Context: an optimization exercise on an open-source flow, tuned for a short achievable clock period and few clock cycles. The choices shown serve that exercise and are no tape-out recipe. At most, simulation tests tie the RTL to the original design; equivalence was not proved. Some runs may be left out. An edit can pass the tests and still lose a function that they never use. For runs 2 to 8, only the layout was checked, not whether the RTL still works. Power figures rest on the tool's default switching activity, not on a simulated workload.

File: flow/design.v
`timescale 1ns / 1ps
module Mux_32(
    input SEL,
    input [31:0] in1,
    input [31:0] in2,
    output [31:0] out
    );
    assign out = (SEL)? in2 : in1;
endmodule
`timescale 1ns / 1ps
module Mux_5(
    input SEL,
    input [4:0] in1,
    input [4:0] in2,
    output [4:0] out
    );
    assign out = (SEL)? in2 : in1;
endmodule
`timescale 1ns / 1ps
module Signext(
    input [15:0] inst,
    output [31:0] data
    );
    assign data = (inst[15]) ? (inst | 32'hffff0000) : (inst | 32'h00000000);
endmodule
`timescale 1ns / 1ps
module Ctr(
    input [5:0] opCode,
    output reg regDst,
    output reg aluSrc,
    output reg memToReg,
    output reg regWrite,
    output reg memRead,
    output reg memWrite,
    output reg branch,
    output reg [1:0] aluOp,
    output reg jump
    );
    always @(*)
    begin
        case(opCode)
        6'b000000:  
        begin
            regDst = 1;
            aluSrc = 0;
            memToReg = 0;
            regWrite = 1;
            memRead = 0;
            memWrite = 0;
            branch = 0;
            aluOp = 2'b10;
            jump = 0;
        end
        6'b100011:  
        begin
            regDst = 0;
            aluSrc = 1;
            memToReg = 1;
            regWrite = 1;
            memRead = 1;
            memWrite = 0;
            branch = 0;
            aluOp = 2'b00;
            jump = 0;
        end
        6'b101011:  
        begin
            regDst = 0;
            aluSrc = 1;
            memToReg = 0;
            regWrite = 0;
            memRead = 0;
            memWrite = 1;
            branch = 0;
            aluOp = 2'b00;
            jump = 0;
        end
        6'b000100:  
        begin
            regDst = 0;
            aluSrc = 0;
            memToReg = 0;
            regWrite = 0;
            memRead = 0;
            memWrite = 0;
            branch = 1;
            aluOp = 2'b01;
            jump = 0;
        end
        6'b000010:  
        begin
            regDst = 0;
            aluSrc = 0;
            memToReg = 0;
            regWrite = 0;
            memRead = 0;
            memWrite = 0;
            branch = 0;
            aluOp = 2'b00;
            jump = 1;
        end
        default:
        begin
            regDst = 0;
            aluSrc = 0;
            memToReg = 0;
            regWrite = 0;
            memRead = 0;
            memWrite = 0;
            branch = 0;
            aluOp = 2'b00;
            jump = 0;
        end
        endcase
    end
endmodule
`timescale 1ns / 1ps
module ALUCtr(
    output reg [3:0] aluCtrOut,
    input [5:0] funct,
    input [1:0] aluOp
    );
    always @(*)
    begin
        casex({aluOp, funct})
        8'b00xxxxxx: aluCtrOut = 4'b0010;
        8'b1xxx0000: aluCtrOut = 4'b0010;
        8'b1xxx0010: aluCtrOut = 4'b0110;
        8'b1xxx0100: aluCtrOut = 4'b0000;
        8'b1xxx0101: aluCtrOut = 4'b0001;
        8'b1xxx1010: aluCtrOut = 4'b0111;
        8'bx1xxxxxx: aluCtrOut = 4'b0110;
        default: aluCtrOut = 4'b0000;
        endcase
    end
endmodule
`timescale 1ns / 1ps
module Alu(
    input [31:0] in1,
    input [31:0] in2,
    input [3:0] aluCtr,
    output reg zero,
    output reg [31:0] aluRes
    );
    always @(*)
    begin
        zero = 0;
        case (aluCtr)
        4'b0010:  
        begin
            aluRes = in1 + in2;
            if (aluRes == 0)
                zero = 1;
        end
        4'b0110:  
        begin
            aluRes = in1 - in2;
            if (aluRes == 0)
                zero = 1;
        end
        4'b0000:  
        begin
            aluRes = in1 & in2;
            if (aluRes == 0)
                zero = 1;
        end
        4'b0001:  
        begin
            aluRes = in1 | in2;
            if (aluRes == 0)
                zero = 1;
        end
        4'b1100:  
        begin
            aluRes = ~(in1 | in2);
            if (aluRes == 0)
                zero = 1;
        end
        4'b0111:  
        begin
            if (in1 < in2)
            begin
                aluRes = 1;
                zero = 0;
            end
            else 
            begin
                aluRes = 0;
                zero = 1;
            end
        end
        default: aluRes = 0;
        endcase
    end
endmodule
`timescale 1ns / 1ps
module Registers(
    input CLK,
    input [25:21] readReg1,
    input [20:16] readReg2,
    input [4:0] writeReg,
    input [31:0] writeData,
    input regWrite,
    input Reset,
    output reg [31:0] readData1,
    output reg [31:0] readData2
    );
    reg [31:0] regFile[0:31];
    always @ (*)
    begin
        if (readReg1)
            readData1 = (regWrite && writeReg == readReg1) ? writeData : regFile[readReg1];
        else 
            readData1 = 0;
        if (readReg2)
            readData2 = (regWrite && writeReg == readReg2) ? writeData : regFile[readReg2];
        else 
            readData2 = 0;
    end
    integer cnt;
    always @ (posedge CLK)
    begin
        if (Reset)                       
        begin
            for (cnt = 0; cnt < 32; cnt = cnt + 1)
                regFile[cnt] <= 0;
        end
        else if (regWrite)
            regFile[writeReg] <= writeData;
    end
endmodule
`timescale 1ns / 1ps
module Top(
    input clk,
    input reset,
    output [31:0] imem_addr,
    input [31:0] imem_rdata,
    output [31:0] dmem_addr,
    output [31:0] dmem_wdata,
    output dmem_we,
    input [31:0] dmem_rdata
    );
    reg [31:0] IFID_pcPlus4, IFID_instr;
    wire [4:0] IFID_INSTRS = IFID_instr[25:21], IFID_INSTRT = IFID_instr[20:16],
        IFID_INSTRD = IFID_instr[15:11];
    wire BRANCH;
    reg [31:0] IDEX_readData1, IDEX_readData2, IDEX_immSext;
    reg [4:0] IDEX_instrRs, IDEX_instrRt, IDEX_instrRd;
    reg [8:0] IDEX_ctrl;
    wire [1:0] IDEX_ALUOP = IDEX_ctrl[7:6];
    wire IDEX_REGDST = IDEX_ctrl[8], IDEX_ALUSRC= IDEX_ctrl[5], 
        IDEX_BRANCH = IDEX_ctrl[4], IDEX_MEMREAD = IDEX_ctrl[3], 
        IDEX_MEMWRITE = IDEX_ctrl[2], IDEX_REGWRITE = IDEX_ctrl[1],
        IDEX_MEMTOREG = IDEX_ctrl[0];
    reg [31:0] EXMEM_aluRes, EXMEM_writeData;
    reg [4:0] EXMEM_dstReg;
    reg [4:0] EXMEM_ctrl;
    reg EXMEM_zero;
    wire EXMEM_BRANCH = EXMEM_ctrl[4], EXMEM_MEMREAD = EXMEM_ctrl[3],
        EXMEM_MEMWRITE = EXMEM_ctrl[2], EXMEM_REGWRITE = EXMEM_ctrl[1],
        EXMEM_MEMTOREG = EXMEM_ctrl[0];
    reg [31:0] MEMWB_readData, MEMWB_aluRes;
    reg [4:0] MEMWB_dstReg;
    reg [1:0] MEMWB_ctrl;
    wire MEMWB_REGWRITE = MEMWB_ctrl[1], MEMWB_MEMTOREG = MEMWB_ctrl[0];
    wire [4:0] DST_REG;
    wire [8:0] CTRL_OUT;
    wire LOAD_STALL = IDEX_MEMREAD & 
        (IDEX_instrRt == IFID_INSTRS | IDEX_instrRt == IFID_INSTRT);
    wire BRANCH_STALL = CTRL_OUT[4] & (
        (IDEX_REGWRITE & DST_REG != 0 &
            (DST_REG == IFID_INSTRS | DST_REG == IFID_INSTRT)) |
        (EXMEM_REGWRITE & EXMEM_dstReg != 0 &
            (EXMEM_dstReg == IFID_INSTRS | EXMEM_dstReg == IFID_INSTRT)));
    wire STALL = LOAD_STALL | BRANCH_STALL;
    reg [31:0] PC;
    wire [31:0] PC_PLUS_4, BRANCH_ADDR, NEXT_PC, IF_INSTR;
    assign PC_PLUS_4 = PC + 4;
    Mux_32 nextPCMux(.in1(PC_PLUS_4), .in2(BRANCH_ADDR), .out(NEXT_PC),
        .SEL(BRANCH));
    assign imem_addr = PC;
    assign IF_INSTR = imem_rdata;
    always @ (posedge clk)
    begin
        if (reset)
        begin
            PC <= 0;
            IFID_pcPlus4 <= 0;
            IFID_instr <= 0;
        end
        else
        begin
            if (!STALL)
            begin
                IFID_pcPlus4 <= PC_PLUS_4;
                IFID_instr <= IF_INSTR;
                PC <= NEXT_PC;
            end
            if (BRANCH)
                IFID_instr <= 0;  
        end
    end
    Ctr mainCtrl(.opCode(IFID_instr[31:26]), .regDst(CTRL_OUT[8]), 
        .aluOp(CTRL_OUT[7:6]), .aluSrc(CTRL_OUT[5]), .branch(CTRL_OUT[4]),
        .memRead(CTRL_OUT[3]), .memWrite(CTRL_OUT[2]), .regWrite(CTRL_OUT[1]),
        .memToReg(CTRL_OUT[0]), .jump());
    wire [31:0] READ_DATA_1, READ_DATA_2, REG_WRITE_DATA;
    Registers regs(.CLK(clk), .readReg1(IFID_INSTRS), .readReg2(IFID_INSTRT), 
        .writeReg(MEMWB_dstReg), .writeData(REG_WRITE_DATA), 
        .regWrite(MEMWB_REGWRITE), .Reset(reset), .readData1(READ_DATA_1), 
        .readData2(READ_DATA_2));
    wire [31:0] IMM_SEXT;
    Signext sext(.inst(IFID_instr[15:0]), .data(IMM_SEXT));
    wire [31:0] IMM_SEXT_SHIFT = IMM_SEXT << 2;
    assign BRANCH_ADDR = IMM_SEXT_SHIFT + IFID_pcPlus4;
    assign BRANCH = (READ_DATA_1 == READ_DATA_2) & CTRL_OUT[4] & !STALL;
    always @ (posedge clk)
    begin
        if (reset)
        begin
            IDEX_ctrl <= 0;
            IDEX_readData1 <= 0;
            IDEX_readData2 <= 0;
            IDEX_immSext <= 0;
            IDEX_instrRs <= 0;
            IDEX_instrRt <= 0;
            IDEX_instrRd <= 0;
        end
        else
        begin
            IDEX_ctrl <= STALL ? 0 : CTRL_OUT;
            IDEX_readData1 <= READ_DATA_1;
            IDEX_readData2 <= READ_DATA_2;
            IDEX_immSext <= IMM_SEXT;
            IDEX_instrRs <= IFID_INSTRS;
            IDEX_instrRt <= IFID_INSTRT;
            IDEX_instrRd <= IFID_INSTRD;
        end
    end
    wire FWD_EX_A = 
        EXMEM_REGWRITE & EXMEM_dstReg != 0 & EXMEM_dstReg == IDEX_instrRs;
    wire FWD_EX_B = 
        EXMEM_REGWRITE & EXMEM_dstReg != 0 & EXMEM_dstReg == IDEX_instrRt;
    wire FWD_MEM_A = 
        MEMWB_REGWRITE & MEMWB_dstReg != 0 & 
        !(EXMEM_REGWRITE & EXMEM_dstReg != 0 & EXMEM_dstReg == IDEX_instrRs) &
        MEMWB_dstReg == IDEX_instrRs;
    wire FWD_MEM_B = 
        MEMWB_REGWRITE & MEMWB_dstReg != 0 & 
        !(EXMEM_REGWRITE & EXMEM_dstReg != 0 & EXMEM_dstReg == IDEX_instrRt) &
        MEMWB_dstReg == IDEX_instrRt;
    wire [31:0] ALU_SRC_A = FWD_EX_A ? EXMEM_aluRes : 
        FWD_MEM_A ? REG_WRITE_DATA : IDEX_readData1;
    wire [31:0] ALU_SRC_B = IDEX_ALUSRC ? IDEX_immSext : FWD_EX_B ? EXMEM_aluRes :
        FWD_EX_B ? EXMEM_aluRes : FWD_MEM_B ? REG_WRITE_DATA : IDEX_readData2;
    wire [31:0] MEM_WRITE_DATA = FWD_EX_B ? EXMEM_aluRes :
        FWD_EX_B ? EXMEM_aluRes : FWD_MEM_B ? REG_WRITE_DATA : IDEX_readData2;
    wire [3:0] ALU_CTRL_OUT;
    ALUCtr aluCtr(.funct(IDEX_immSext[5:0]), .aluOp(IDEX_ALUOP), 
        .aluCtrOut(ALU_CTRL_OUT));
    wire [31:0] ALU_RES;
    wire ZERO;
    Alu alu(.in1(ALU_SRC_A), .in2(ALU_SRC_B), .aluCtr(ALU_CTRL_OUT), .zero(ZERO),
        .aluRes(ALU_RES));
    Mux_5 dstRegMux(.in1(IDEX_instrRt), .in2(IDEX_instrRd), .SEL(IDEX_REGDST),
        .out(DST_REG));
    always @ (posedge clk)
    begin
        if (reset)
        begin
            EXMEM_ctrl <= 0;
            EXMEM_zero <= 0;
            EXMEM_aluRes <= 0;
            EXMEM_writeData <= 0;
            EXMEM_dstReg <= 0;
        end
        else
        begin
            EXMEM_ctrl <= IDEX_ctrl[4:0];
            EXMEM_zero <= ZERO;
            EXMEM_aluRes <= ALU_RES;
            EXMEM_writeData <= MEM_WRITE_DATA;
            EXMEM_dstReg <= DST_REG;
        end
    end
    wire [31:0] MEM_READ_DATA = dmem_rdata;
    assign dmem_addr = EXMEM_aluRes;
    assign dmem_wdata = EXMEM_writeData;
    assign dmem_we = EXMEM_MEMWRITE;
    always @ (posedge clk)
    begin
        if (reset)
        begin
            MEMWB_ctrl <= 0;
            MEMWB_readData <= 0;
            MEMWB_aluRes <= 0;
            MEMWB_dstReg <= 0;
        end
        else
        begin
            MEMWB_ctrl <= EXMEM_ctrl[1:0];
            MEMWB_readData <= MEM_READ_DATA;
            MEMWB_aluRes <= EXMEM_aluRes;
            MEMWB_dstReg <= EXMEM_dstReg;
        end
    end
    Mux_32 writeDataMux(.in2(MEMWB_readData), .in1(MEMWB_aluRes), 
        .SEL(MEMWB_MEMTOREG), .out(REG_WRITE_DATA));
endmodule
File: flow/constraint.sdc
create_clock -name core_clock -period 7.0 [get_ports {clk}]
set_input_delay 1.4000 -clock core_clock [delete_from_list [all_inputs] [get_ports {clk}]]
set_output_delay 1.4000 -clock core_clock [all_outputs]
set_load 0.01 [all_outputs]
File: flow/config.mk
export PLATFORM = sky130hd
export DESIGN_NAME = Top
export DESIGN_NICKNAME = Top
export VERILOG_FILES = /design/flow/design.v
export SDC_FILE = /design/flow/constraint.sdc
export NUM_CORES = 4
export LEC_CHECK = 0
export CAP_MARGIN = 20
export CORE_MARGIN = 2
export CORE_UTILIZATION = 40
export SLEW_MARGIN = 20
File: flow/run.sh
#!/bin/bash
# synth_recipe.tcl (not shown) runs the flow's synth.tcl, then flattens the netlist and writes it again
# the make line also repeats each setting of config.mk as NAME=value (left out here)
make -C /OpenROAD-flow-scripts/flow DESIGN_CONFIG=/design/flow/config.mk WORK_HOME=/design/flow/orfs CLKGATE_MAP_FILE= SYNTH_SCRIPT=/design/flow/synth_recipe.tcl finish
### Sequential cells grouped by signal name, run 1

Other sequential cells in the stronger grey, the rest of the logic in the fainter grey.
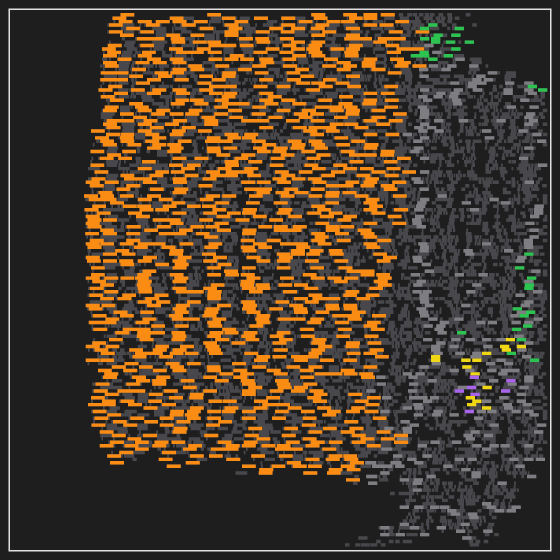
colour	name in the netlist	flops
orange	regs.regFile	1,024
yellow	IDEX_immSext	16
purple	IDEX_ctrl	7
green	MEMWB_readData	32
not coloured	291
Util after Layout: 45.45%
fraction of area in registers: 45.99%

### Supply voltage drop heat map, run 1

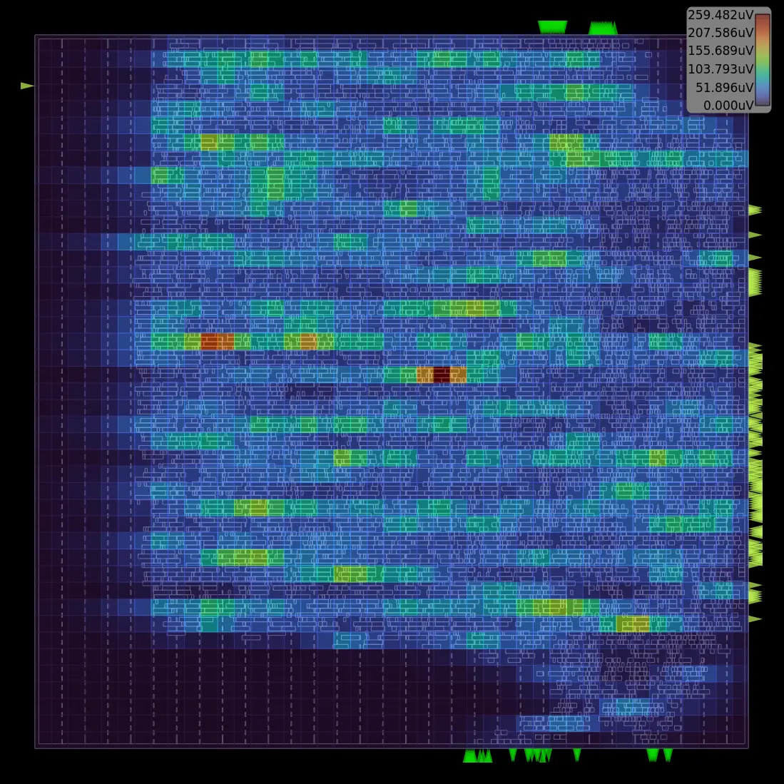
Pwr Total: 19.95 mW
NetSw: 5.488 mW

### Logic cells by family, run 1

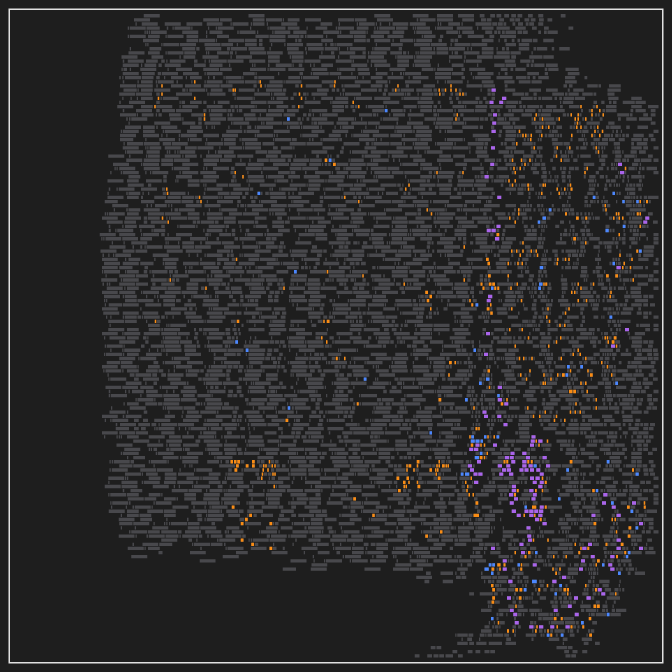
colour	family	cells
blue	and/or cells	75
orange	nand cells	448
purple	xor and xnor cells	138
Final Non-Filler Cells: 8,617
multi-input combinational area share: 39.59%

-- run 1: power groups by stage --
| stage | Combinational [mW] | Sequential [mW] | Clock (mW) |
|---|---|---|---|
| after floorplan | 1.73 | 9.32 | 0 |
| after CTS | 2.71 | 9.30 | 7.96 |
| final | 2.77 | 9.30 | 7.88 |
| after global placement | 2.68 | 9.45 | 0 |
| after detailed placement | 2.70 | 9.47 | 0 |
| after global routing | 2.91 | 9.33 | 8.27 |
-- run 1: worst reg2reg max path, cell delays in order, from the launching register on --
cell and delay [ns]:
dfxtp_1 0.63, nor3_1 0.22, nand2_1 0.10, nand2_1 0.10, nor4_2 0.35, buf_6 0.41, nand2_1 0.11, o21ai_0 0.09
o21ai_0 0.13, mux2_2 0.31, ha_1 0.38, inv_1 0.08, a21oi_1 0.30, o211ai_1 0.23, a2111oi_0 0.60, o211ai_1 0.23
a211o_1 0.40, a21oi_1 0.29, o311ai_0 0.30, a221oi_1 0.56, and2_1 0.20, o32ai_1 0.08, a21oi_1 0.16
-- run 1: cells in the final DEF, fill, tap and decap left out, drive strengths merged, types with 46 or more instances in the layout --
cell type      instances
nand3                 46
a21oi                156
mux2i                237
o22ai                 50
xor2                  50
o21ai                235
a221oi                48
mux4                 489
clkdlybuf4s50        161
clkinv                63
nor3                  51
nor2b                197
nor2                1300
ha                   134
dfxtp                346
xnor2                 88
edfxtp              1024
a211oi                72
buf                  228
nand2                346
clkbuf               199
inv                  131
a22oi                168
-- run 1: flip-flops by register name, summed over array words and instances (netlist names), named ones only --
| signal | flops |
|---|---|
| MEMWB_readData | 32 |
| regs.regFile | 1024 |
| IDEX_instrRt | 5 |
| IFID_instr | 32 |
| PC | 32 |
| EXMEM_ctrl | 3 |
| EXMEM_aluRes | 32 |
| IDEX_instrRs | 5 |
| IDEX_readData1 | 32 |
| EXMEM_writeData | 32 |
| IDEX_immSext | 16 |
| MEMWB_dstReg | 5 |
| IFID_pcPlus4 | 32 |
| IDEX_readData2 | 32 |
| EXMEM_dstReg | 5 |
| MEMWB_ctrl | 2 |
| MEMWB_aluRes | 32 |
| IDEX_ctrl | 7 |
-- run 1: cells by family after synthesis --
logic type               synth area share, %
AO/OA/AOI/OAI                          8.811
XOR/XNOR                               1.669
adder cells (fa/ha/maj)                2.399
buffers and inverters                  3.919
flip-flops                             52.03
multiplexers                           18.80
AND/OR/NAND/NOR                        12.37
==> results.ini, run 1 <==
[die]
die_x_um=429.5
io_pins=163

[critical_path]
crit_cells=22
critPathMaxFanout=64
reg2reg_slack_ns=0.68
r2r_start=MEMWB_dstReg[3]

[yosys]
synth.distinct_cells=77
avgSynthCellArea_sq_um=11.82
synthesis.area_sq_mm=0.07241
synth_flop_cell=edfxtp_1
synth-seq-area-share_pct=52.03

[worst_hold_path]
hold_end=EXMEM_ctrl[2]

[clock_network]
cts_resized=0

[route]
wl_per_cell_um=29.94
drt-initial-drc-count=6577
drc=0
firstDrtPassIters=6
drt-total-wl_um=258000

[finish]
clock_area_share_pct=5.902
clkbuf_count=198
final_nets=6320
diodes=3

[place]
dp_cells=8334

[timing]
whs_ns=0.4465
finalSetupTns_ns=0
clock_skew_ns=0.04335

[global_route]
grt_max_degree=175

[run_status]
outcome=complete, no violations

Testbench counts for the RTL of run 1, summed over its fixed seeds: cycles 79,816.
==> run 2: a larger rewrite; changed files in full <==
removed: flow/run.sh
==> flow/design.v <==
`timescale 1ns / 1ps
module Mux_32(
    input SEL,
    input [31:0] in1,
    input [31:0] in2,
    output [31:0] out
    );
    assign out = (SEL)? in2 : in1;
endmodule
`timescale 1ns / 1ps
module Mux_5(
    input SEL,
    input [4:0] in1,
    input [4:0] in2,
    output [4:0] out
    );
    assign out = (SEL)? in2 : in1;
endmodule
`timescale 1ns / 1ps
module Signext(
    input [15:0] inst,
    output [31:0] data
    );
    assign data = (inst[15]) ? (inst | 32'hffff0000) : (inst | 32'h00000000);
endmodule
`timescale 1ns / 1ps
module Ctr(
    input [5:0] opCode,
    output reg regDst,
    output reg aluSrc,
    output reg memToReg,
    output reg regWrite,
    output reg memRead,
    output reg memWrite,
    output reg branch,
    output reg [1:0] aluOp,
    output reg jump
    );
    always @(*)
    begin
        case(opCode)
        6'b000000:  
        begin
            regDst = 1;
            aluSrc = 0;
            memToReg = 0;
            regWrite = 1;
            memRead = 0;
            memWrite = 0;
            branch = 0;
            aluOp = 2'b10;
            jump = 0;
        end
        6'b100011:  
        begin
            regDst = 0;
            aluSrc = 1;
            memToReg = 1;
            regWrite = 1;
            memRead = 1;
            memWrite = 0;
            branch = 0;
            aluOp = 2'b00;
            jump = 0;
        end
        6'b101011:  
        begin
            regDst = 0;
            aluSrc = 1;
            memToReg = 0;
            regWrite = 0;
            memRead = 0;
            memWrite = 1;
            branch = 0;
            aluOp = 2'b00;
            jump = 0;
        end
        6'b000100:  
        begin
            regDst = 0;
            aluSrc = 0;
            memToReg = 0;
            regWrite = 0;
            memRead = 0;
            memWrite = 0;
            branch = 1;
            aluOp = 2'b01;
            jump = 0;
        end
        6'b000010:  
        begin
            regDst = 0;
            aluSrc = 0;
            memToReg = 0;
            regWrite = 0;
            memRead = 0;
            memWrite = 0;
            branch = 0;
            aluOp = 2'b00;
            jump = 1;
        end
        default:
        begin
            regDst = 0;
            aluSrc = 0;
            memToReg = 0;
            regWrite = 0;
            memRead = 0;
            memWrite = 0;
            branch = 0;
            aluOp = 2'b00;
            jump = 0;
        end
        endcase
    end
endmodule
`timescale 1ns / 1ps
module ALUCtr(
    output reg [3:0] aluCtrOut,
    input [5:0] funct,
    input [1:0] aluOp
    );
    always @(*)
    begin
        casex({aluOp, funct})
        8'b00xxxxxx: aluCtrOut = 4'b0010;
        8'b1xxx0000: aluCtrOut = 4'b0010;
        8'b1xxx0010: aluCtrOut = 4'b0110;
        8'b1xxx0100: aluCtrOut = 4'b0000;
        8'b1xxx0101: aluCtrOut = 4'b0001;
        8'b1xxx1010: aluCtrOut = 4'b0111;
        8'bx1xxxxxx: aluCtrOut = 4'b0110;
        default: aluCtrOut = 4'b0000;
        endcase
    end
endmodule
`timescale 1ns / 1ps
module Alu(
    input [31:0] in1,
    input [31:0] in2,
    input [3:0] aluCtr,
    output reg zero,
    output reg [31:0] aluRes
    );
    always @(*)
    begin
        zero = 0;
        case (aluCtr)
        4'b0010:  
        begin
            aluRes = in1 + in2;
            if (aluRes == 0)
                zero = 1;
        end
        4'b0110:  
        begin
            aluRes = in1 - in2;
            if (aluRes == 0)
                zero = 1;
        end
        4'b0000:  
        begin
            aluRes = in1 & in2;
            if (aluRes == 0)
                zero = 1;
        end
        4'b0001:  
        begin
            aluRes = in1 | in2;
            if (aluRes == 0)
                zero = 1;
        end
        4'b1100:  
        begin
            aluRes = ~(in1 | in2);
            if (aluRes == 0)
                zero = 1;
        end
        4'b0111:  
        begin
            if (in1 < in2)
            begin
                aluRes = 1;
                zero = 0;
            end
            else 
            begin
                aluRes = 0;
                zero = 1;
            end
        end
        default: aluRes = 0;
        endcase
    end
endmodule
`timescale 1ns / 1ps
module Registers(
    input CLK,
    input [25:21] readReg1,
    input [20:16] readReg2,
    input [4:0] writeReg,
    input [31:0] writeData,
    input regWrite,
    input Reset,
    output reg [31:0] readData1,
    output reg [31:0] readData2
    );
    reg [31:0] regFile[0:31];
    always @ (*)
    begin
        if (readReg1)
            readData1 = (regWrite && writeReg == readReg1) ? writeData : regFile[readReg1];
        else 
            readData1 = 0;
        if (readReg2)
            readData2 = (regWrite && writeReg == readReg2) ? writeData : regFile[readReg2];
        else 
            readData2 = 0;
    end
    integer cnt;
    always @ (posedge CLK)
    begin
        if (Reset)                       
        begin
            for (cnt = 0; cnt < 32; cnt = cnt + 1)
                regFile[cnt] <= 0;
        end
        else if (regWrite)
            regFile[writeReg] <= writeData;
    end
endmodule
`timescale 1ns / 1ps
module Top(
    input clk,
    input reset,
    output [31:0] imem_addr,
    input [31:0] imem_rdata,
    output [31:0] dmem_addr,
    output [31:0] dmem_wdata,
    output dmem_we,
    input [31:0] dmem_rdata
    );
    reg [31:2] pcF;
    reg         bhS [0:31];
    reg [1:0]   bht [0:31];
    reg         huV, huT;        
    reg [4:0]   huI;
    reg        vD;
    reg [4:0]  rsD, rtD, dstD;
    reg [4:0]  keyD;
    reg [31:0] immD, rfA, rfB;
    reg        useRsD, useRtD, isImmD, rwD, ldD, stD, eLdD;
    reg        subD, andD, orD, sltD;
    reg        bqD, beqD, predD;
    reg        fXa, fXb, lXa, lXb;
    reg        fMLa, fMLb, fMAa, fMAb;    
    reg [31:2] p1D, tgD;
    reg        vX, rwX, ldX, stX, eX, beqX, predX, bqX, sdLdX;
    reg        subX, andX, orX, sltX;
    reg [4:0]  dstX;
    reg [4:0]  idxX;
    reg [31:0] aX, bX, sdX;      
    reg [31:2] altX;
    reg        rwM, ldM, stM;
    reg [4:0]  dstM;
    reg [31:0] resM, wdM, addrR;
    reg [31:0] rf [1:31];
    reg        rstR;
    wire [31:0] p0 = aX ^ bX;
    wire [31:0] g0 = aX & bX;
    wire [31:0] gl [0:5];
    wire [31:0] pl [0:5];
    assign gl[0] = g0;
    assign pl[0] = p0;
    genvar k, j;
    generate
        for (k = 0; k < 5; k = k + 1) begin : ks
            for (j = 0; j < 32; j = j + 1) begin : bt
                if (j >= (1 << k)) begin : m
                    assign gl[k+1][j] = gl[k][j] | (pl[k][j] & gl[k][j-(1<<k)]);
                    assign pl[k+1][j] = pl[k][j] & pl[k][j-(1<<k)];
                end else begin : c
                    assign gl[k+1][j] = gl[k][j];
                    assign pl[k+1][j] = pl[k][j];
                end
            end
        end
    endgenerate
    wire [31:0] cin = {gl[5][30:0], 1'b0};
    wire cout = gl[5][31];
    wire sltBit = cout;          
    wire [31:0] pS = p0 ^ {32{subX}};    
    wire useSum = !eX & !andX & !orX & !sltX;
    wire [31:0] xLog = eX ? dmem_rdata : andX ? (aX & bX) :
                       orX ? (aX | bX) : 32'd0;
    wire [31:0] xE = sltX ? {31'd0, sltBit} : xLog;
    wire [31:0] xRes = (cin & (useSum ? ~pS : xE)) | (~cin & (useSum ? pS : xE));
    wire eqX = (aX == bX);
    wire misX = vX & beqX & (eqX != predX);
    wire [31:0] wbM = ldM ? dmem_rdata : resM;
    assign dmem_addr = addrR;
    assign dmem_wdata = wdM;
    assign dmem_we = stM;
    assign imem_addr = {pcF, 2'b00};
    wire fwdXrs = fXa, fwdXrt = fXb;
    wire ldXrs = lXa, ldXrt = lXb;
    wire [31:0] aOld = fMLa ? dmem_rdata : fMAa ? resM : rfA;
    wire [31:0] tOld = fMLb ? dmem_rdata : fMAb ? resM : rfB;
    wire [31:0] aEarly = fwdXrs ? xLog : aOld;
    wire [31:0] rtEarly = fwdXrt ? xLog : tOld;
    wire [31:0] bEarly = isImmD ? immD : rtEarly;
    wire aSum = fwdXrs & useSum, aSlt = fwdXrs & sltX;
    wire bSum = !isImmD & fwdXrt & useSum, bSlt = !isImmD & fwdXrt & sltX;
    wire tSum = fwdXrt & useSum, tSlt = fwdXrt & sltX;
    wire [31:0] pA = pS ^ {32{subD}};
    wire [31:0] aE = aSlt ? {{31{subD}}, sltBit ^ subD} : (aEarly ^ {32{subD}});
    wire [31:0] bE = bSlt ? {31'd0, sltBit} : bEarly;
    wire [31:0] tE = tSlt ? {31'd0, sltBit} : rtEarly;
    wire [31:0] aNext = (cin & (aSum ? ~pA : aE)) | (~cin & (aSum ? pA : aE));
    wire [31:0] bNext = (cin & (bSum ? ~pS : bE)) | (~cin & (bSum ? pS : bE));
    wire [31:0] tNext = (cin & (tSum ? ~pS : tE)) | (~cin & (tSum ? pS : tE));
    wire [31:2] altD = predD ? p1D : tgD;
    wire eLd = eLdD & !(vX & (ldX | stX));
    wire stallD = vD & ((useRsD & ldXrs) | (useRtD & ldXrt));
    wire goX = vD & !stallD & !misX;
    wire [4:0] idxF = pcF[6:2];
    wire [31:2] pcF1 = pcF + 30'd1;
    wire [31:0] fi = imem_rdata;
    wire [5:0] opF = fi[31:26];
    wire [4:0] rsF = fi[25:21], rtF = fi[20:16], rdF = fi[15:11];
    wire fR  = opF == 6'b000000;
    wire fLW = opF == 6'b100011;
    wire fSW = opF == 6'b101011;
    wire fBQ = opF == 6'b000100;
    wire [4:0] fDst = fR ? rdF : rtF;
    wire [31:0] fImm = {{16{fi[15]}}, fi[15:0]};
    wire [30:0] fTgt2 = {pcF, 1'b1} + {fImm[29:0], 1'b1};
    wire [31:2] fTgt = fTgt2[30:1];      
    wire fSame = rsF == rtF;
    wire fBq = fBQ & (fi[15:0] != 16'd0);
    wire fPred = fBQ & (fSame | (bhS[idxF] ? bht[idxF][1] : fi[15]));
    wire [3:0] fFn = fi[3:0];
    wire [31:0] fA = (rsF == 0 | rstR) ? 32'd0 :
                     (rwM & (dstM == rsF)) ? wbM : rf[rsF];
    wire [31:0] fB = (rtF == 0 | rstR) ? 32'd0 :
                     (rwM & (dstM == rtF)) ? wbM : rf[rtF];
    integer i;
    always @(posedge clk) begin
        aX <= aNext;
        bX <= bNext;
        sdX <= tNext;
        dstX <= dstD;
        altX <= altD;
        idxX <= keyD;
        dstM <= dstX;
        resM <= xRes;
        wdM <= sdLdX ? dmem_rdata : sdX;
        addrR <= (goX & eLd) ? immD : (cin & ~pS) | (~cin & pS);
        rstR <= reset;
        if (rstR) begin
            for (i = 1; i < 32; i = i + 1) rf[i] <= 0;
        end else if (rwM) rf[dstM] <= wbM;
        huI <= idxX;
        huT <= eqX;
        if (reset) begin
            pcF <= 0;
            vD <= 0;
            vX <= 0; rwX <= 0; ldX <= 0; stX <= 0; eX <= 0; beqX <= 0;
            predX <= 0; bqX <= 0; sdLdX <= 0;
            subX <= 0; andX <= 0; orX <= 0; sltX <= 0;
            rwM <= 0; ldM <= 0; stM <= 0;
            huV <= 0;
            for (i = 0; i < 32; i = i + 1) bhS[i] <= 0;
        end else begin
            huV <= vX & bqX;
            if (huV) begin
                bhS[huI] <= 1;
                if (!bhS[huI]) bht[huI] <= huT ? 2'b10 : 2'b01;
                else if (huT & bht[huI] != 2'b11) bht[huI] <= bht[huI] + 2'd1;
                else if (!huT & bht[huI] != 2'b00) bht[huI] <= bht[huI] - 2'd1;
            end
            rwM <= vX & rwX;
            ldM <= vX & ldX;
            stM <= vX & stX;
            vX <= goX;
            rwX <= rwD; ldX <= ldD & !eLd; stX <= stD;
            eX <= goX & eLd;
            subX <= subD; andX <= andD; orX <= orD; sltX <= sltD;
            beqX <= beqD; predX <= predD; bqX <= bqD;
            sdLdX <= ldXrt;
            if (misX) begin
                pcF <= altX;
            end else if (!stallD) begin
                pcF <= fPred ? fTgt : pcF1;
            end
            vD <= !misX & (vD | !stallD);
            if (stallD) begin
                rfA <= aOld;
                rfB <= tOld;
                fXa <= 0; fXb <= 0; lXa <= 0; lXb <= 0;
                fMLa <= vX & rwX & ldX & (dstX == rsD);
                fMLb <= vX & rwX & ldX & (dstX == rtD);
                fMAa <= vX & rwX & !ldX & (dstX == rsD);
                fMAb <= vX & rwX & !ldX & (dstX == rtD);
            end else begin
                fXa <= vD & rwD & !(ldD & !eLd) & (dstD == rsF);
                fXb <= vD & rwD & !(ldD & !eLd) & (dstD == rtF);
                lXa <= vD & rwD & ldD & !eLd & (dstD == rsF);
                lXb <= vD & rwD & ldD & !eLd & (dstD == rtF);
                fMLa <= vX & rwX & ldX & (dstX == rsF);
                fMLb <= vX & rwX & ldX & (dstX == rtF);
                fMAa <= vX & rwX & !ldX & (dstX == rsF);
                fMAb <= vX & rwX & !ldX & (dstX == rtF);
                rsD <= rsF; rtD <= rtF; dstD <= fDst;
                immD <= fImm;
                rfA <= fA; rfB <= fB;
                useRsD <= fR | fLW | fSW | fBQ;
                useRtD <= fR | fBQ;
                isImmD <= fLW | fSW;
                rwD <= (fR | fLW) & (fDst != 0);
                ldD <= fLW; stD <= fSW;
                eLdD <= fLW & (rsF == 0);
                subD <= fR & ((fFn == 4'b0010) | (fFn == 4'b1010));
                orD  <= fR & (fFn == 4'b0101);
                sltD <= fR & (fFn == 4'b1010);
                andD <= fR & !(fFn == 4'b0000 | fFn == 4'b0010 |
                               fFn == 4'b0101 | fFn == 4'b1010);
                bqD <= fBq;
                beqD <= fBq & !fSame;
                predD <= fPred;
                p1D <= pcF1;
                tgD <= fTgt;
                keyD <= idxF;
            end
        end
    end
endmodule
==> flow/flow/run.sh <==
#!/bin/bash
# Standard layout, but the port buffers start as plain buffers (buf_4)
# instead of the delay buffers buffer_ports picks by default; the resizer
# then sizes them like any other buffer.
set -euo pipefail
export BUFFER_PORTS_ARGS="-buffer_cell sky130_fd_sc_hd__buf_4"
bash standard.sh finish > flow_make.log 2>&1
==> flow/standard.sh <==
#!/bin/bash
# synth_recipe.tcl (not shown) runs the flow's synth.tcl, then flattens the netlist and writes it again
# the make line also repeats each setting of config.mk as NAME=value (left out here)
make -C /OpenROAD-flow-scripts/flow DESIGN_CONFIG=/design/flow/config.mk WORK_HOME=/design/flow/orfs CLKGATE_MAP_FILE= SYNTH_SCRIPT=/design/flow/synth_recipe.tcl "${@:-finish}"
==> flow/config.mk <==
export PLATFORM = sky130hd
export DESIGN_NAME = Top
export DESIGN_NICKNAME = Top
export VERILOG_FILES = /design/flow/design.v
export SDC_FILE = /design/flow/constraint.sdc
export NUM_CORES = 4
export LEC_CHECK = 0
export ABC_CLOCK_PERIOD_IN_PS = 3000
export CAP_MARGIN = 20
export CORE_MARGIN = 2
export CORE_UTILIZATION = 60
export SETUP_SLACK_MARGIN = 4.0
export SLEW_MARGIN = 20
export TNS_END_PERCENT = 10
### Supply voltage drop heat map, run 2

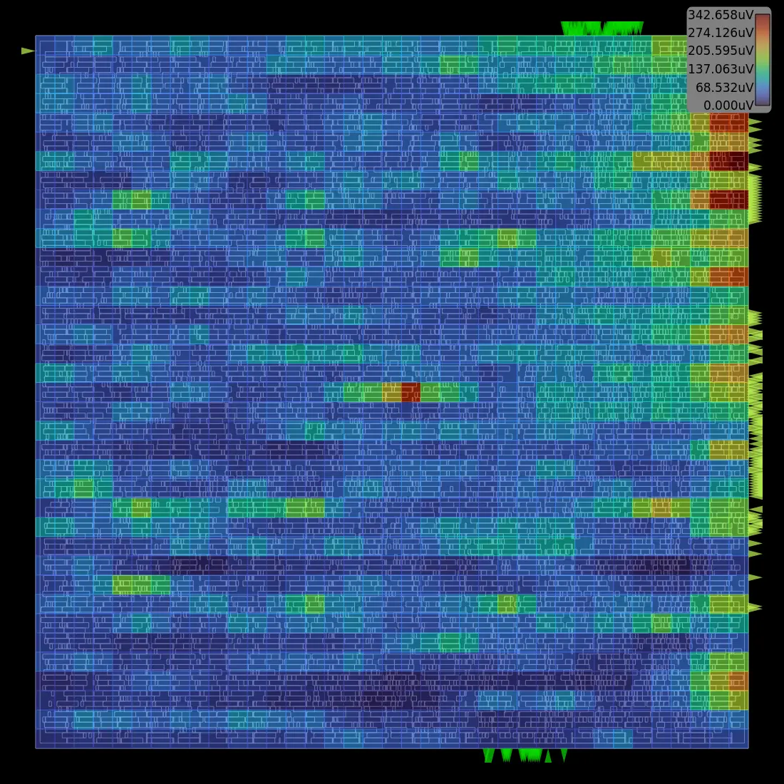
Int Power: 18.72 mW
Power per Cell Area: 292.0 mW/mm^2
NetSw: 8.568 mW

### Close-up of the layout, run 2

The bar under the picture is 20 um long. Region (160, 86) to (210, 136) um. Cells in grey, sequential cells in the stronger grey; small squares are vias.
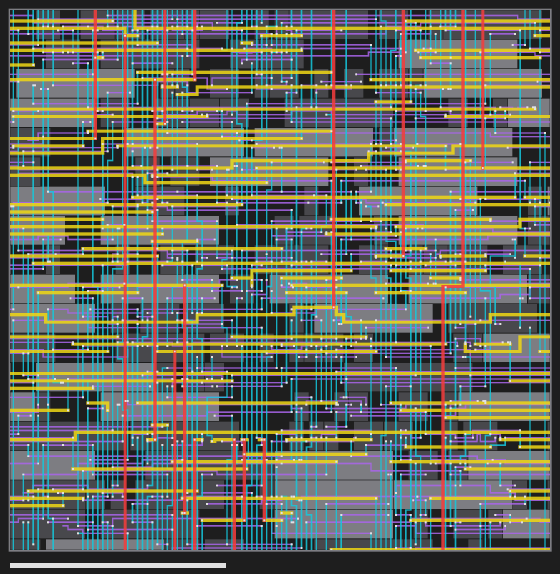
colour	layer
cyan	M2
yellow	M3
purple	M1
red	M4
most frequent	edfxtp_1 (29), nor2_1 (26), buf_4 (12)
netlist names of flops here include	rf (28), rfB (1)
cells with their middle in the window	133
sequential cells in the window	29

### Met1 routing, run 2

The bar under the picture is 100 um long. Supply wires on this layer in grey. Cells faint in the background.
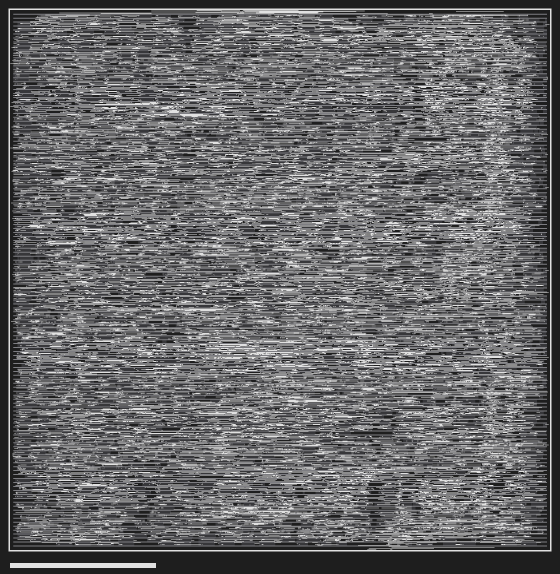
main direction	horizontal
longest straight run	127 um
wire length on this layer	103 mm
met1 Use GR: 56.58%
Detailed Route WL: 283,500 um
Vias: 57,945

==> results.ini, run 2 <==
[finish]
top_regs=rf: 1024 flops, bht: 64 flops
final_nets=6441
largest-register=rf
layout_common_cells=nor2_1, edfxtp_1, mux4_2
largest_reg_flops=1024
layout-drive-gt1-share_pct=27.91
final_common_cell=nor2_1
final_core_util_pct=70.11
final_cell_count_no_fill=8189

[global_route]
grt-ovfl-total=0
grt_max_degree=96

[yosys]
synthesis.area_sq_mm=0.08040
synthSimpleGateAreaFrac_pct=9.716
synth.distinct_cells=70
synth_compound_area_share_pct=5.878
synthXorXnorAreaFrac_pct=1.961
synthCells=6195
synth_flop_cell=edfxtp_1
synth_area_leaders=edfxtp_1, mux4_2, dfxtp_1
synth_top_family_by_area=multiplexers
synthMuxAreaShare_pct=22.06
synth-seq-area-share_pct=55.63
avgSynthCellArea_sq_um=12.98
synthAdderAreaFrac_pct=1.519
synth_edf_count=1270

[die]
core-area_sq_mm=0.1333
die_x_um=370.1
io_pins=163
start_util_pct=60.32
core.rowCount=134

[timing]
whs_ns=0.3307
hold_viol_final=0
finalSetupTns_ns=0
rsz0062_at_grt=yes
clock_skew_ns=0.03067

[power]
ir_worst_vdd_uv=216.1
p_sw_share_pct=31.40
power_mw=27.29
combinationalPowerShare_pct=24.7

[place]
place.gp.congestion=0.9151
dpl_worst_slack_ns=1.803
dp_cells=7718
placed_area_sq_mm=0.08363

[route]
drt-initial-drc-count=9120
ant_nets=0
drc=0
firstDrtPassIters=8
wl_per_cell_um=34.62
vias_per_cell=7.076

[run_status]
outcome=complete, no violations

[critical_path]
critPathMaxFanout=16
critical_path_class=in -> reg
startpoint_type=primary input

[clock_network]
cts_tree=yes
cts.sinks=1599
htree_levels=4

## run 2: cell count changes after synthesis, moves of 64 or more
cell / before / now
edfxtp_1: 1024 / 1270
a21oi_1: 156 / 335
nand2_1: 346 / 170
nor2b_1: 197 / 40
a22oi_1: 168 / 16
o21ai_0: 232 / 92
mux4_2: 489 / 615
mux2_2: 20 / 120
o22ai_1: 50 / 124
nor2_1: 1300 / 1368
buf_1: 35 / 99
## run 2: final timing paths
check,from,to,slack (ns),cells past startpoint
max,imem_rdata[16],rfB[2],3.65,7
min,idxX[2],huI[2],0.33,0
max reg2reg,rwM,rf[9][4],3.72,6
min reg2reg,idxX[2],huI[2],0.33,0
## run 2: kinds of logic (layout without fill, tap and decap cells)
group / Yosys count / count (layout)
adders and majority gates: 97 / 97
other: 1 / 6
and+or+nand+nor: 1876 / 1877
AOI/OAI and AO/OA: 772 / 772
xor gates and xnor gates: 180 / 180
DFF: 1599 / 1599
muxes: 988 / 994
buffers and inverters: 682 / 896
## run 2: per-layer routing
| layer | track usage (%) | up-vias | share of wire (%) |
|---|---|---|---|
| met5 | 0 | - | 0.017 |
| met3 | 11.37 | 806 | 14 |
| met2 | 62.12 | 4518 | 45 |
| met4 | 15.68 | 8 | 4.5 |
| met1 | 56.58 | 29187 | 36 |
| li1 | - | 23426 | - |
## run 2: critical path, cell delays in order
cell and delay [ns]:
buf_16 0.19, mux4_2 0.58, mux4_2 0.53, nor2b_1 0.37
nor3_1 0.12, a21oi_1 0.40, o22ai_1 0.17
## run 2: repair_timing
item,in CTS,in global routing
buffers inserted,78,28
cloned,34,12
gates resized for setup,292,134
setup endpoints to repair,809,853
pin swaps,54,32
hold buffers,0,0
## run 2: cell type report
class | count | area, sq um
Antenna cell | 4 | 10.01
Clock buffer | 218 | 4528
Clock inverter | 89 | 944.7
Fill cell | 9312 | 39840
Inverter | 125 | 475.5
Multi-Input combinational cell | 3922 | 35350
Sequential cell | 1599 | 44780
Tap cell | 1768 | 2212
Timing Repair Buffer | 463 | 5147
Timing Repair inverter | 1 | 5.005
## run 2: power by group through the flow
stage / combinational, mW / clock (mW) / sequential (mW)
6_report: 6.73 / 9.03 / 11.5
5_1_grt: 7.01 / 9.40 / 11.6
3_5_place_dp: 5.44 / 0 / 11.6
3_3_place_gp: 5.39 / 0 / 11.6
4_1_cts: 6.05 / 9.05 / 11.5
2_1_floorplan: 3.43 / 0 / 11.5
==> inputs of run 3 (changes only) <==
--- a/flow/design.v
+++ b/flow/design.v
@@ -243,11 +243,14 @@
     reg [31:2] pcF;
     reg         bhS [0:31];
     reg [1:0]   bht [0:31];
-    reg         huV, huT;        
-    reg [4:0]   huI;
+    reg         huV;             
+    reg [4:0]   huI;             
+    reg [1:0]   huN;
     reg        vD;
     reg [4:0]  rsD, rtD, dstD;
     reg [4:0]  keyD;
+    reg        bsD;              
+    reg [1:0]  bcD;
     reg [31:0] immD, rfA, rfB;
     reg        useRsD, useRtD, isImmD, rwD, ldD, stD, eLdD;
     reg        subD, andD, orD, sltD;
@@ -259,6 +262,8 @@
     reg        subX, andX, orX, sltX;
     reg [4:0]  dstX;
     reg [4:0]  idxX;
+    reg        bsX;
+    reg [1:0]  bcX;
     reg [31:0] aX, bX, sdX;      
     reg [31:2] altX;
     reg        rwM, ldM, stM;
@@ -339,6 +344,9 @@
     wire fSame = rsF == rtF;
     wire fBq = fBQ & (fi[15:0] != 16'd0);
     wire fPred = fBQ & (fSame | (bhS[idxF] ? bht[idxF][1] : fi[15]));
+    wire selT = fPred & !misX & !stallD & !reset;
+    wire [31:2] pcOther = reset ? 30'd0 : misX ? altX : stallD ? pcF : pcF1;
+    wire [31:2] pcNext = selT ? fTgt : pcOther;
     wire [3:0] fFn = fi[3:0];
     wire [31:0] fA = (rsF == 0 | rstR) ? 32'd0 :
                      (rwM & (dstM == rsF)) ? wbM : rf[rsF];
@@ -352,6 +360,8 @@
         dstX <= dstD;
         altX <= altD;
         idxX <= keyD;
+        bsX <= bsD;
+        bcX <= bcD;
         dstM <= dstX;
         resM <= xRes;
         wdM <= sdLdX ? dmem_rdata : sdX;
@@ -361,9 +371,11 @@
             for (i = 1; i < 32; i = i + 1) rf[i] <= 0;
         end else if (rwM) rf[dstM] <= wbM;
         huI <= idxX;
-        huT <= eqX;
+        huN <= !bsX ? (eqX ? 2'b10 : 2'b01) :
+               eqX ? (bcX == 2'b11 ? 2'b11 : bcX + 2'd1) :
+                     (bcX == 2'b00 ? 2'b00 : bcX - 2'd1);
+        pcF <= pcNext;
         if (reset) begin
-            pcF <= 0;
             vD <= 0;
             vX <= 0; rwX <= 0; ldX <= 0; stX <= 0; eX <= 0; beqX <= 0;
             predX <= 0; bqX <= 0; sdLdX <= 0;
@@ -375,9 +387,7 @@
             huV <= vX & bqX;
             if (huV) begin
                 bhS[huI] <= 1;
-                if (!bhS[huI]) bht[huI] <= huT ? 2'b10 : 2'b01;
-                else if (huT & bht[huI] != 2'b11) bht[huI] <= bht[huI] + 2'd1;
-                else if (!huT & bht[huI] != 2'b00) bht[huI] <= bht[huI] - 2'd1;
+                bht[huI] <= huN;
             end
             rwM <= vX & rwX;
             ldM <= vX & ldX;
@@ -388,11 +398,6 @@
             subX <= subD; andX <= andD; orX <= orD; sltX <= sltD;
             beqX <= beqD; predX <= predD; bqX <= bqD;
             sdLdX <= ldXrt;
-            if (misX) begin
-                pcF <= altX;
-            end else if (!stallD) begin
-                pcF <= fPred ? fTgt : pcF1;
-            end
             vD <= !misX & (vD | !stallD);
             if (stallD) begin
                 rfA <= aOld;
@@ -431,6 +436,8 @@
                 p1D <= pcF1;
                 tgD <= fTgt;
                 keyD <= idxF;
+                bsD <= bhS[idxF];
+                bcD <= bht[idxF];
             end
         end
     end
### Sequential cells grouped by signal name, run 3

Other sequential cells in the stronger grey, the rest of the logic in the fainter grey.
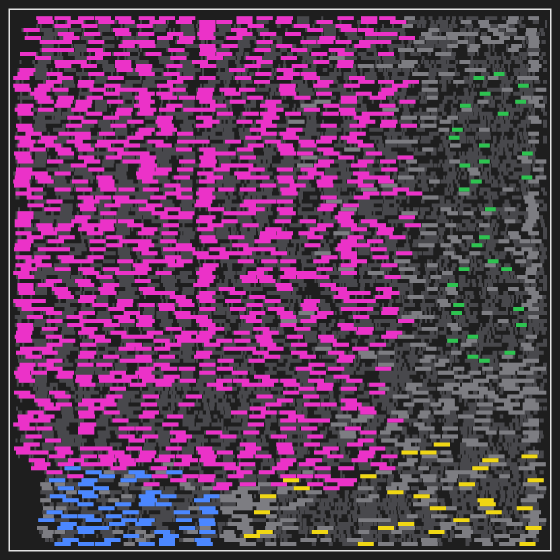
colour	name in the netlist	flops
magenta	rf	1,024
yellow	tgD	30
green	bX	32
blue	bht	64
not coloured	456
Flop+latch power: 11.6 mW
FF+latch area: 0.04521 sq mm
fraction of area in registers: 49.27%

### Supply voltage drop heat map, run 3

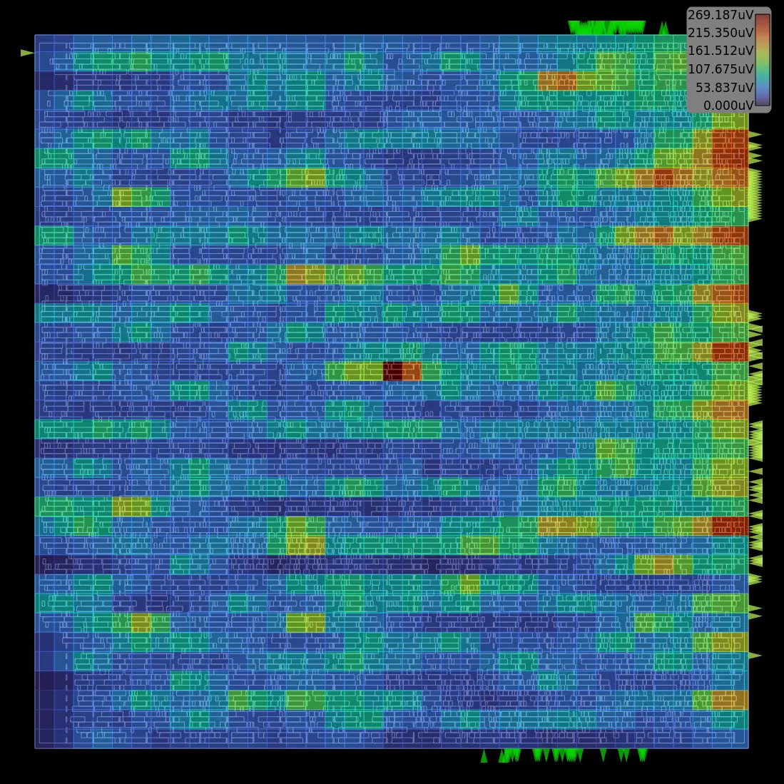
Int Power: 18.41 mW
Power per Cell Area: 290.2 mW/mm^2
Pwr Total: 26.63 mW
NetSw: 8.225 mW

### Close-up of the layout, run 3

The bar under the picture is 20 um long. Region (159, 86) to (209, 136) um. Cells in grey, sequential cells in the stronger grey; small squares are vias.
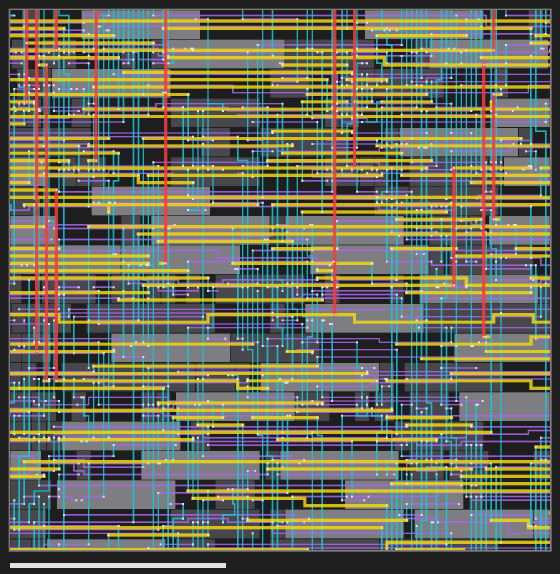

==> results.ini, run 3 <==
[run_status]
outcome=complete, no violations

[route]
wl_per_cell_um=34.01
vias=57164
drt-total-wl_um=276000
drc=0
firstDrtPassIters=6

[finish]
final_cell_count_no_fill=8115
layout_common_cells=nor2_1, edfxtp_1, mux4_2
n_fill_cell=9201
final_core_util_pct=69.63
top_regs=rf: 1024 flops, bht: 64 flops
multi_input_area_sq_mm=0.03352

[die]
io_pins=163
start_util_pct=60.54
die_x_um=368.7
core-area_sq_mm=0.1318
core.rowCount=133

[yosys]
synthAdderAreaFrac_pct=1.512
synth_area_leaders=edfxtp_1, mux4_2, dfxtp_1
synth_top_family_by_area=multiplexers
synthCells=6147
synthMuxAreaShare_pct=21.10
avgSynthCellArea_sq_um=12.98
synth_flop_cell=edfxtp_1

[critical_path]
reg2reg_slack_ns=3.51
cp_top_family=multiplexers
critical_path_class=reg -> reg
max_stage_delay_ns=0.54
crit_buf_inv=2
critPathMaxFanout=7

[clock_network]
htree_levels=4
cts_tree=yes
cts.sinks=1606
hold_buffers=0

[global_route]
grt-ovfl-total=0

[place]
dp_cells=7680
dpl_worst_slack_ns=2.238
place.gp.congestion=0.9486

[timing]
hold_viol_final=0
clock_skew_ns=0.02609
whs_ns=0.3299
rsz0062_at_grt=yes
finalSetupTns_ns=0

-- run 3: cell types whose count changed after synthesis, moves of 29 or more --
cell      before   now
a21oi_1      335   234
nor3_1        71    32
a21o_1        35    72
mux4_2       615   572
edfxtp_1    1270  1303
nor2_1      1368  1397
o21ai_0       92   165
a221oi_1      21   100
nand2_1      170   229
mux2i_1      253   290
-- run 3: report_power, final --
part           leakage (nW)  switching, mW  total, mW  internal (mW)
registers              15.8          0.487       11.6           11.1
clock network          2.62           3.84       8.86           5.02
logic                  15.9           3.90       6.18           2.28
-- run 3: path summary, 6_finish.rpt --
| check | startpoint | endpoint | cells after the start |
|---|---|---|---|
| worst min register to register | idxX[3] | huI[3] | 0 |
| worst min-delay path | idxX[3] | huI[3] | 0 |
| worst max-delay path | flop | flop | 11 |
| worst max register to register | flop | flop | 11 |
-- run 3: worst reg2reg max path, delay by kind of cell (launching register included) --
family,cells,cell delay (ns)
AOI/OAI and AO/OA,3,0.71
muxes,4,1.62
and+or+nand+nor,2,0.34
DFF,1,0.40
buffers and inverters,2,0.31
-- run 3: cells by family (layout without fill, tap and decap cells) --
logic type                 Yosys count  after routing
and+or+nand+nor                   1880           1882
AOI/OAI and AO/OA                  770            770
muxes                              955            955
adders and majority gates           96             96
xor gates and xnor gates           177            177
other                                1              9
buffers and inverters              662            865
DFF                               1606           1606
-- run 3: layout make-up --
| class | instances | area share (%) |
|---|---|---|
| sequential | 1606 | 49.27 |
| multi-input combinational | 3882 | 36.52 |
| timing repair buffer | 433 | 5.423 |
| clock buffer | 217 | 5.043 |
| tap | 1755 | 2.393 |
| clock inverter | 88 | 0.7922 |
| inverter | 127 | 0.5358 |
| antenna | 7 | 0.01909 |
-- run 3: metal layers --
| layer | vias up | share of wire [%] | track usage [%] |
|---|---|---|---|
| li1 | 23155 | - | - |
| met1 | 28681 | 36 | 56.36 |
| met2 | 4527 | 44 | 60.13 |
| met3 | 799 | 14 | 11.98 |
| met4 | 2 | 4.8 | 17.63 |
| met5 | - | 0.0040 | 0 |
-- run 3: what timing repair did --
item / in CTS / in global routing
setup buffers: 72 / 7
gates cloned: 38 / 0
resized for setup: 273 / 37
hold endpoints to repair: 0 / 0
pin swaps: 65 / 20
endpoints found under the setup margin: 592 / 742
==> inputs of run 4 (changes only) <==
--- a/flow/design.v
+++ b/flow/design.v
@@ -240,37 +240,30 @@
     output dmem_we,
     input [31:0] dmem_rdata
     );
-    reg [31:2] pcF;
+    reg [31:2] pcF, pcO;
     reg         bhS [0:31];
     reg [1:0]   bht [0:31];
-    reg         huV;             
-    reg [4:0]   huI;             
-    reg [1:0]   huN;
+    reg         huV, huT;        
+    reg [4:0]   huI;
     reg        vD;
     reg [4:0]  rsD, rtD, dstD;
     reg [4:0]  keyD;
-    reg        bsD;              
-    reg [1:0]  bcD;
     reg [31:0] immD, rfA, rfB;
     reg        useRsD, useRtD, isImmD, rwD, ldD, stD, eLdD;
     reg        subD, andD, orD, sltD;
     reg        bqD, beqD, predD;
-    reg        fXa, fXb, lXa, lXb;
-    reg        fMLa, fMLb, fMAa, fMAb;    
-    reg [31:2] p1D, tgD;
+    reg        fXa, fXb, lXa, lXb, fMa, fMb;
+    reg [31:2] altD;
     reg        vX, rwX, ldX, stX, eX, beqX, predX, bqX, sdLdX;
     reg        subX, andX, orX, sltX;
     reg [4:0]  dstX;
     reg [4:0]  idxX;
-    reg        bsX;
-    reg [1:0]  bcX;
     reg [31:0] aX, bX, sdX;      
     reg [31:2] altX;
     reg        rwM, ldM, stM;
     reg [4:0]  dstM;
     reg [31:0] resM, wdM, addrR;
     reg [31:0] rf [1:31];
-    reg        rstR;
     wire [31:0] p0 = aX ^ bX;
     wire [31:0] g0 = aX & bX;
     wire [31:0] gl [0:5];
@@ -306,11 +299,12 @@
     assign dmem_addr = addrR;
     assign dmem_wdata = wdM;
     assign dmem_we = stM;
-    assign imem_addr = {pcF, 2'b00};
+    assign imem_addr = {pcO, 2'b00};
     wire fwdXrs = fXa, fwdXrt = fXb;
     wire ldXrs = lXa, ldXrt = lXb;
-    wire [31:0] aOld = fMLa ? dmem_rdata : fMAa ? resM : rfA;
-    wire [31:0] tOld = fMLb ? dmem_rdata : fMAb ? resM : rfB;
+    wire fwdMrs = fMa, fwdMrt = fMb;
+    wire [31:0] aOld = fwdMrs ? wbM : rfA;
+    wire [31:0] tOld = fwdMrt ? wbM : rfB;
     wire [31:0] aEarly = fwdXrs ? xLog : aOld;
     wire [31:0] rtEarly = fwdXrt ? xLog : tOld;
     wire [31:0] bEarly = isImmD ? immD : rtEarly;
@@ -324,7 +318,6 @@
     wire [31:0] aNext = (cin & (aSum ? ~pA : aE)) | (~cin & (aSum ? pA : aE));
     wire [31:0] bNext = (cin & (bSum ? ~pS : bE)) | (~cin & (bSum ? pS : bE));
     wire [31:0] tNext = (cin & (tSum ? ~pS : tE)) | (~cin & (tSum ? pS : tE));
-    wire [31:2] altD = predD ? p1D : tgD;
     wire eLd = eLdD & !(vX & (ldX | stX));
     wire stallD = vD & ((useRsD & ldXrs) | (useRtD & ldXrt));
     wire goX = vD & !stallD & !misX;
@@ -339,18 +332,14 @@
     wire fBQ = opF == 6'b000100;
     wire [4:0] fDst = fR ? rdF : rtF;
     wire [31:0] fImm = {{16{fi[15]}}, fi[15:0]};
-    wire [30:0] fTgt2 = {pcF, 1'b1} + {fImm[29:0], 1'b1};
-    wire [31:2] fTgt = fTgt2[30:1];      
+    wire [31:2] fTgt = pcF + fImm[29:0] + 30'd1;
     wire fSame = rsF == rtF;
     wire fBq = fBQ & (fi[15:0] != 16'd0);
-    wire fPred = fBQ & (fSame | (bhS[idxF] ? bht[idxF][1] : fi[15]));
-    wire selT = fPred & !misX & !stallD & !reset;
-    wire [31:2] pcOther = reset ? 30'd0 : misX ? altX : stallD ? pcF : pcF1;
-    wire [31:2] pcNext = selT ? fTgt : pcOther;
+    wire fPred = fBq & (fSame | (bhS[idxF] ? bht[idxF][1] : fi[15]));
     wire [3:0] fFn = fi[3:0];
-    wire [31:0] fA = (rsF == 0 | rstR) ? 32'd0 :
+    wire [31:0] fA = (rsF == 0) ? 32'd0 :
                      (rwM & (dstM == rsF)) ? wbM : rf[rsF];
-    wire [31:0] fB = (rtF == 0 | rstR) ? 32'd0 :
+    wire [31:0] fB = (rtF == 0) ? 32'd0 :
                      (rwM & (dstM == rtF)) ? wbM : rf[rtF];
     integer i;
     always @(posedge clk) begin
@@ -360,34 +349,30 @@
         dstX <= dstD;
         altX <= altD;
         idxX <= keyD;
-        bsX <= bsD;
-        bcX <= bcD;
         dstM <= dstX;
         resM <= xRes;
         wdM <= sdLdX ? dmem_rdata : sdX;
         addrR <= (goX & eLd) ? immD : (cin & ~pS) | (~cin & pS);
-        rstR <= reset;
-        if (rstR) begin
-            for (i = 1; i < 32; i = i + 1) rf[i] <= 0;
-        end else if (rwM) rf[dstM] <= wbM;
+        if (rwM) rf[dstM] <= wbM;
         huI <= idxX;
-        huN <= !bsX ? (eqX ? 2'b10 : 2'b01) :
-               eqX ? (bcX == 2'b11 ? 2'b11 : bcX + 2'd1) :
-                     (bcX == 2'b00 ? 2'b00 : bcX - 2'd1);
-        pcF <= pcNext;
+        huT <= eqX;
         if (reset) begin
+            pcF <= 0; pcO <= 0;
             vD <= 0;
             vX <= 0; rwX <= 0; ldX <= 0; stX <= 0; eX <= 0; beqX <= 0;
             predX <= 0; bqX <= 0; sdLdX <= 0;
             subX <= 0; andX <= 0; orX <= 0; sltX <= 0;
             rwM <= 0; ldM <= 0; stM <= 0;
             huV <= 0;
+            for (i = 1; i < 32; i = i + 1) rf[i] <= 0;
             for (i = 0; i < 32; i = i + 1) bhS[i] <= 0;
         end else begin
             huV <= vX & bqX;
             if (huV) begin
                 bhS[huI] <= 1;
-                bht[huI] <= huN;
+                if (!bhS[huI]) bht[huI] <= huT ? 2'b10 : 2'b01;
+                else if (huT & bht[huI] != 2'b11) bht[huI] <= bht[huI] + 2'd1;
+                else if (!huT & bht[huI] != 2'b00) bht[huI] <= bht[huI] - 2'd1;
             end
             rwM <= vX & rwX;
             ldM <= vX & ldX;
@@ -398,24 +383,24 @@
             subX <= subD; andX <= andD; orX <= orD; sltX <= sltD;
             beqX <= beqD; predX <= predD; bqX <= bqD;
             sdLdX <= ldXrt;
-            vD <= !misX & (vD | !stallD);
-            if (stallD) begin
+            if (misX) begin
+                pcF <= altX; pcO <= altX;
+                vD <= 0;
+                fXa <= 0; fXb <= 0; lXa <= 0; lXb <= 0; fMa <= 0; fMb <= 0;
+            end else if (stallD) begin
                 rfA <= aOld;
                 rfB <= tOld;
                 fXa <= 0; fXb <= 0; lXa <= 0; lXb <= 0;
-                fMLa <= vX & rwX & ldX & (dstX == rsD);
-                fMLb <= vX & rwX & ldX & (dstX == rtD);
-                fMAa <= vX & rwX & !ldX & (dstX == rsD);
-                fMAb <= vX & rwX & !ldX & (dstX == rtD);
+                fMa <= vX & rwX & (dstX == rsD);
+                fMb <= vX & rwX & (dstX == rtD);
             end else begin
                 fXa <= vD & rwD & !(ldD & !eLd) & (dstD == rsF);
                 fXb <= vD & rwD & !(ldD & !eLd) & (dstD == rtF);
                 lXa <= vD & rwD & ldD & !eLd & (dstD == rsF);
                 lXb <= vD & rwD & ldD & !eLd & (dstD == rtF);
-                fMLa <= vX & rwX & ldX & (dstX == rsF);
-                fMLb <= vX & rwX & ldX & (dstX == rtF);
-                fMAa <= vX & rwX & !ldX & (dstX == rsF);
-                fMAb <= vX & rwX & !ldX & (dstX == rtF);
+                fMa <= vX & rwX & (dstX == rsF);
+                fMb <= vX & rwX & (dstX == rtF);
+                vD <= 1;
                 rsD <= rsF; rtD <= rtF; dstD <= fDst;
                 immD <= fImm;
                 rfA <= fA; rfB <= fB;
@@ -433,11 +418,10 @@
                 bqD <= fBq;
                 beqD <= fBq & !fSame;
                 predD <= fPred;
-                p1D <= pcF1;
-                tgD <= fTgt;
+                altD <= fPred ? pcF1 : fTgt;
                 keyD <= idxF;
-                bsD <= bhS[idxF];
-                bcD <= bht[idxF];
+                pcF <= fPred ? fTgt : pcF1;
+                pcO <= fPred ? fTgt : pcF1;
             end
         end
     end
### Logic cells by family, run 4

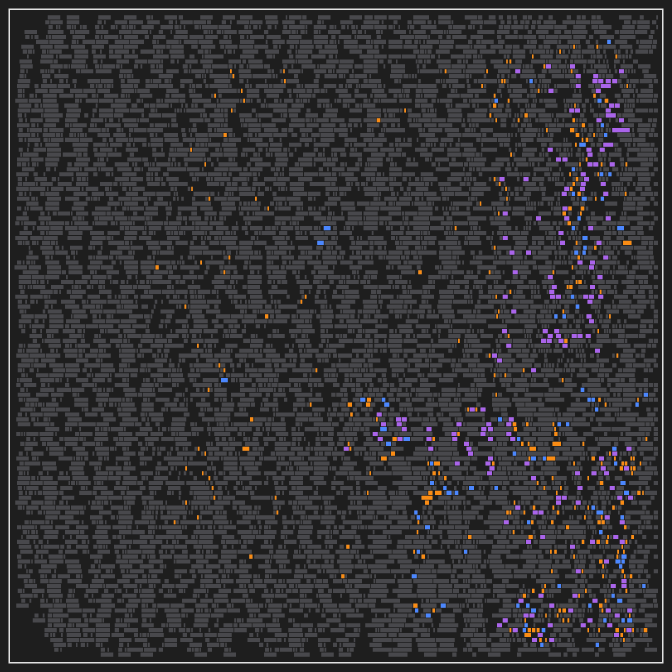
colour	family	cells
purple	xor and xnor cells	185
orange	nand cells	287
blue	and/or cells	91
commonest non-fill, non-tap cell in the layout: nor2_1
multi-input combinational area share: 47.06%

### Close-up of the layout, run 4

The bar under the picture is 20 um long. Region (156, 84) to (206, 134) um. Cells in grey, sequential cells in the stronger grey; small squares are vias.
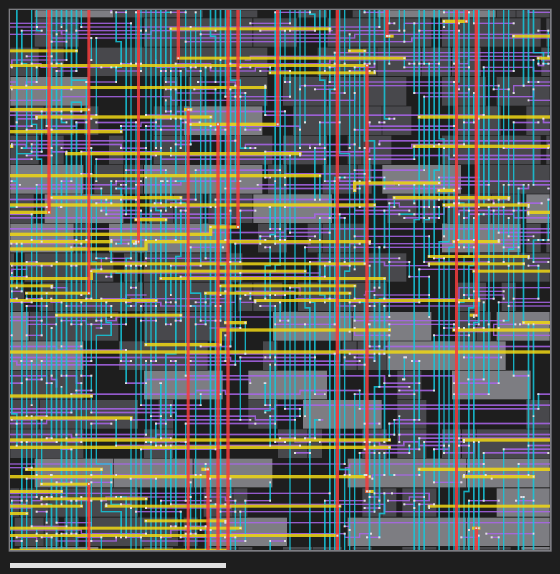

### Met1 routing, run 4

The bar under the picture is 100 um long. Supply wires on this layer in grey. Cells faint in the background.
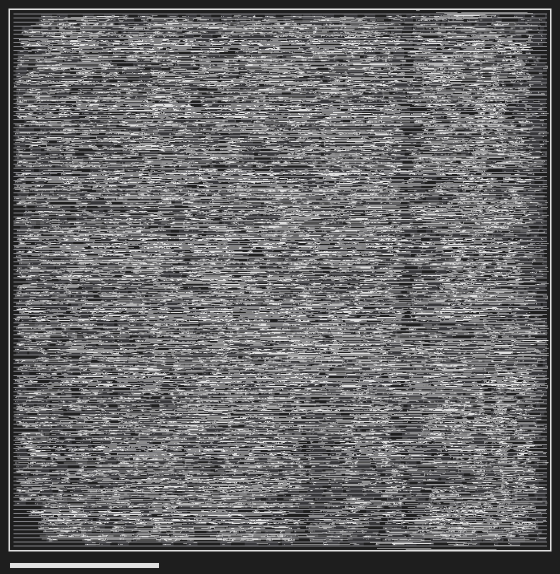
main direction	horizontal
share of all routed wire	40%
nets with wire on the layer	6,967
longest straight run	109 um
wire length on this layer	105 mm
Vias: 61,540
met1 Use GR: 53.49%
Detailed Route WL: 260,200 um

==> results.ini, run 4 <==
[route]
ant_nets=0
wl_per_cell_um=29.22
firstDrtPassIters=6
drc=0

[power]
powerSeq_mw=9.94
combinationalPowerShare_pct=22.5
p_int_mw=16.93
clock_power_mw=9.17
p_sw_share_pct=31.36
power_leader=registers
ir_worst_vdd_uv=275.1
p_clk_share_pct=37.2

[global_route]
grt_max_degree=226
grt-ovfl-total=0

[finish]
layout_common_cells=nor2_1, dfxtp_1, a211oi_1
top_regs=rf: 1024 flops, bht: 64 flops
final_nets=7265
largest-register=rf
layout-drive-gt1-share_pct=21.89

[die]
start_util_pct=60.30
io_pins=163
core.rowCount=131
core-area_sq_mm=0.1274

[yosys]
synthesis.area_sq_mm=0.07679
synth_edf_count=246
synthCells=7299
synth_flop_cell=dfxtp_1
synth-seq-area-share_pct=44.03
avgSynthCellArea_sq_um=10.52
synth.distinct_cells=75
synth_area_leaders=dfxtp_1, mux4_2, a211oi_1

[timing]
clock_skew_ns=0.02875
hold_viol_final=0

[clock_network]
cts_tree=yes
htree_levels=4
cts.sinks=1566

[critical_path]
critical_path_class=in -> reg
critPathMaxFanout=29
startpoint_type=primary input

[place]
placed_area_sq_mm=0.07935

[run_status]
outcome=complete, no violations

-- run 4: changes by cell type after synthesis, sizes merged, moves of 66 or more --
| cell | previous run | this run |
|---|---|---|
| a211oi | 9 | 1020 |
| a221oi | 100 | 34 |
| dfxtp | 303 | 1320 |
| clkbuf | 421 | 642 |
| edfxtp | 1303 | 246 |
| mux2i | 290 | 200 |
| a21oi | 234 | 309 |
-- run 4: kinds of logic after synthesis --
kind of cell,share of synthesized area (%)
AOI/OAI and AO/OA,16.30
xor gates and xnor gates,2.110
adders and majority gates,1.590
buffers and inverters,4.437
DFF,44.03
muxes,21.71
other,0.004883
and+or+nand+nor,9.810
-- run 4: layer usage --
metal / up-vias / global-route usage, % / wire length (um)
met5: - / 0 / 55
met4: 8 / 16.27 / 11140
met3: 663 / 7.238 / 27000
met2: 3513 / 59.47 / 117300
met1: 30366 / 53.49 / 104700
li1: 26990 / - / -
-- run 4: final timing paths --
check / slack [ns] / cells after the start / to / start
worst max-delay path: 3.22 / 8 / rfB[16] / imem_rdata[19]
worst min register to register: 0.33 / 0 / huI[3] / idxX[3]
worst max register to register: 3.44 / 11 / altD[31] / pcO[2]
worst min-delay path: 0.33 / 0 / huI[3] / idxX[3]
-- run 4: per-stage QoR --
stage          cells  setup slack, ns  utilization (%)  hold WS (ns)
2_1_floorplan   7300            3.271                -        0.3096
3_3_place_gp    8491            2.207            62.24        0.3129
3_5_place_dp    8495            2.211            62.30        0.3121
4_1_cts         8845            3.416            67.61        0.3258
5_1_grt         8905            3.275            68.51        0.3305
6_report        8905            3.223            68.51        0.3252
-- run 4: cell type report --
type                       count  area (sq um)
clock buffer                 240          4923
clock inverter                65         728.2
fill                        9684         40100
timing repair buffer         390          4046
tap                         1662          2079
antenna                        2         5.005
multi-input combinational   4845         41060
sequential                  1566         33840
timing repair inverter         3         26.28
inverter                     132         541.8
-- run 4: repair_timing --
action	in CTS	in global routing
pin swaps	32	18
setup endpoints to repair	1077	1156
resized for setup	119	97
gates cloned	10	19
hold endpoints to repair	0	0
setup buffers	35	33
-- run 4: worst max-delay path: stages --
cell	delay (ns)
buf_4	0.38
buf_6	0.50
buf_4	0.48
mux2_2	0.39
a221oi_1	0.62
a211oi_1	0.18
a21oi_1	0.15
o22ai_1	0.09
==> inputs of run 5 (changes only) <==
--- a/flow/design.v
+++ b/flow/design.v
@@ -268,7 +268,7 @@
     wire [31:0] g0 = aX & bX;
     wire [31:0] gl [0:5];
     wire [31:0] pl [0:5];
-    assign gl[0] = g0;
+    assign gl[0] = {g0[31:1], g0[0] | (p0[0] & subX)};
     assign pl[0] = p0;
     genvar k, j;
     generate
@@ -284,15 +284,14 @@
             end
         end
     endgenerate
-    wire [31:0] cin = {gl[5][30:0], 1'b0};
+    wire [31:0] cin = {gl[5][30:0], subX};
     wire cout = gl[5][31];
-    wire sltBit = cout;          
-    wire [31:0] pS = p0 ^ {32{subX}};    
+    wire [31:0] sum = p0 ^ cin;
+    wire sltBit = ~cout;         
     wire useSum = !eX & !andX & !orX & !sltX;
     wire [31:0] xLog = eX ? dmem_rdata : andX ? (aX & bX) :
                        orX ? (aX | bX) : 32'd0;
-    wire [31:0] xE = sltX ? {31'd0, sltBit} : xLog;
-    wire [31:0] xRes = (cin & (useSum ? ~pS : xE)) | (~cin & (useSum ? pS : xE));
+    wire [31:0] xRes = useSum ? sum : sltX ? {31'd0, sltBit} : xLog;
     wire eqX = (aX == bX);
     wire misX = vX & beqX & (eqX != predX);
     wire [31:0] wbM = ldM ? dmem_rdata : resM;
@@ -311,14 +310,16 @@
     wire aSum = fwdXrs & useSum, aSlt = fwdXrs & sltX;
     wire bSum = !isImmD & fwdXrt & useSum, bSlt = !isImmD & fwdXrt & sltX;
     wire tSum = fwdXrt & useSum, tSlt = fwdXrt & sltX;
-    wire [31:0] pA = pS ^ {32{subD}};
-    wire [31:0] aE = aSlt ? {{31{subD}}, sltBit ^ subD} : (aEarly ^ {32{subD}});
-    wire [31:0] bE = bSlt ? {31'd0, sltBit} : bEarly;
-    wire [31:0] tE = tSlt ? {31'd0, sltBit} : rtEarly;
-    wire [31:0] aNext = (cin & (aSum ? ~pA : aE)) | (~cin & (aSum ? pA : aE));
-    wire [31:0] bNext = (cin & (bSum ? ~pS : bE)) | (~cin & (bSum ? pS : bE));
-    wire [31:0] tNext = (cin & (tSum ? ~pS : tE)) | (~cin & (tSum ? pS : tE));
-    wire eLd = eLdD & !(vX & (ldX | stX));
+    wire [31:0] sumB = (p0 ^ {32{subD}}) ^ cin;
+    wire [31:0] aNext = aSum ? sum : aSlt ? {31'd0, sltBit} : aEarly;
+    wire [31:0] bNext = bSum ? sumB :
+                        bSlt ? {{31{subD}}, sltBit ^ subD} :
+                        (bEarly ^ {32{subD}});
+    wire [31:0] tNext = tSum ? sum : tSlt ? {31'd0, sltBit} : rtEarly;
+    wire xLogOp = andX | orX;
+    wire eLd = eLdD & !lXa & !fMa & (!fXa | xLogOp) & !(vX & (ldX | stX));
+    wire [31:0] eAddrF = rfA + immD;
+    wire [31:0] eAddrX = (andX ? (aX & bX) : (aX | bX)) + immD;
     wire stallD = vD & ((useRsD & ldXrs) | (useRtD & ldXrt));
     wire goX = vD & !stallD & !misX;
     wire [4:0] idxF = pcF[6:2];
@@ -352,7 +353,7 @@
         dstM <= dstX;
         resM <= xRes;
         wdM <= sdLdX ? dmem_rdata : sdX;
-        addrR <= (goX & eLd) ? immD : (cin & ~pS) | (~cin & pS);
+        addrR <= !eLd ? sum : fXa ? eAddrX : eAddrF;
         if (rwM) rf[dstM] <= wbM;
         huI <= idxX;
         huT <= eqX;
@@ -409,7 +410,7 @@
                 isImmD <= fLW | fSW;
                 rwD <= (fR | fLW) & (fDst != 0);
                 ldD <= fLW; stD <= fSW;
-                eLdD <= fLW & (rsF == 0);
+                eLdD <= fLW;
                 subD <= fR & ((fFn == 4'b0010) | (fFn == 4'b1010));
                 orD  <= fR & (fFn == 4'b0101);
                 sltD <= fR & (fFn == 4'b1010);
### Close-up of the layout, run 5

The bar under the picture is 20 um long. Region (158, 85) to (208, 135) um. Cells in grey, sequential cells in the stronger grey; small squares are vias.
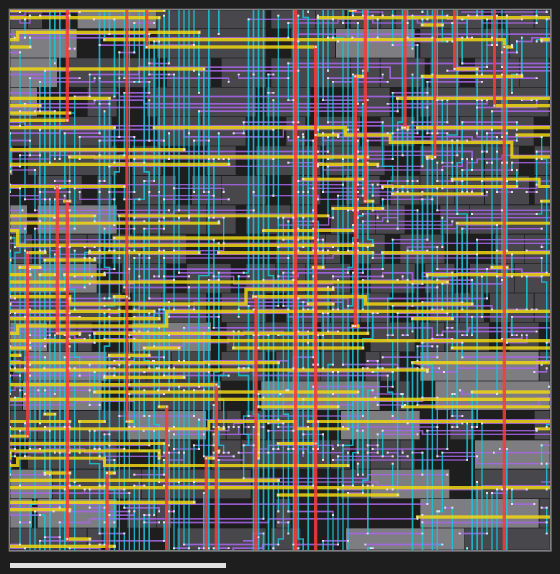
colour	layer
yellow	M3
red	M4
purple	M1
cyan	M2
netlist names of flops here include	rf (14), bht (3), rfB (2)
sequential cells in the window	20
cells with their middle in the window	170
most frequent	buf_4 (33), nor2_4 (32), nor2_1 (16)

### Sequential cells grouped by signal name, run 5

Other sequential cells in the stronger grey, the rest of the logic in the fainter grey.
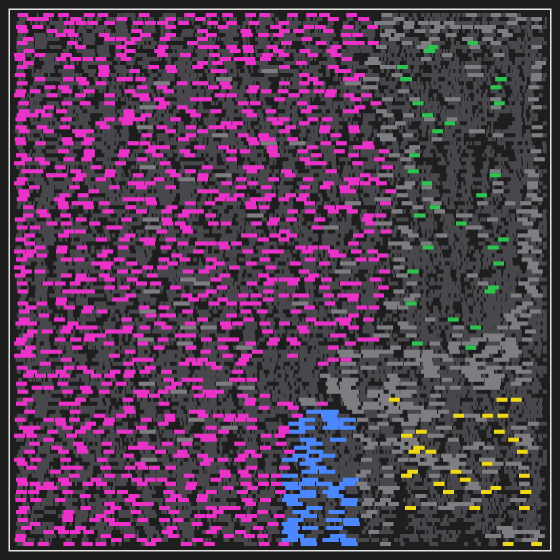
Util after Layout: 71.00%
fraction of area in registers: 36.37%
FF+latch area: 0.03382 sq mm
Flop+latch power: 9.93 mW

### Met1 routing, run 5

The bar under the picture is 100 um long. Supply wires on this layer in grey. Cells faint in the background.
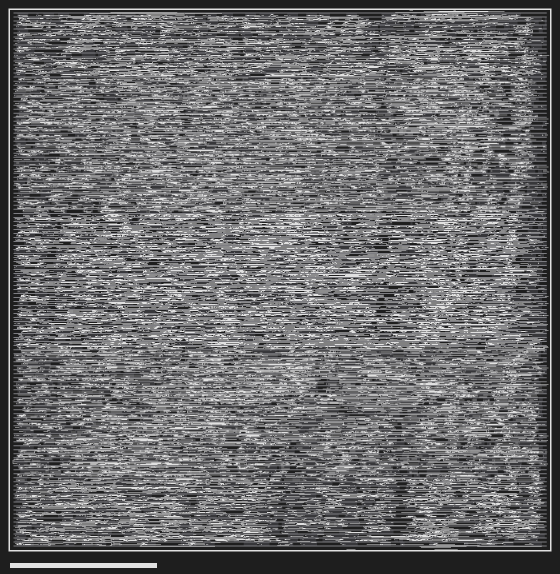
met1 Use GR: 56.20%
Detailed Route WL: 297,700 um

==> results.ini, run 5 <==
[run_status]
outcome=finished with violations
violations=max-capacitance violations, max-slew violations

[yosys]
synthAdderAreaFrac_pct=2.117
synthSimpleGateAreaFrac_pct=10.03
synth_edf_count=245
synth-seq-area-share_pct=42.84
synth_area_leaders=dfxtp_1, mux4_2, a211oi_1
avgSynthCellArea_sq_um=10.24
synthesis.area_sq_mm=0.07885
synthXorXnorAreaFrac_pct=1.877
synth_flop_cell=dfxtp_1

[power]
ir_worst_vdd_uv=268.8
p_per_area_mw_per_mm2=270.9

[route]
firstDrtPassIters=6
vias=67318
top_layer=met5
vias_per_cell=7.025
drt-initial-drc-count=9760
wl_per_cell_um=31.07
m1WireLength_um=113400
wl_met2_um=129200

[job]
drv_cap=1

[clock_network]
cts.sinks=1565

[critical_path]
crit_chain=inv_2, fa_2, inv_2, fa_2, a21o_1, a311o_1, nand3_2, nand2_4, o211ai_1, buf_4, a21oi_4, o31a_1, o31ai_4, buf_4, nand2_1, o21ai_0
reg2reg_slack_ns=3.50
startpoint_type=flop
r2r_start=bX[0]

[finish]
top_regs=rf: 1024 flops, bht: 64 flops
largest_reg_flops=1024
final_nets=7883
layout-drive-gt1-share_pct=24.46
largest-register=rf
final_cell_count_no_fill=9583

[worst_hold_path]
whs_path_depth=0
min_from=idxX[2]
hold_end=huI[2]

[place]
placed_area_sq_mm=0.08161

[die]
io_pins=163
core.rowCount=133
die_x_um=366.5

[timing]
hold_viol_final=0
clock_skew_ns=0.02863
final_max_slew_viol_count=16

[global_route]
grt-ovfl-total=0

[run 5: cell count changes in the layout (fill, tap and decap cells not counted), moves of 25 or more]
cell      delta
a21oi_1     -73
nand2_1     +83
mux2i_1     +39
a221oi_1    +26
o21ai_0    +108
buf_4      +117
a21oi_2     +32
inv_1       +25
nor2_1      -80
o211ai_1    +36
mux2_2      +47
mux4_2      -74
[run 5: routing by layer]
layer / vias up / global-route usage [%]
li1: 28930 / -
met1: 32916 / 56.20
met2: 4524 / 60.80
met3: 936 / 9.491
met4: 12 / 18.80
met5: - / 0
[run 5: critical path: cells and delay by family, from the launching register on]
| family | cells | cell delay [ns] |
|---|---|---|
| simple gates | 3 | 0.26 |
| flops | 1 | 0.33 |
| buf+inv | 4 | 0.46 |
| compound gates | 7 | 1.70 |
| fa+ha+maj | 2 | 0.61 |
[run 5: repair_timing]
| item | CTS | global route |
|---|---|---|
| resized for setup | 212 | 362 |
| endpoints found under the setup margin | 842 | 1012 |
| setup buffers | 47 | 144 |
| pin swaps | 45 | 122 |
| gates cloned | 23 | 47 |
| hold buffers | 0 | 0 |
[run 5: layout make-up]
cell class / instances / area share (%)
antenna: 2 / 0.005382
clock buffer: 245 / 5.283
inverter: 161 / 0.6808
timing repair buffer: 563 / 6.783
clock inverter: 64 / 0.7441
tap: 1755 / 2.361
sequential: 1565 / 36.37
multi-input combinational: 5228 / 47.78
[run 5: cells by family (layout without fill, tap and decap cells)]
| family | count (synthesis) | count (layout) |
|---|---|---|
| AO/OA/AOI/OAI | 2085 | 2088 |
| XOR/XNOR | 169 | 169 |
| adder cells (fa/ha/maj) | 131 | 131 |
| buffers and inverters | 930 | 1033 |
| flip-flops | 1565 | 1565 |
| multiplexers | 919 | 919 |
| other | 1 | 4 |
| AND/OR/NAND/NOR | 1902 | 1919 |
[run 5: report_power, final]
group	switching (mW)	internal [mW]
registers	0.282	9.65
clock network	3.81	5.31
logic	3.98	2.15
[run 5: worst max path at each step]
stage                      start    endpoint  slack [ns]  depth (start not counted)
after floorplan             andX   addrR[30]        3.30                         16
after global placement    aX[28]      rsD[4]        2.07                         12
after detailed placement  aX[29]      rsD[3]        1.97                         12
after CTS                    rwM  rf[14][26]        3.59                          5
after global routing         fXa   addrR[30]        3.46                         15
final                      bX[0]      aX[30]        3.50                         16
==> inputs of run 6 (changes only) <==
--- a/flow/config.mk
+++ b/flow/config.mk
@@ -8,7 +8,7 @@
 export ABC_CLOCK_PERIOD_IN_PS = 3000
 export CAP_MARGIN = 20
 export CORE_MARGIN = 2
-export CORE_UTILIZATION = 60
+export CORE_UTILIZATION = 55
 export SETUP_SLACK_MARGIN = 4.0
 export SLEW_MARGIN = 20
 export TNS_END_PERCENT = 10
### Close-up of the layout, run 6

The bar under the picture is 20 um long. Region (166, 90) to (216, 140) um. Cells in grey, sequential cells in the stronger grey; small squares are vias.
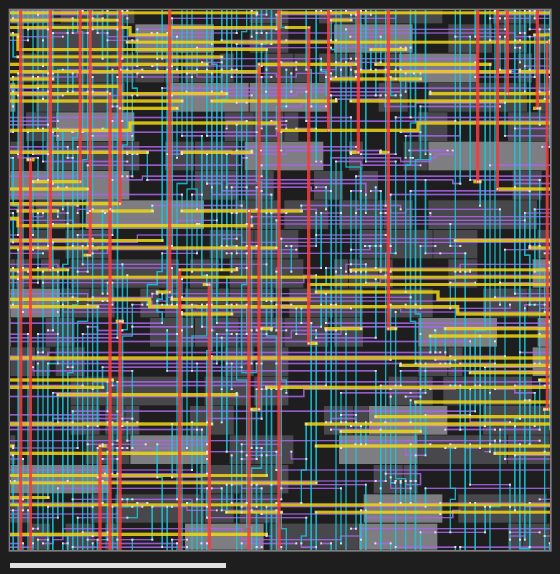

### Supply voltage drop heat map, run 6

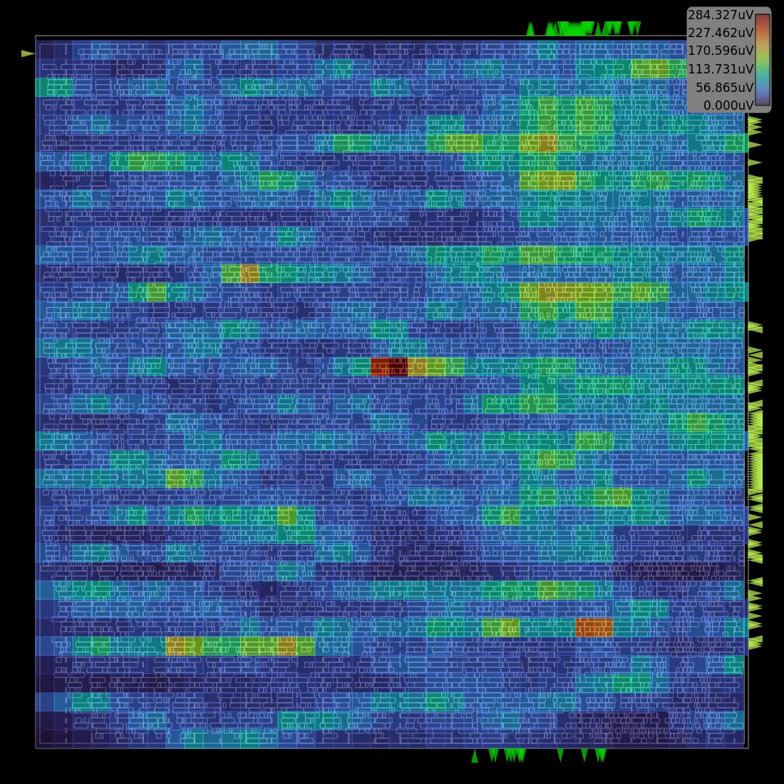
Pwr Total: 25.34 mW
Power per Cell Area: 269.9 mW/mm^2

### Logic cells by family, run 6

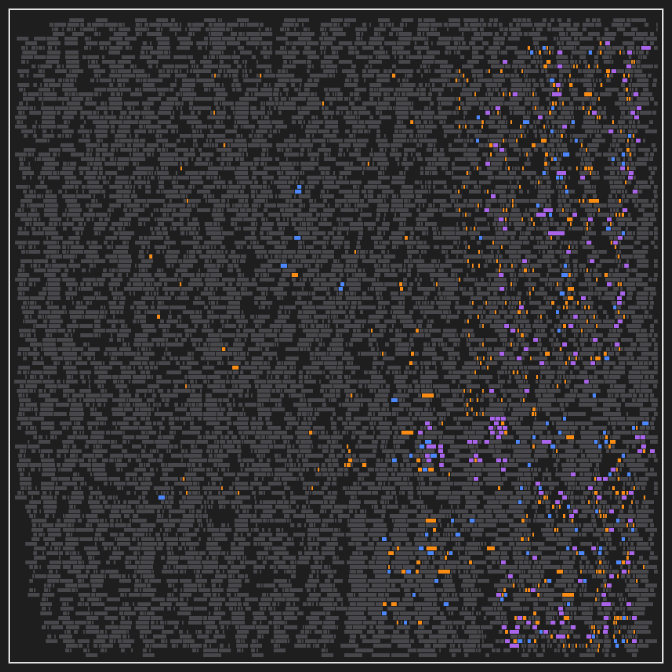
colour	family	cells
purple	xor and xnor cells	169
blue	and/or cells	108
orange	nand cells	394
Final Non-Filler Cells: 9,753
multi-input combinational area share: 47.50%
commonest non-fill, non-tap cell in the layout: dfxtp_1

==> results.ini, run 6 <==
[run_status]
outcome=complete, no violations

[power]
ir_worst_vdd_uv=287.2
pwr-share-seq_pct=39.2
clock_power_mw=9.15
combinationalPowerShare_pct=24.6
p_clk_share_pct=36.1
p_sw_mw=8.206

[yosys]
avgSynthCellArea_sq_um=10.24
synth_area_leaders=dfxtp_1, mux4_2, a211oi_1
synthCells=7702
synth_edf_count=245
synth_flop_cell=dfxtp_1

[worst_hold_path]
min_from=idxX[3]
whs_path_depth=0

[finish]
layout-drive-gt1-share_pct=24.90
final_nets=7916
largest-register=rf

[timing]
hold_viol_final=0
finalSetupTns_ns=0
clock_skew_ns=0.03114
final_max_slew_viol_count=0
rsz0062_at_grt=yes
whs_ns=0.3301

[die]
io_pins=163

[critical_path]
critical_path_class=reg -> reg
max_stage_delay_ns=0.83
startpoint_type=flop
reg2reg_slack_ns=3.57
cp_slowest_cell=nor2_4
critPathMaxFanout=42

[clock_network]
cts.sinks=1565
htree_levels=4
cts_tree=yes

[route]
firstDrtPassIters=6
drt-total-wl_um=305700
wl_per_cell_um=31.35
vias_per_cell=6.860
drc=0
dr_wl_met3_um=37010

[global_route]
grt-ovfl-total=0

[job]
drv_cap=0

-- run 6: changes by cell type in the layout (fill, tap and decap cells not counted), sizes merged --
cell	delta
clkbuf	+28
buf	+27
clkinv	-14
nor2	-7
bufinv	-6
and3	+4
clkinvlp	+4
bufbuf	-3
diode	+1
mux2i	+1
nand2	+1
or3	-1
-- run 6: logic make-up after synthesis --
family          count (synthesis)  share of synthesized area (%)
buf+inv                       930                          4.567
fa+ha+maj                     131                          2.117
mux                           919                          20.48
other cells                     1                       0.004756
simple gates                 1902                          10.03
flops                        1565                          42.84
xor+xnor                      169                          1.877
compound gates               2085                          18.09
-- run 6: per-layer routing --
layer | track usage [%] | vias up
met1 | 54.08 | 32872
met3 | 8.211 | 880
met4 | 15.24 | 16
li1 | - | 29006
met2 | 58.33 | 4131
met5 | 0 | -
-- run 6: cell type report --
| class | instances | area [sq um] |
|---|---|---|
| Clock buffer | 266 | 5121 |
| Inverter | 161 | 643.1 |
| Timing Repair Buffer | 594 | 6800 |
| Clock inverter | 47 | 520.5 |
| Timing Repair inverter | 1 | 7.507 |
| Multi-Input combinational cell | 5226 | 44590 |
| Tap cell | 1890 | 2365 |
| Fill cell | 11172 | 48060 |
| Antenna cell | 3 | 7.507 |
| Sequential cell | 1565 | 33820 |
-- run 6: through the flow --
stage,instances,cell area (sq um),worst slack (ns),utilization [%]
4_1_cts,9564,89730,3.589,63.22
3_5_place_dp,9150,81800,2.211,57.63
2_1_floorplan,7703,79110,3.296,-
6_report,9753,93880,3.566,66.14
5_1_grt,9751,93870,3.551,66.14
3_3_place_gp,9146,81700,2.223,57.57
-- run 6: how the worst max path moves through the flow --
stage | startpoint | endpoint | slack, ns | depth (start not counted)
finish | rwM | rf[15][21] | 3.57 | 5
global route | aX[1] | addrR[21] | 3.55 | 15
CTS | imem_rdata[17] | rfB[10] | 3.59 | 8
detailed placement | imem_rdata[22] | rfA[10] | 2.21 | 8
global placement | imem_rdata[22] | rfA[10] | 2.22 | 8
floorplan | andX | addrR[30] | 3.30 | 16
-- run 6: what timing repair did --
item | CTS | global route
pin swaps | 58 | 112
gates resized for setup | 211 | 409
setup endpoints to repair | 1065 | 1168
setup buffers | 71 | 137
cloned | 30 | 46
==> inputs of run 7 (changes only) <==
--- a/flow/design.v
+++ b/flow/design.v
@@ -316,10 +316,9 @@
                         bSlt ? {{31{subD}}, sltBit ^ subD} :
                         (bEarly ^ {32{subD}});
     wire [31:0] tNext = tSum ? sum : tSlt ? {31'd0, sltBit} : rtEarly;
-    wire xLogOp = andX | orX;
-    wire eLd = eLdD & !lXa & !fMa & (!fXa | xLogOp) & !(vX & (ldX | stX));
+    wire eLd = eLdD & !lXa & !fMa & (!fXa | andX) & !(vX & (ldX | stX));
     wire [31:0] eAddrF = rfA + immD;
-    wire [31:0] eAddrX = (andX ? (aX & bX) : (aX | bX)) + immD;
+    wire [31:0] eAddrX = (aX & bX) + immD;
     wire stallD = vD & ((useRsD & ldXrs) | (useRtD & ldXrt));
     wire goX = vD & !stallD & !misX;
     wire [4:0] idxF = pcF[6:2];
--- a/flow/config.mk
+++ b/flow/config.mk
@@ -8,7 +8,7 @@
 export ABC_CLOCK_PERIOD_IN_PS = 3000
 export CAP_MARGIN = 20
 export CORE_MARGIN = 2
-export CORE_UTILIZATION = 55
+export CORE_UTILIZATION = 60
 export SETUP_SLACK_MARGIN = 4.0
 export SLEW_MARGIN = 20
 export TNS_END_PERCENT = 10
### Sequential cells grouped by signal name, run 7

Other sequential cells in the stronger grey, the rest of the logic in the fainter grey.
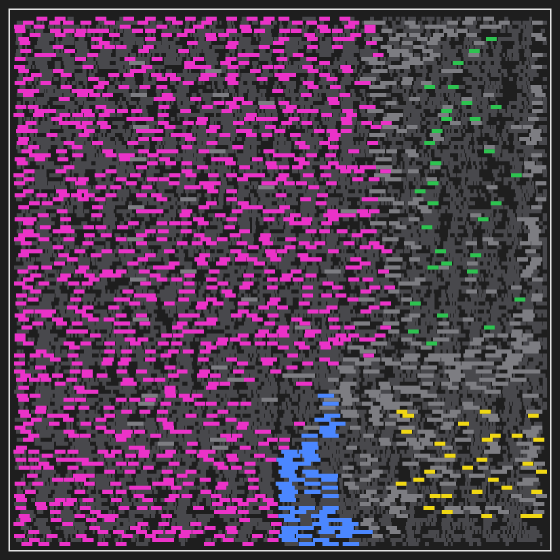
colour	name in the netlist	flops
magenta	rf	1,024
blue	bht	64
yellow	pcO	30
green	bX	32

### Supply voltage drop heat map, run 7

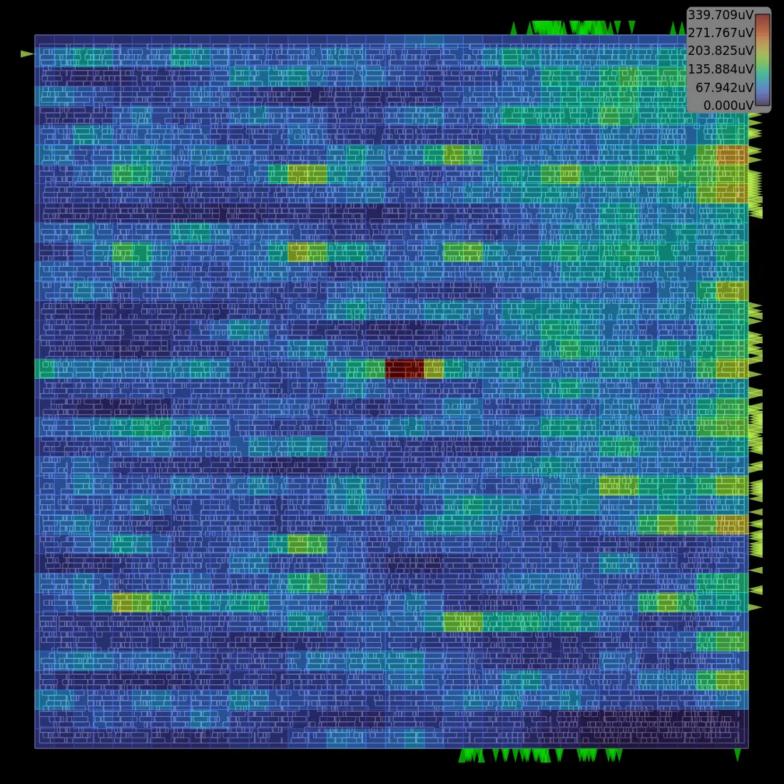
NetSw: 8.193 mW
Power per Cell Area: 270.5 mW/mm^2
Pwr Total: 25.03 mW

### Close-up of the layout, run 7

The bar under the picture is 20 um long. Region (158, 85) to (208, 135) um. Cells in grey, sequential cells in the stronger grey; small squares are vias.
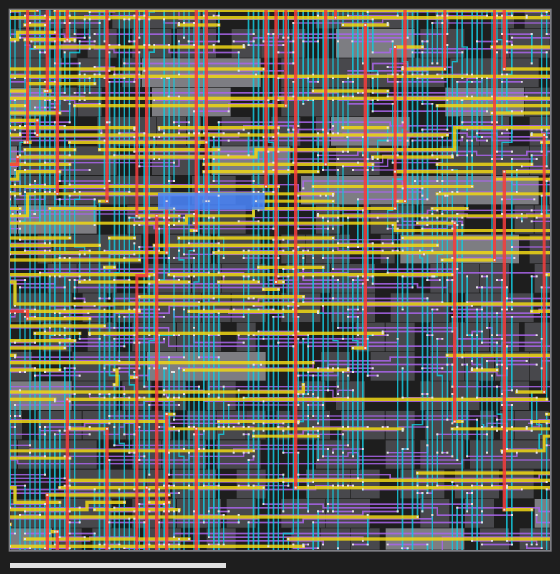
colour	layer
yellow	M3
blue	M5
red	M4
purple	M1
cyan	M2
cells with their middle in the window	177
sequential cells in the window	14
most frequent	buf_4 (38), nor2_4 (32), nor2_1 (15)
netlist names of flops here include	rf (11), rfB (2)

==> results.ini, run 7 <==
[timing]
hold_viol_final=0
rsz0062_at_grt=yes
clock_skew_ns=0.02815
finalSetupTns_ns=0

[critical_path]
max_stage_delay_ns=0.84
crit_chain=or3b_2, nor2_4, buf_6, nor2_1, a211oi_1
crit_buf_inv=1
startpoint_type=flop
reg2reg_to=rf[24][2]
critPathMaxFanout=46
cp_slowest_cell=dfxtp_1

[run_status]
outcome=complete, no violations

[route]
vias=67082
drc=0
ant_nets=0
vias_per_cell=7.039
firstDrtPassIters=6
drt-initial-drc-count=9484

[finish]
n_fill_cell=9593
layout.nonclk_buf_share_pct=7.000
layout_common_cells=dfxtp_1, nor2_1, a211oi_1
top_regs=rf: 1024 flops, bht: 64 flops
clkbuf_count=244
final_common_cell=dfxtp_1
dominant_cells=multi-input combinational cells
nNonClkBuffers=578
multi_input_gates=5196
layout-drive-gt1-share_pct=24.47
inverters=139

[global_route]
grt_max_degree=175
grt-ovfl-total=0

[yosys]
avgSynthCellArea_sq_um=10.29
synth-seq-area-share_pct=42.87
synth_flop_cell=dfxtp_1
synth_edf_count=245
synthCells=7659

[worst_hold_path]
min_from=idxX[1]
hold_end=huI[1]
whs_path_depth=0

[place]
placed_area_sq_mm=0.08132
place.gp.congestion=0.9564

[die]
core-area_sq_mm=0.1300
n_tap_cell=1742

[clock_network]
cts_tree=yes
hold_buffers=0

[power]
ir_worst_vdd_uv=251.3

run 7: cell count changes in the layout (fill, tap and decap cells not counted), sizes merged, moves of 14 or more:
cell / change
and3: -20
nor2: +32
nand2b: +18
nand2: -46
o221ai: +24
clkbuf: -24
buf: -14
o21ai: -76
o211ai: -20
a21oi: +18
inv: -21
o22ai: +26
xor2: +15
run 7: where the power goes:
part           leakage [nW]  internal, mW  total (mW)  switching [mW]
sequential             13.3          9.65        9.93           0.277
combinational          16.2          2.23        6.30            4.07
clock                  2.62          4.95        8.80            3.85
run 7: worst reg2reg max path: stages, from the launching register on:
cell	delay, ns
dfxtp_1	0.84
or3b_2	0.80
nor2_4	0.69
buf_6	0.58
nor2_1	0.11
a211oi_1	0.28
run 7: logic make-up (layout without fill, tap and decap cells):
family | after synthesis | count (layout) | share of synthesized area [%]
xor+xnor | 174 | 174 | 1.934
fa+ha+maj | 131 | 131 | 2.118
simple gates | 1889 | 1904 | 10.01
mux | 921 | 922 | 20.35
compound gates | 2062 | 2063 | 18.08
flops | 1565 | 1565 | 42.87
other cells | 1 | 8 | 0.004759
buf+inv | 916 | 1021 | 4.639
run 7: what timing repair did:
action,4_1_cts,5_1_grt
endpoints found under the setup margin,906,1244
pin swaps,41,112
gates resized for setup,163,376
buffers inserted,50,162
cloned,22,46
run 7: layer usage:
layer  part of all wire [%]  up-vias  global-route usage [%]
li1                       -    28813                       -
met1                     38    32681                   55.50
met2                     44     4605                   61.65
met3                     13      961                   9.950
met4                    5.1       22                   18.36
met5                  0.056        -                       0
run 7: through the flow:
step	instances	util, %	power (mW)	setup slack (ns)	hold slack (ns)
floorplan	7660	-	13.17	3.205	0.3096
global placement	8932	62.51	15.13	2.072	0.3123
detailed placement	8937	62.57	15.17	1.969	0.3127
CTS	9313	67.97	24.06	3.451	0.3249
global route	9524	71.18	25.67	3.602	0.3312
finish	9530	71.19	25.03	3.604	0.3223
run 7: how the worst max path moves through the flow:
| stage | slack (ns) | from | endpoint | cells past startpoint |
|---|---|---|---|---|
| floorplan | 3.20 | imem_rdata[21] | rfA[2] | 10 |
| global placement | 2.07 | aX[31] | flop | 11 |
| detailed placement | 1.97 | aX[30] | flop | 11 |
| CTS | 3.45 | aX[0] | bX[30] | 13 |
| global route | 3.60 | fXa | addrR[28] | 13 |
| finish | 3.60 | rwM | rf[24][2] | 5 |
==> inputs of run 8 (changes only) <==
--- a/flow/config.mk
+++ b/flow/config.mk
@@ -8,7 +8,7 @@
 export ABC_CLOCK_PERIOD_IN_PS = 3000
 export CAP_MARGIN = 20
 export CORE_MARGIN = 2
-export CORE_UTILIZATION = 60
+export CORE_UTILIZATION = 65
 export SETUP_SLACK_MARGIN = 4.0
 export SLEW_MARGIN = 20
 export TNS_END_PERCENT = 10
### Met1 routing, run 8

The bar under the picture is 100 um long. Supply wires on this layer in grey. Cells faint in the background.
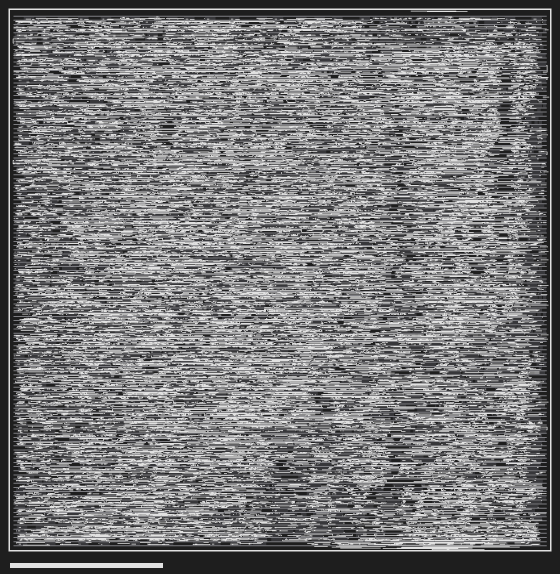
longest straight run	129 um
share of all routed wire	36%

### Logic cells by family, run 8

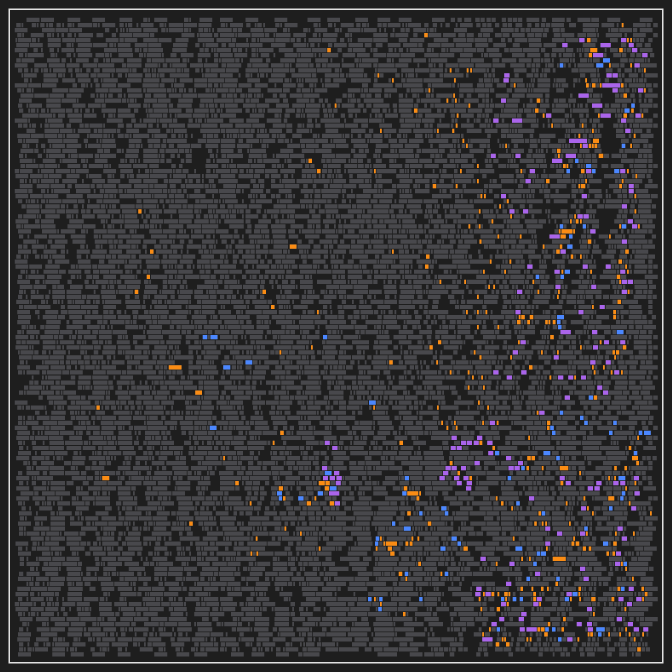
colour	family	cells
purple	xor and xnor cells	174
blue	and/or cells	97
orange	nand cells	371

### Close-up of the layout, run 8

The bar under the picture is 20 um long. Region (151, 81) to (201, 131) um. Cells in grey, sequential cells in the stronger grey; small squares are vias.
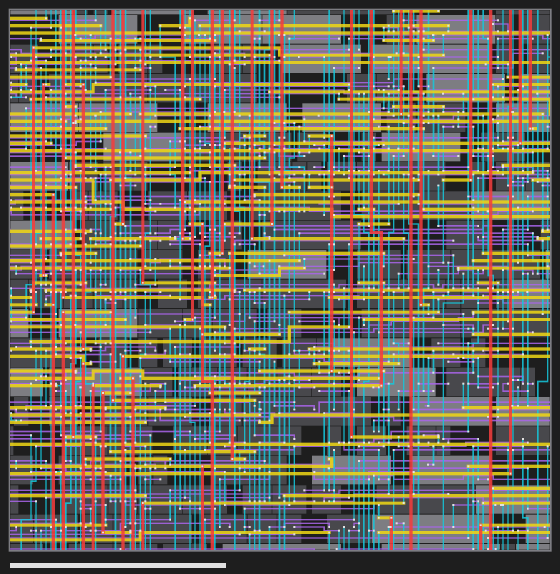

==> results.ini, run 8 <==
[yosys]
synthXorXnorAreaFrac_pct=1.934
synth_flop_cell=dfxtp_1
synth_edf_count=245
synth_top_family_by_area=multiplexers
synth_area_leaders=dfxtp_1, mux4_2, a211oi_1
synthesis.area_sq_mm=0.07880

[critical_path]
cp_slowest_cell=or3b_2
crit_buf_inv=1
crit_chain=or3b_2, nor2_4, buf_6, nor2_1, a211oi_1
critical_path_class=reg -> reg
reg2reg_to=rf[28][23]

[power]
p_comb_mw=6.38
p_sw_share_pct=32.74
p_clk_share_pct=34.8
ir_worst_vdd_uv=292.5
combinationalPowerShare_pct=25.5
p_per_area_mw_per_mm2=270.0
p_sw_mw=8.205

[route]
vias_per_cell=7.287
drt-initial-drc-count=10776
firstDrtPassIters=10

[clock_network]
htree_levels=4
cts.sinks=1565

[global_route]
grt-ovfl-total=0
busiest_layer=met2
use_met1_pct=58.50

[finish]
n_fill_cell=8035
layout_common_cells=dfxtp_1, nor2_1, a211oi_1
largest-register=rf
final_common_cell=dfxtp_1

[worst_hold_path]
whs_path_depth=0
min_from=idxX[4]

[timing]
final_max_slew_viol_count=0
rsz0062_at_grt=yes

[job]
drv_cap=0

[die]
core-area_sq_mm=0.1201
core.rowCount=127

[place]
placed_area_sq_mm=0.08105

[run_status]
outcome=complete, no violations

==> run 8: cell types whose count changed in the layout (fill, tap and decap cells not counted), moves of 6 or more <==
cell / change
ha_4: +11
nor2_2: -6
buf_6: -6
clkinvlp_4: -7
o21ai_2: -8
ha_1: -8
buf_12: -10
a21oi_1: -15
buf_4: +29
a221oi_1: -7
a21oi_2: +20
clkbuf_16: +8
buf_16: +9
==> run 8: per-layer routing <==
| metal | vias up | part of all wire (%) |
|---|---|---|
| met4 | 20 | 6.6 |
| met1 | 33070 | 36 |
| met2 | 5526 | 43 |
| met3 | 1236 | 15 |
| li1 | 28839 | - |
| met5 | - | 0.11 |
==> run 8: timing repair <==
item,4_1_cts,5_1_grt
pin swaps,20,121
resized for setup,120,438
setup endpoints to repair,921,1151
setup buffers,40,200
gates cloned,20,56
hold buffers,0,0
==> run 8: metrics by stage <==
| stage | setup slack [ns] | hold slack [ns] | std cells | total power [mW] |
|---|---|---|---|---|
| floorplan | 3.205 | 0.3096 | 7660 | 13.17 |
| global placement | 2.132 | 0.3143 | 8789 | 15.04 |
| detailed placement | 2.111 | 0.3146 | 8794 | 15.13 |
| CTS | 3.493 | 0.3246 | 9154 | 23.82 |
| global route | 3.600 | 0.3269 | 9415 | 25.60 |
| finish | 3.575 | 0.3209 | 9426 | 25.06 |
==> run 8: worst max path at each step <==
| stage | end | slack (ns) | depth (start not counted) |
|---|---|---|---|
| 3_5_place_dp | rfB[29] | 2.11 | 10 |
| 5_1_grt | addrR[28] | 3.60 | 13 |
| 6_report | rf[28][23] | 3.57 | 5 |
| 3_3_place_gp | rfB[21] | 2.13 | 9 |
| 2_1_floorplan | rfA[2] | 3.20 | 10 |
| 4_1_cts | bht[31][0] | 3.49 | 9 |
==> run 8: worst reg2reg max path: stages, from the launching register on <==
cell and delay (ns):
dfxtp_1 0.73, or3b_2 0.74, nor2_4 0.71, buf_6 0.61, nor2_1 0.17, a211oi_1 0.32
==> run 8: cell type report <==
class | count | area, sq um | area share, %
Clock inverter | 51 | 427.9 | 0.4611
Tap cell | 1612 | 2017 | 2.173
Timing Repair inverter | 1 | 11.26 | 0.01213
Sequential cell | 1565 | 33800 | 36.43
Clock buffer | 249 | 4860 | 5.237
Timing Repair Buffer | 604 | 6815 | 7.344
Antenna cell | 11 | 27.53 | 0.02966
Inverter | 139 | 568.0 | 0.6121
Multi-Input combinational cell | 5194 | 44270 | 47.70
==> inputs of run 9 (changes only) <==
--- a/flow/design.v
+++ b/flow/design.v
@@ -316,9 +316,7 @@
                         bSlt ? {{31{subD}}, sltBit ^ subD} :
                         (bEarly ^ {32{subD}});
     wire [31:0] tNext = tSum ? sum : tSlt ? {31'd0, sltBit} : rtEarly;
-    wire eLd = eLdD & !lXa & !fMa & (!fXa | andX) & !(vX & (ldX | stX));
-    wire [31:0] eAddrF = rfA + immD;
-    wire [31:0] eAddrX = (aX & bX) + immD;
+    wire eLd = eLdD & !(vX & (ldX | stX));
     wire stallD = vD & ((useRsD & ldXrs) | (useRtD & ldXrt));
     wire goX = vD & !stallD & !misX;
     wire [4:0] idxF = pcF[6:2];
@@ -352,7 +350,7 @@
         dstM <= dstX;
         resM <= xRes;
         wdM <= sdLdX ? dmem_rdata : sdX;
-        addrR <= !eLd ? sum : fXa ? eAddrX : eAddrF;
+        addrR <= (goX & eLd) ? immD : sum;
         if (rwM) rf[dstM] <= wbM;
         huI <= idxX;
         huT <= eqX;
@@ -409,7 +407,7 @@
                 isImmD <= fLW | fSW;
                 rwD <= (fR | fLW) & (fDst != 0);
                 ldD <= fLW; stD <= fSW;
-                eLdD <= fLW;
+                eLdD <= fLW & (rsF == 0);
                 subD <= fR & ((fFn == 4'b0010) | (fFn == 4'b1010));
                 orD  <= fR & (fFn == 4'b0101);
                 sltD <= fR & (fFn == 4'b1010);
--- a/flow/config.mk
+++ b/flow/config.mk
@@ -8,7 +8,7 @@
 export ABC_CLOCK_PERIOD_IN_PS = 3000
 export CAP_MARGIN = 20
 export CORE_MARGIN = 2
-export CORE_UTILIZATION = 65
+export CORE_UTILIZATION = 60
 export SETUP_SLACK_MARGIN = 4.0
 export SLEW_MARGIN = 20
 export TNS_END_PERCENT = 10
### Supply voltage drop heat map, run 9

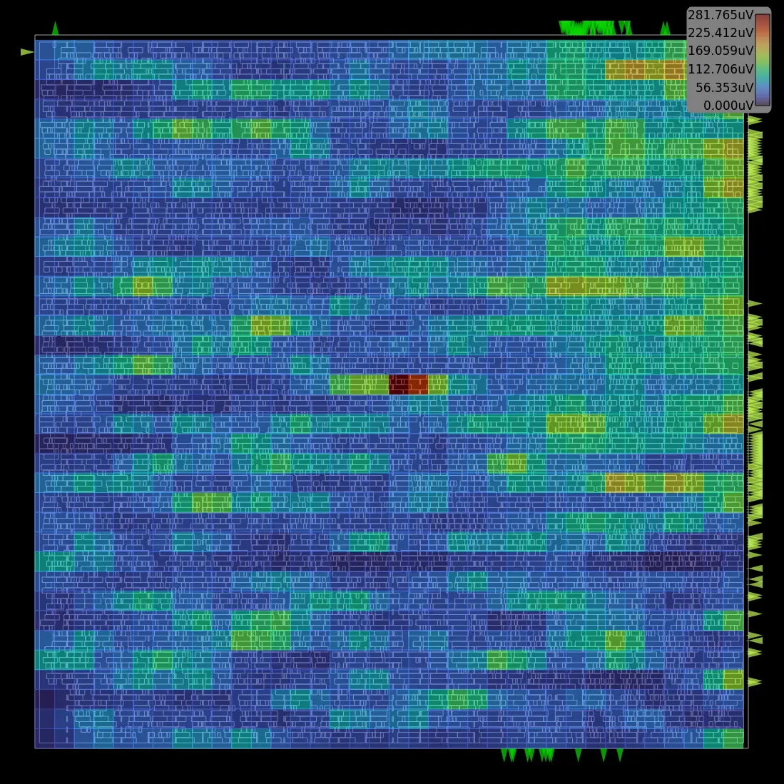
Power per Cell Area: 273.7 mW/mm^2
Pwr Total: 24.68 mW

### Close-up of the layout, run 9

The bar under the picture is 20 um long. Region (156, 84) to (206, 134) um. Cells in grey, sequential cells in the stronger grey; small squares are vias.
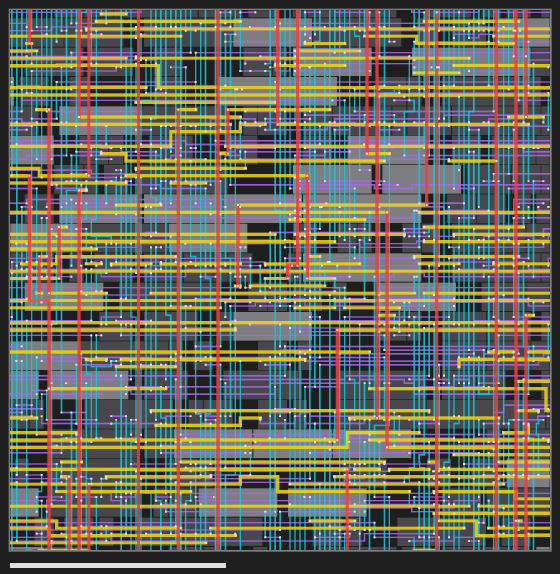
colour	layer
red	M4
purple	M1
cyan	M2
yellow	M3
most frequent	nor2_1 (28), a211oi_1 (23), dfxtp_1 (23)
sequential cells in the window	27
cells with their middle in the window	158
netlist names of flops here include	rf (25)

### Met1 routing, run 9

The bar under the picture is 100 um long. Supply wires on this layer in grey. Cells faint in the background.
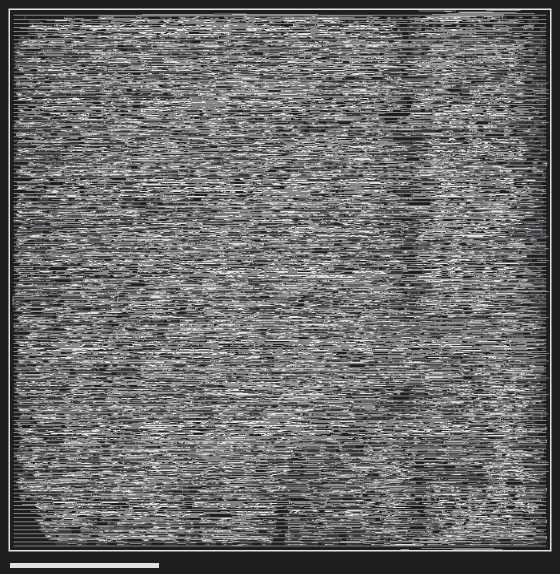
longest straight run	110 um
nets with wire on the layer	7,291
share of all routed wire	37%
wire length on this layer	109 mm
main direction	horizontal

==> results.ini, run 9 <==
[run_status]
outcome=complete, no violations

[finish]
top_regs=rf: 1024 flops, bht: 64 flops
n_fill_cell=9471
largest-register=rf
final_nets=7609
layout_common_cells=dfxtp_1, nor2_1, a211oi_1
final_common_cell=dfxtp_1
largest_reg_flops=1024
layout-drive-gt1-share_pct=23.33

[timing]
clock_skew_ns=0.03965
rsz0062_at_grt=yes
finalSetupTns_ns=0
timing.final.ws_setup_ns=3.694
hold_viol_final=0
final_max_slew_viol_count=0

[die]
io_pins=163
start_util_pct=60.52
core.rowCount=131

[clock_network]
cts_tree=yes
cts.sinks=1566
htree_levels=4

[place]
dpl_worst_slack_ns=2.206
place.gp.congestion=0.9527

[yosys]
synth_area_leaders=dfxtp_1, mux4_2, a211oi_1
synth_edf_count=246
synthCells=7488
synth-seq-area-share_pct=43.81
synthesis.area_sq_mm=0.07717
synth.distinct_cells=78

[power]
combinationalPowerShare_pct=23.1
p_sw_share_pct=31.86
ir_worst_vdd_uv=242.0
powerSeq_mw=9.92
p_int_mw=16.82
power_leader=registers
p_clk_share_pct=36.7
p_sw_mw=7.861
p_comb_mw=5.70

[global_route]
grt_max_degree=203
met2_usage_pct=61.91
use_met3_pct=9.936
busiest_layer=met2
use_met1_pct=55.31

[route]
drc=0
drt-initial-drc-count=9781
wl_met2_um=127400
m1WireLength_um=108500
wl_per_cell_um=31.91
vias_per_cell=7.101
drt-total-wl_um=295300
dr_wl_met3_um=40250

[critical_path]
critPathMaxFanout=62
startpoint_type=flop

Testbench counts for the RTL of run 9, summed over its fixed seeds: cycles 63,485.
run 9: changes by cell type in the layout (fill, tap and decap cells not counted), moves of 13 or more:
| cell | before | now |
|---|---|---|
| a21oi_1 | 240 | 259 |
| a21oi_2 | 47 | 10 |
| a221oi_1 | 29 | 52 |
| buf_12 | 32 | 48 |
| buf_4 | 433 | 373 |
| ha_1 | 72 | 55 |
| nand3_1 | 57 | 43 |
| o22ai_1 | 149 | 162 |
| xnor2_1 | 77 | 61 |
| xor2_1 | 82 | 68 |
run 9: critical path: stages (launching register included):
cell and delay (ns):
dfxtp_2 0.38, buf_4 0.60, or4_1 1.02, nor2_1 0.09, or4b_2 0.63, o21ai_0 0.27
xnor2_1 0.10
run 9: kinds of logic (layout without fill, tap and decap cells):
group	Yosys count	count (layout)	share of synthesized area, %
other	1	6	0.004859
buffers and inverters	911	993	4.532
adders and majority gates	99	99	1.634
DFF	1566	1566	43.81
muxes	899	900	20.37
AOI/OAI and AO/OA	2012	2012	18.05
xor gates and xnor gates	139	139	1.578
and+or+nand+nor	1861	1877	10.02
run 9: through the flow:
| stage | std cells | hold WS (ns) | power (mW) | instance area, sq um | util, % |
|---|---|---|---|---|---|
| detailed placement | 8703 | 0.3153 | 14.93 | 79770 | 62.56 |
| global placement | 8696 | 0.3133 | 14.89 | 79660 | 62.46 |
| CTS | 9078 | 0.3318 | 24.03 | 86620 | 67.93 |
| global route | 9251 | 0.3343 | 25.31 | 90170 | 70.71 |
| floorplan | 7489 | 0.3096 | 12.99 | 77240 | - |
| finish | 9254 | 0.3354 | 24.68 | 90170 | 70.71 |
run 9: layout make-up:
class                   instances  area [sq um]  share of cell area (%)
inverters                     140         549.3                  0.6091
multi-input cells            5029         41980                   46.55
clock inverters                59         591.8                  0.6563
diodes                          4         10.01                 0.01110
repair buffers                540          6161                   6.832
well taps                    1662          2079                   2.306
clock buffers                 254          4964                   5.504
flip-flops and latches       1566         33840                   37.53
run 9: worst paths after layout:
kind,from,to,slack [ns],cells after the start
hold / removal,altD[25],altX[25],0.34,0
hold reg to reg,altD[25],altX[25],0.34,0
setup reg to reg,eX,bX[0],3.69,6
setup / recovery,eX,bX[0],3.69,6
run 9: timing repair:
action                                  4_1_cts  5_1_grt
endpoints found under the setup margin     1248     1302
buffers inserted                             49      117
gates cloned                                 13       49
pin swaps                                    44       91
endpoints found under the hold margin         0        0
gates resized for setup                     132      285
==> inputs of run 10 (changes only) <==
--- a/flow/design.v
+++ b/flow/design.v
@@ -316,7 +316,8 @@
                         bSlt ? {{31{subD}}, sltBit ^ subD} :
                         (bEarly ^ {32{subD}});
     wire [31:0] tNext = tSum ? sum : tSlt ? {31'd0, sltBit} : rtEarly;
-    wire eLd = eLdD & !(vX & (ldX | stX));
+    wire eLd = eLdD & !fXa & !lXa & !fMa & !(vX & (ldX | stX));
+    wire [31:0] eAddr = rfA + immD;
     wire stallD = vD & ((useRsD & ldXrs) | (useRtD & ldXrt));
     wire goX = vD & !stallD & !misX;
     wire [4:0] idxF = pcF[6:2];
@@ -350,7 +351,7 @@
         dstM <= dstX;
         resM <= xRes;
         wdM <= sdLdX ? dmem_rdata : sdX;
-        addrR <= (goX & eLd) ? immD : sum;
+        addrR <= eLd ? eAddr : sum;
         if (rwM) rf[dstM] <= wbM;
         huI <= idxX;
         huT <= eqX;
@@ -407,7 +408,7 @@
                 isImmD <= fLW | fSW;
                 rwD <= (fR | fLW) & (fDst != 0);
                 ldD <= fLW; stD <= fSW;
-                eLdD <= fLW & (rsF == 0);
+                eLdD <= fLW;
                 subD <= fR & ((fFn == 4'b0010) | (fFn == 4'b1010));
                 orD  <= fR & (fFn == 4'b0101);
                 sltD <= fR & (fFn == 4'b1010);
### Met1 routing, run 10

The bar under the picture is 100 um long. Supply wires on this layer in grey. Cells faint in the background.
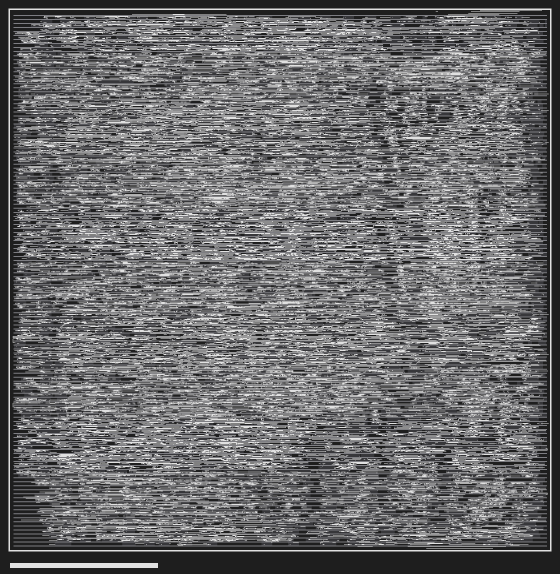
met1 Use GR: 55.16%
Vias: 66,869
Detailed Route WL: 296,400 um

### Logic cells by family, run 10

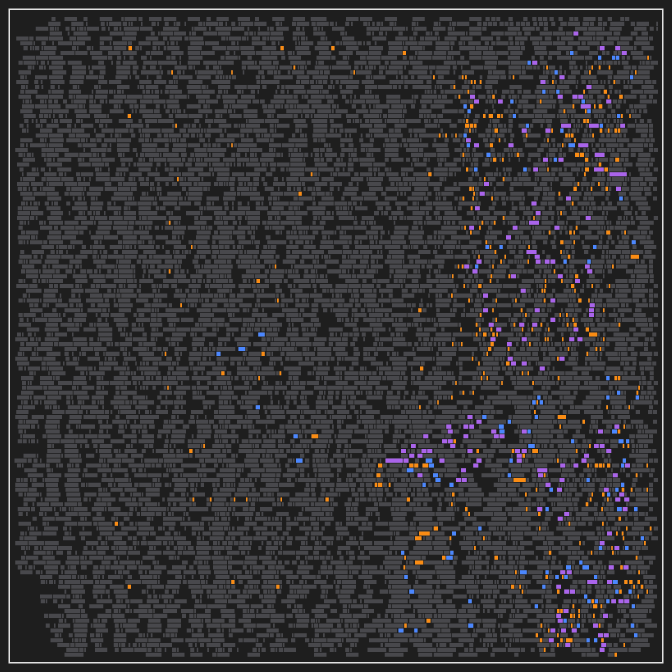
colour	family	cells
orange	nand cells	380
purple	xor and xnor cells	169
blue	and/or cells	115

### Close-up of the layout, run 10

The bar under the picture is 20 um long. Region (158, 85) to (208, 135) um. Cells in grey, sequential cells in the stronger grey; small squares are vias.
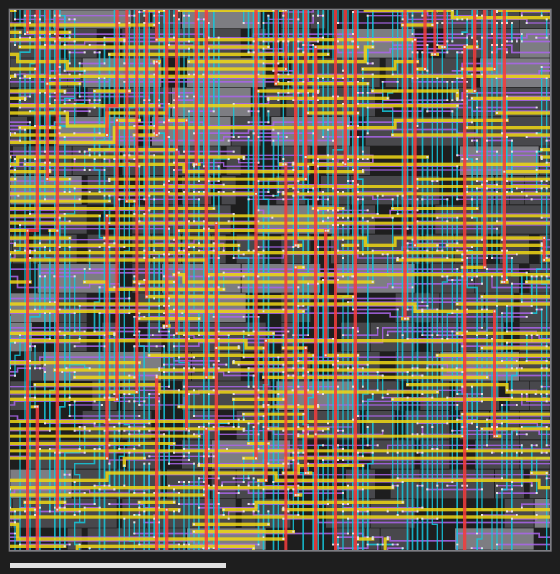
colour	layer
yellow	M3
red	M4
purple	M1
cyan	M2
most frequent	buf_4 (32), nor2_1 (31), a211oi_1 (29)
cells with their middle in the window	179
netlist names of flops here include	rf (26)
sequential cells in the window	26

==> results.ini, run 10 <==
[finish]
final_common_cell=dfxtp_1
n_fill_cell=9527
top_regs=rf: 1024 flops, bht: 64 flops
final_area_sq_mm=0.09171
regArea_sq_mm=0.03380
multi_input_area_sq_mm=0.04308
layout-drive-gt1-share_pct=23.68
final_nets=7748

[power]
p_clk_share_pct=36.7
power_mw=25.67
combinationalPowerShare_pct=24.6
p_sw_share_pct=32.47
p_sw_mw=8.333

[yosys]
synthesis.area_sq_mm=0.07839
avgSynthCellArea_sq_um=10.36
synthSimpleGateAreaFrac_pct=9.901
synth_edf_count=245
synthCells=7565
synth_flop_cell=dfxtp_1
synth_area_leaders=dfxtp_1, mux4_2, a211oi_1

[route]
firstDrtPassIters=7
ant_nets=0
wl_per_cell_um=31.40

[timing]
finalSetupTns_ns=0
hold_viol_final=0
rsz0062_at_grt=yes
clock_skew_ns=0.04196

[global_route]
use_met3_pct=10.24
grt_max_degree=221

[critical_path]
crit_buf_inv=4
reg2reg_slack_ns=3.64
critPathMaxFanout=4
max_stage_delay_ns=0.38
r2r_cells=15
r2r_start=aX[0]
critical_path_class=reg -> reg
cp_top_family=compound AO/OA/AOI/OAI gates

[worst_hold_path]
min_from=idxX[0]

[place]
place.gp.congestion=0.9511

[die]
core-area_sq_mm=0.1296
die_x_um=365.5
core.rowCount=132

[clock_network]
cts.sinks=1565
htree_levels=4
cts_tree=yes

[run_status]
outcome=complete, no violations

Testbench counts for the RTL of run 10, summed over its fixed seeds: cycles 62,905.
## run 10: cell count changes in the layout (fill, tap and decap cells not counted), sizes merged, moves of 13 or more
cell / previous run / this run
o22ai: 162 / 175
ha: 96 / 127
buf: 495 / 522
xnor2: 68 / 86
o211ai: 30 / 58
mux2i: 247 / 234
nor2: 1332 / 1277
mux4: 524 / 542
a21oi: 272 / 245
clkbuf: 296 / 271
a22oi: 29 / 16
clkinv: 37 / 54
nand2: 233 / 259
a21o: 40 / 59
## run 10: metal layers
metal  share of wire, %  routed length [um]
met5              0.083                 246
met1                 37              110300
met3                 14               41520
met4                5.6               16560
met2                 43              127800
## run 10: repair_timing
| action | in CTS | in global routing |
|---|---|---|
| cloned | 11 | 54 |
| setup buffers | 51 | 138 |
| pin swaps | 47 | 53 |
| setup endpoints to repair | 834 | 1187 |
| resized for setup | 151 | 232 |
## run 10: kinds of logic after synthesis
group | after synthesis
other | 1
AOI/OAI and AO/OA | 2042
and+or+nand+nor | 1851
muxes | 901
buffers and inverters | 905
xor gates and xnor gates | 169
DFF | 1565
adders and majority gates | 131
## run 10: power by group through the flow
stage / registers, mW / logic (mW) / clock network, mW
finish: 9.95 / 6.30 / 9.41
global route: 9.98 / 6.49 / 9.79
CTS: 9.94 / 5.46 / 9.42
floorplan: 10.1 / 3.13 / 0
detailed placement: 10.1 / 5.17 / 0
global placement: 10.1 / 5.13 / 0
## run 10: how the worst max path moves through the flow
| stage | slack [ns] | cells after the start | end | from |
|---|---|---|---|---|
| final | 3.64 | 15 | aX[24] | aX[0] |
| after global routing | 3.60 | 14 | altD[30] | imem_rdata[0] |
| after CTS | 3.31 | 9 | rfA[29] | imem_rdata[22] |
| after detailed placement | 2.09 | 8 | rfB[23] | imem_rdata[16] |
| after global placement | 2.12 | 8 | rfB[23] | imem_rdata[16] |
| after floorplan | 3.34 | 13 | altD[30] | imem_rdata[0] |
## run 10: layout make-up
class	instances	share of cell area, %
flip-flops and latches	1565	36.86
multi-input cells	5109	46.98
clock inverters	84	0.9714
inverters	141	0.5839
diodes	4	0.01091
well taps	1742	2.377
repair buffers	567	6.843
clock buffers	228	5.381
## run 10: metrics by stage
stage | setup WS [ns] | std cells
after detailed placement | 2.093 | 8866
after global routing | 3.604 | 9436
after CTS | 3.313 | 9240
after global placement | 2.116 | 8862
final | 3.644 | 9440
after floorplan | 3.343 | 7566

## separate check: timing with driven ports
The flow's constraints put no driver on any port. The routed layouts listed below were extracted and timed again, unchanged, in two steps.
Step 1 sets driving cells, clkbuf_16 on the clock port and buf_2 on the other inputs (assumed; they add their load-dependent delay and slew).
Step 2 times the ports against the registers' clock, not the clock port: input delays grow and output delays shrink by t, the midpoint of the rising clock arrivals with the driver on.
Three values: ideal, step 1, step 2; two values: the first two.
| run | shift t [ns] | setup WS [ns] | latest minus earliest clock arrival (ns) |
|---|---|---|---|
| run 1 | 0.905 | 0.676 / 0.676 / 0.676 | 0.045 / 0.045 |
| run 2 | 0.894 | 3.651 / 3.334 / 2.440 | 0.030 / 0.030 |
| run 3 | 0.882 | 3.507 / 3.411 / 2.529 | 0.030 / 0.030 |
| run 4 | 0.891 | 3.223 / 3.283 / 2.392 | 0.029 / 0.029 |
| run 5 | 0.897 | 3.500 / 3.464 / 2.568 | 0.034 / 0.035 |
| run 6 | 0.897 | 3.566 / 3.439 / 2.542 | 0.031 / 0.031 |
| run 7 | 0.882 | 3.604 / 3.446 / 2.564 | 0.035 / 0.034 |
| run 8 | 0.887 | 3.575 / 3.416 / 2.528 | 0.029 / 0.029 |
| run 9 | 0.903 | 3.694 / 3.583 / 2.680 | 0.041 / 0.041 |
| run 10 | 0.899 | 3.644 / 3.443 / 2.544 | 0.043 / 0.043 |
For run 2, which loses most, drivers alone change the setup slack by -0.317 ns; drivers and shift together by -1.211 ns.
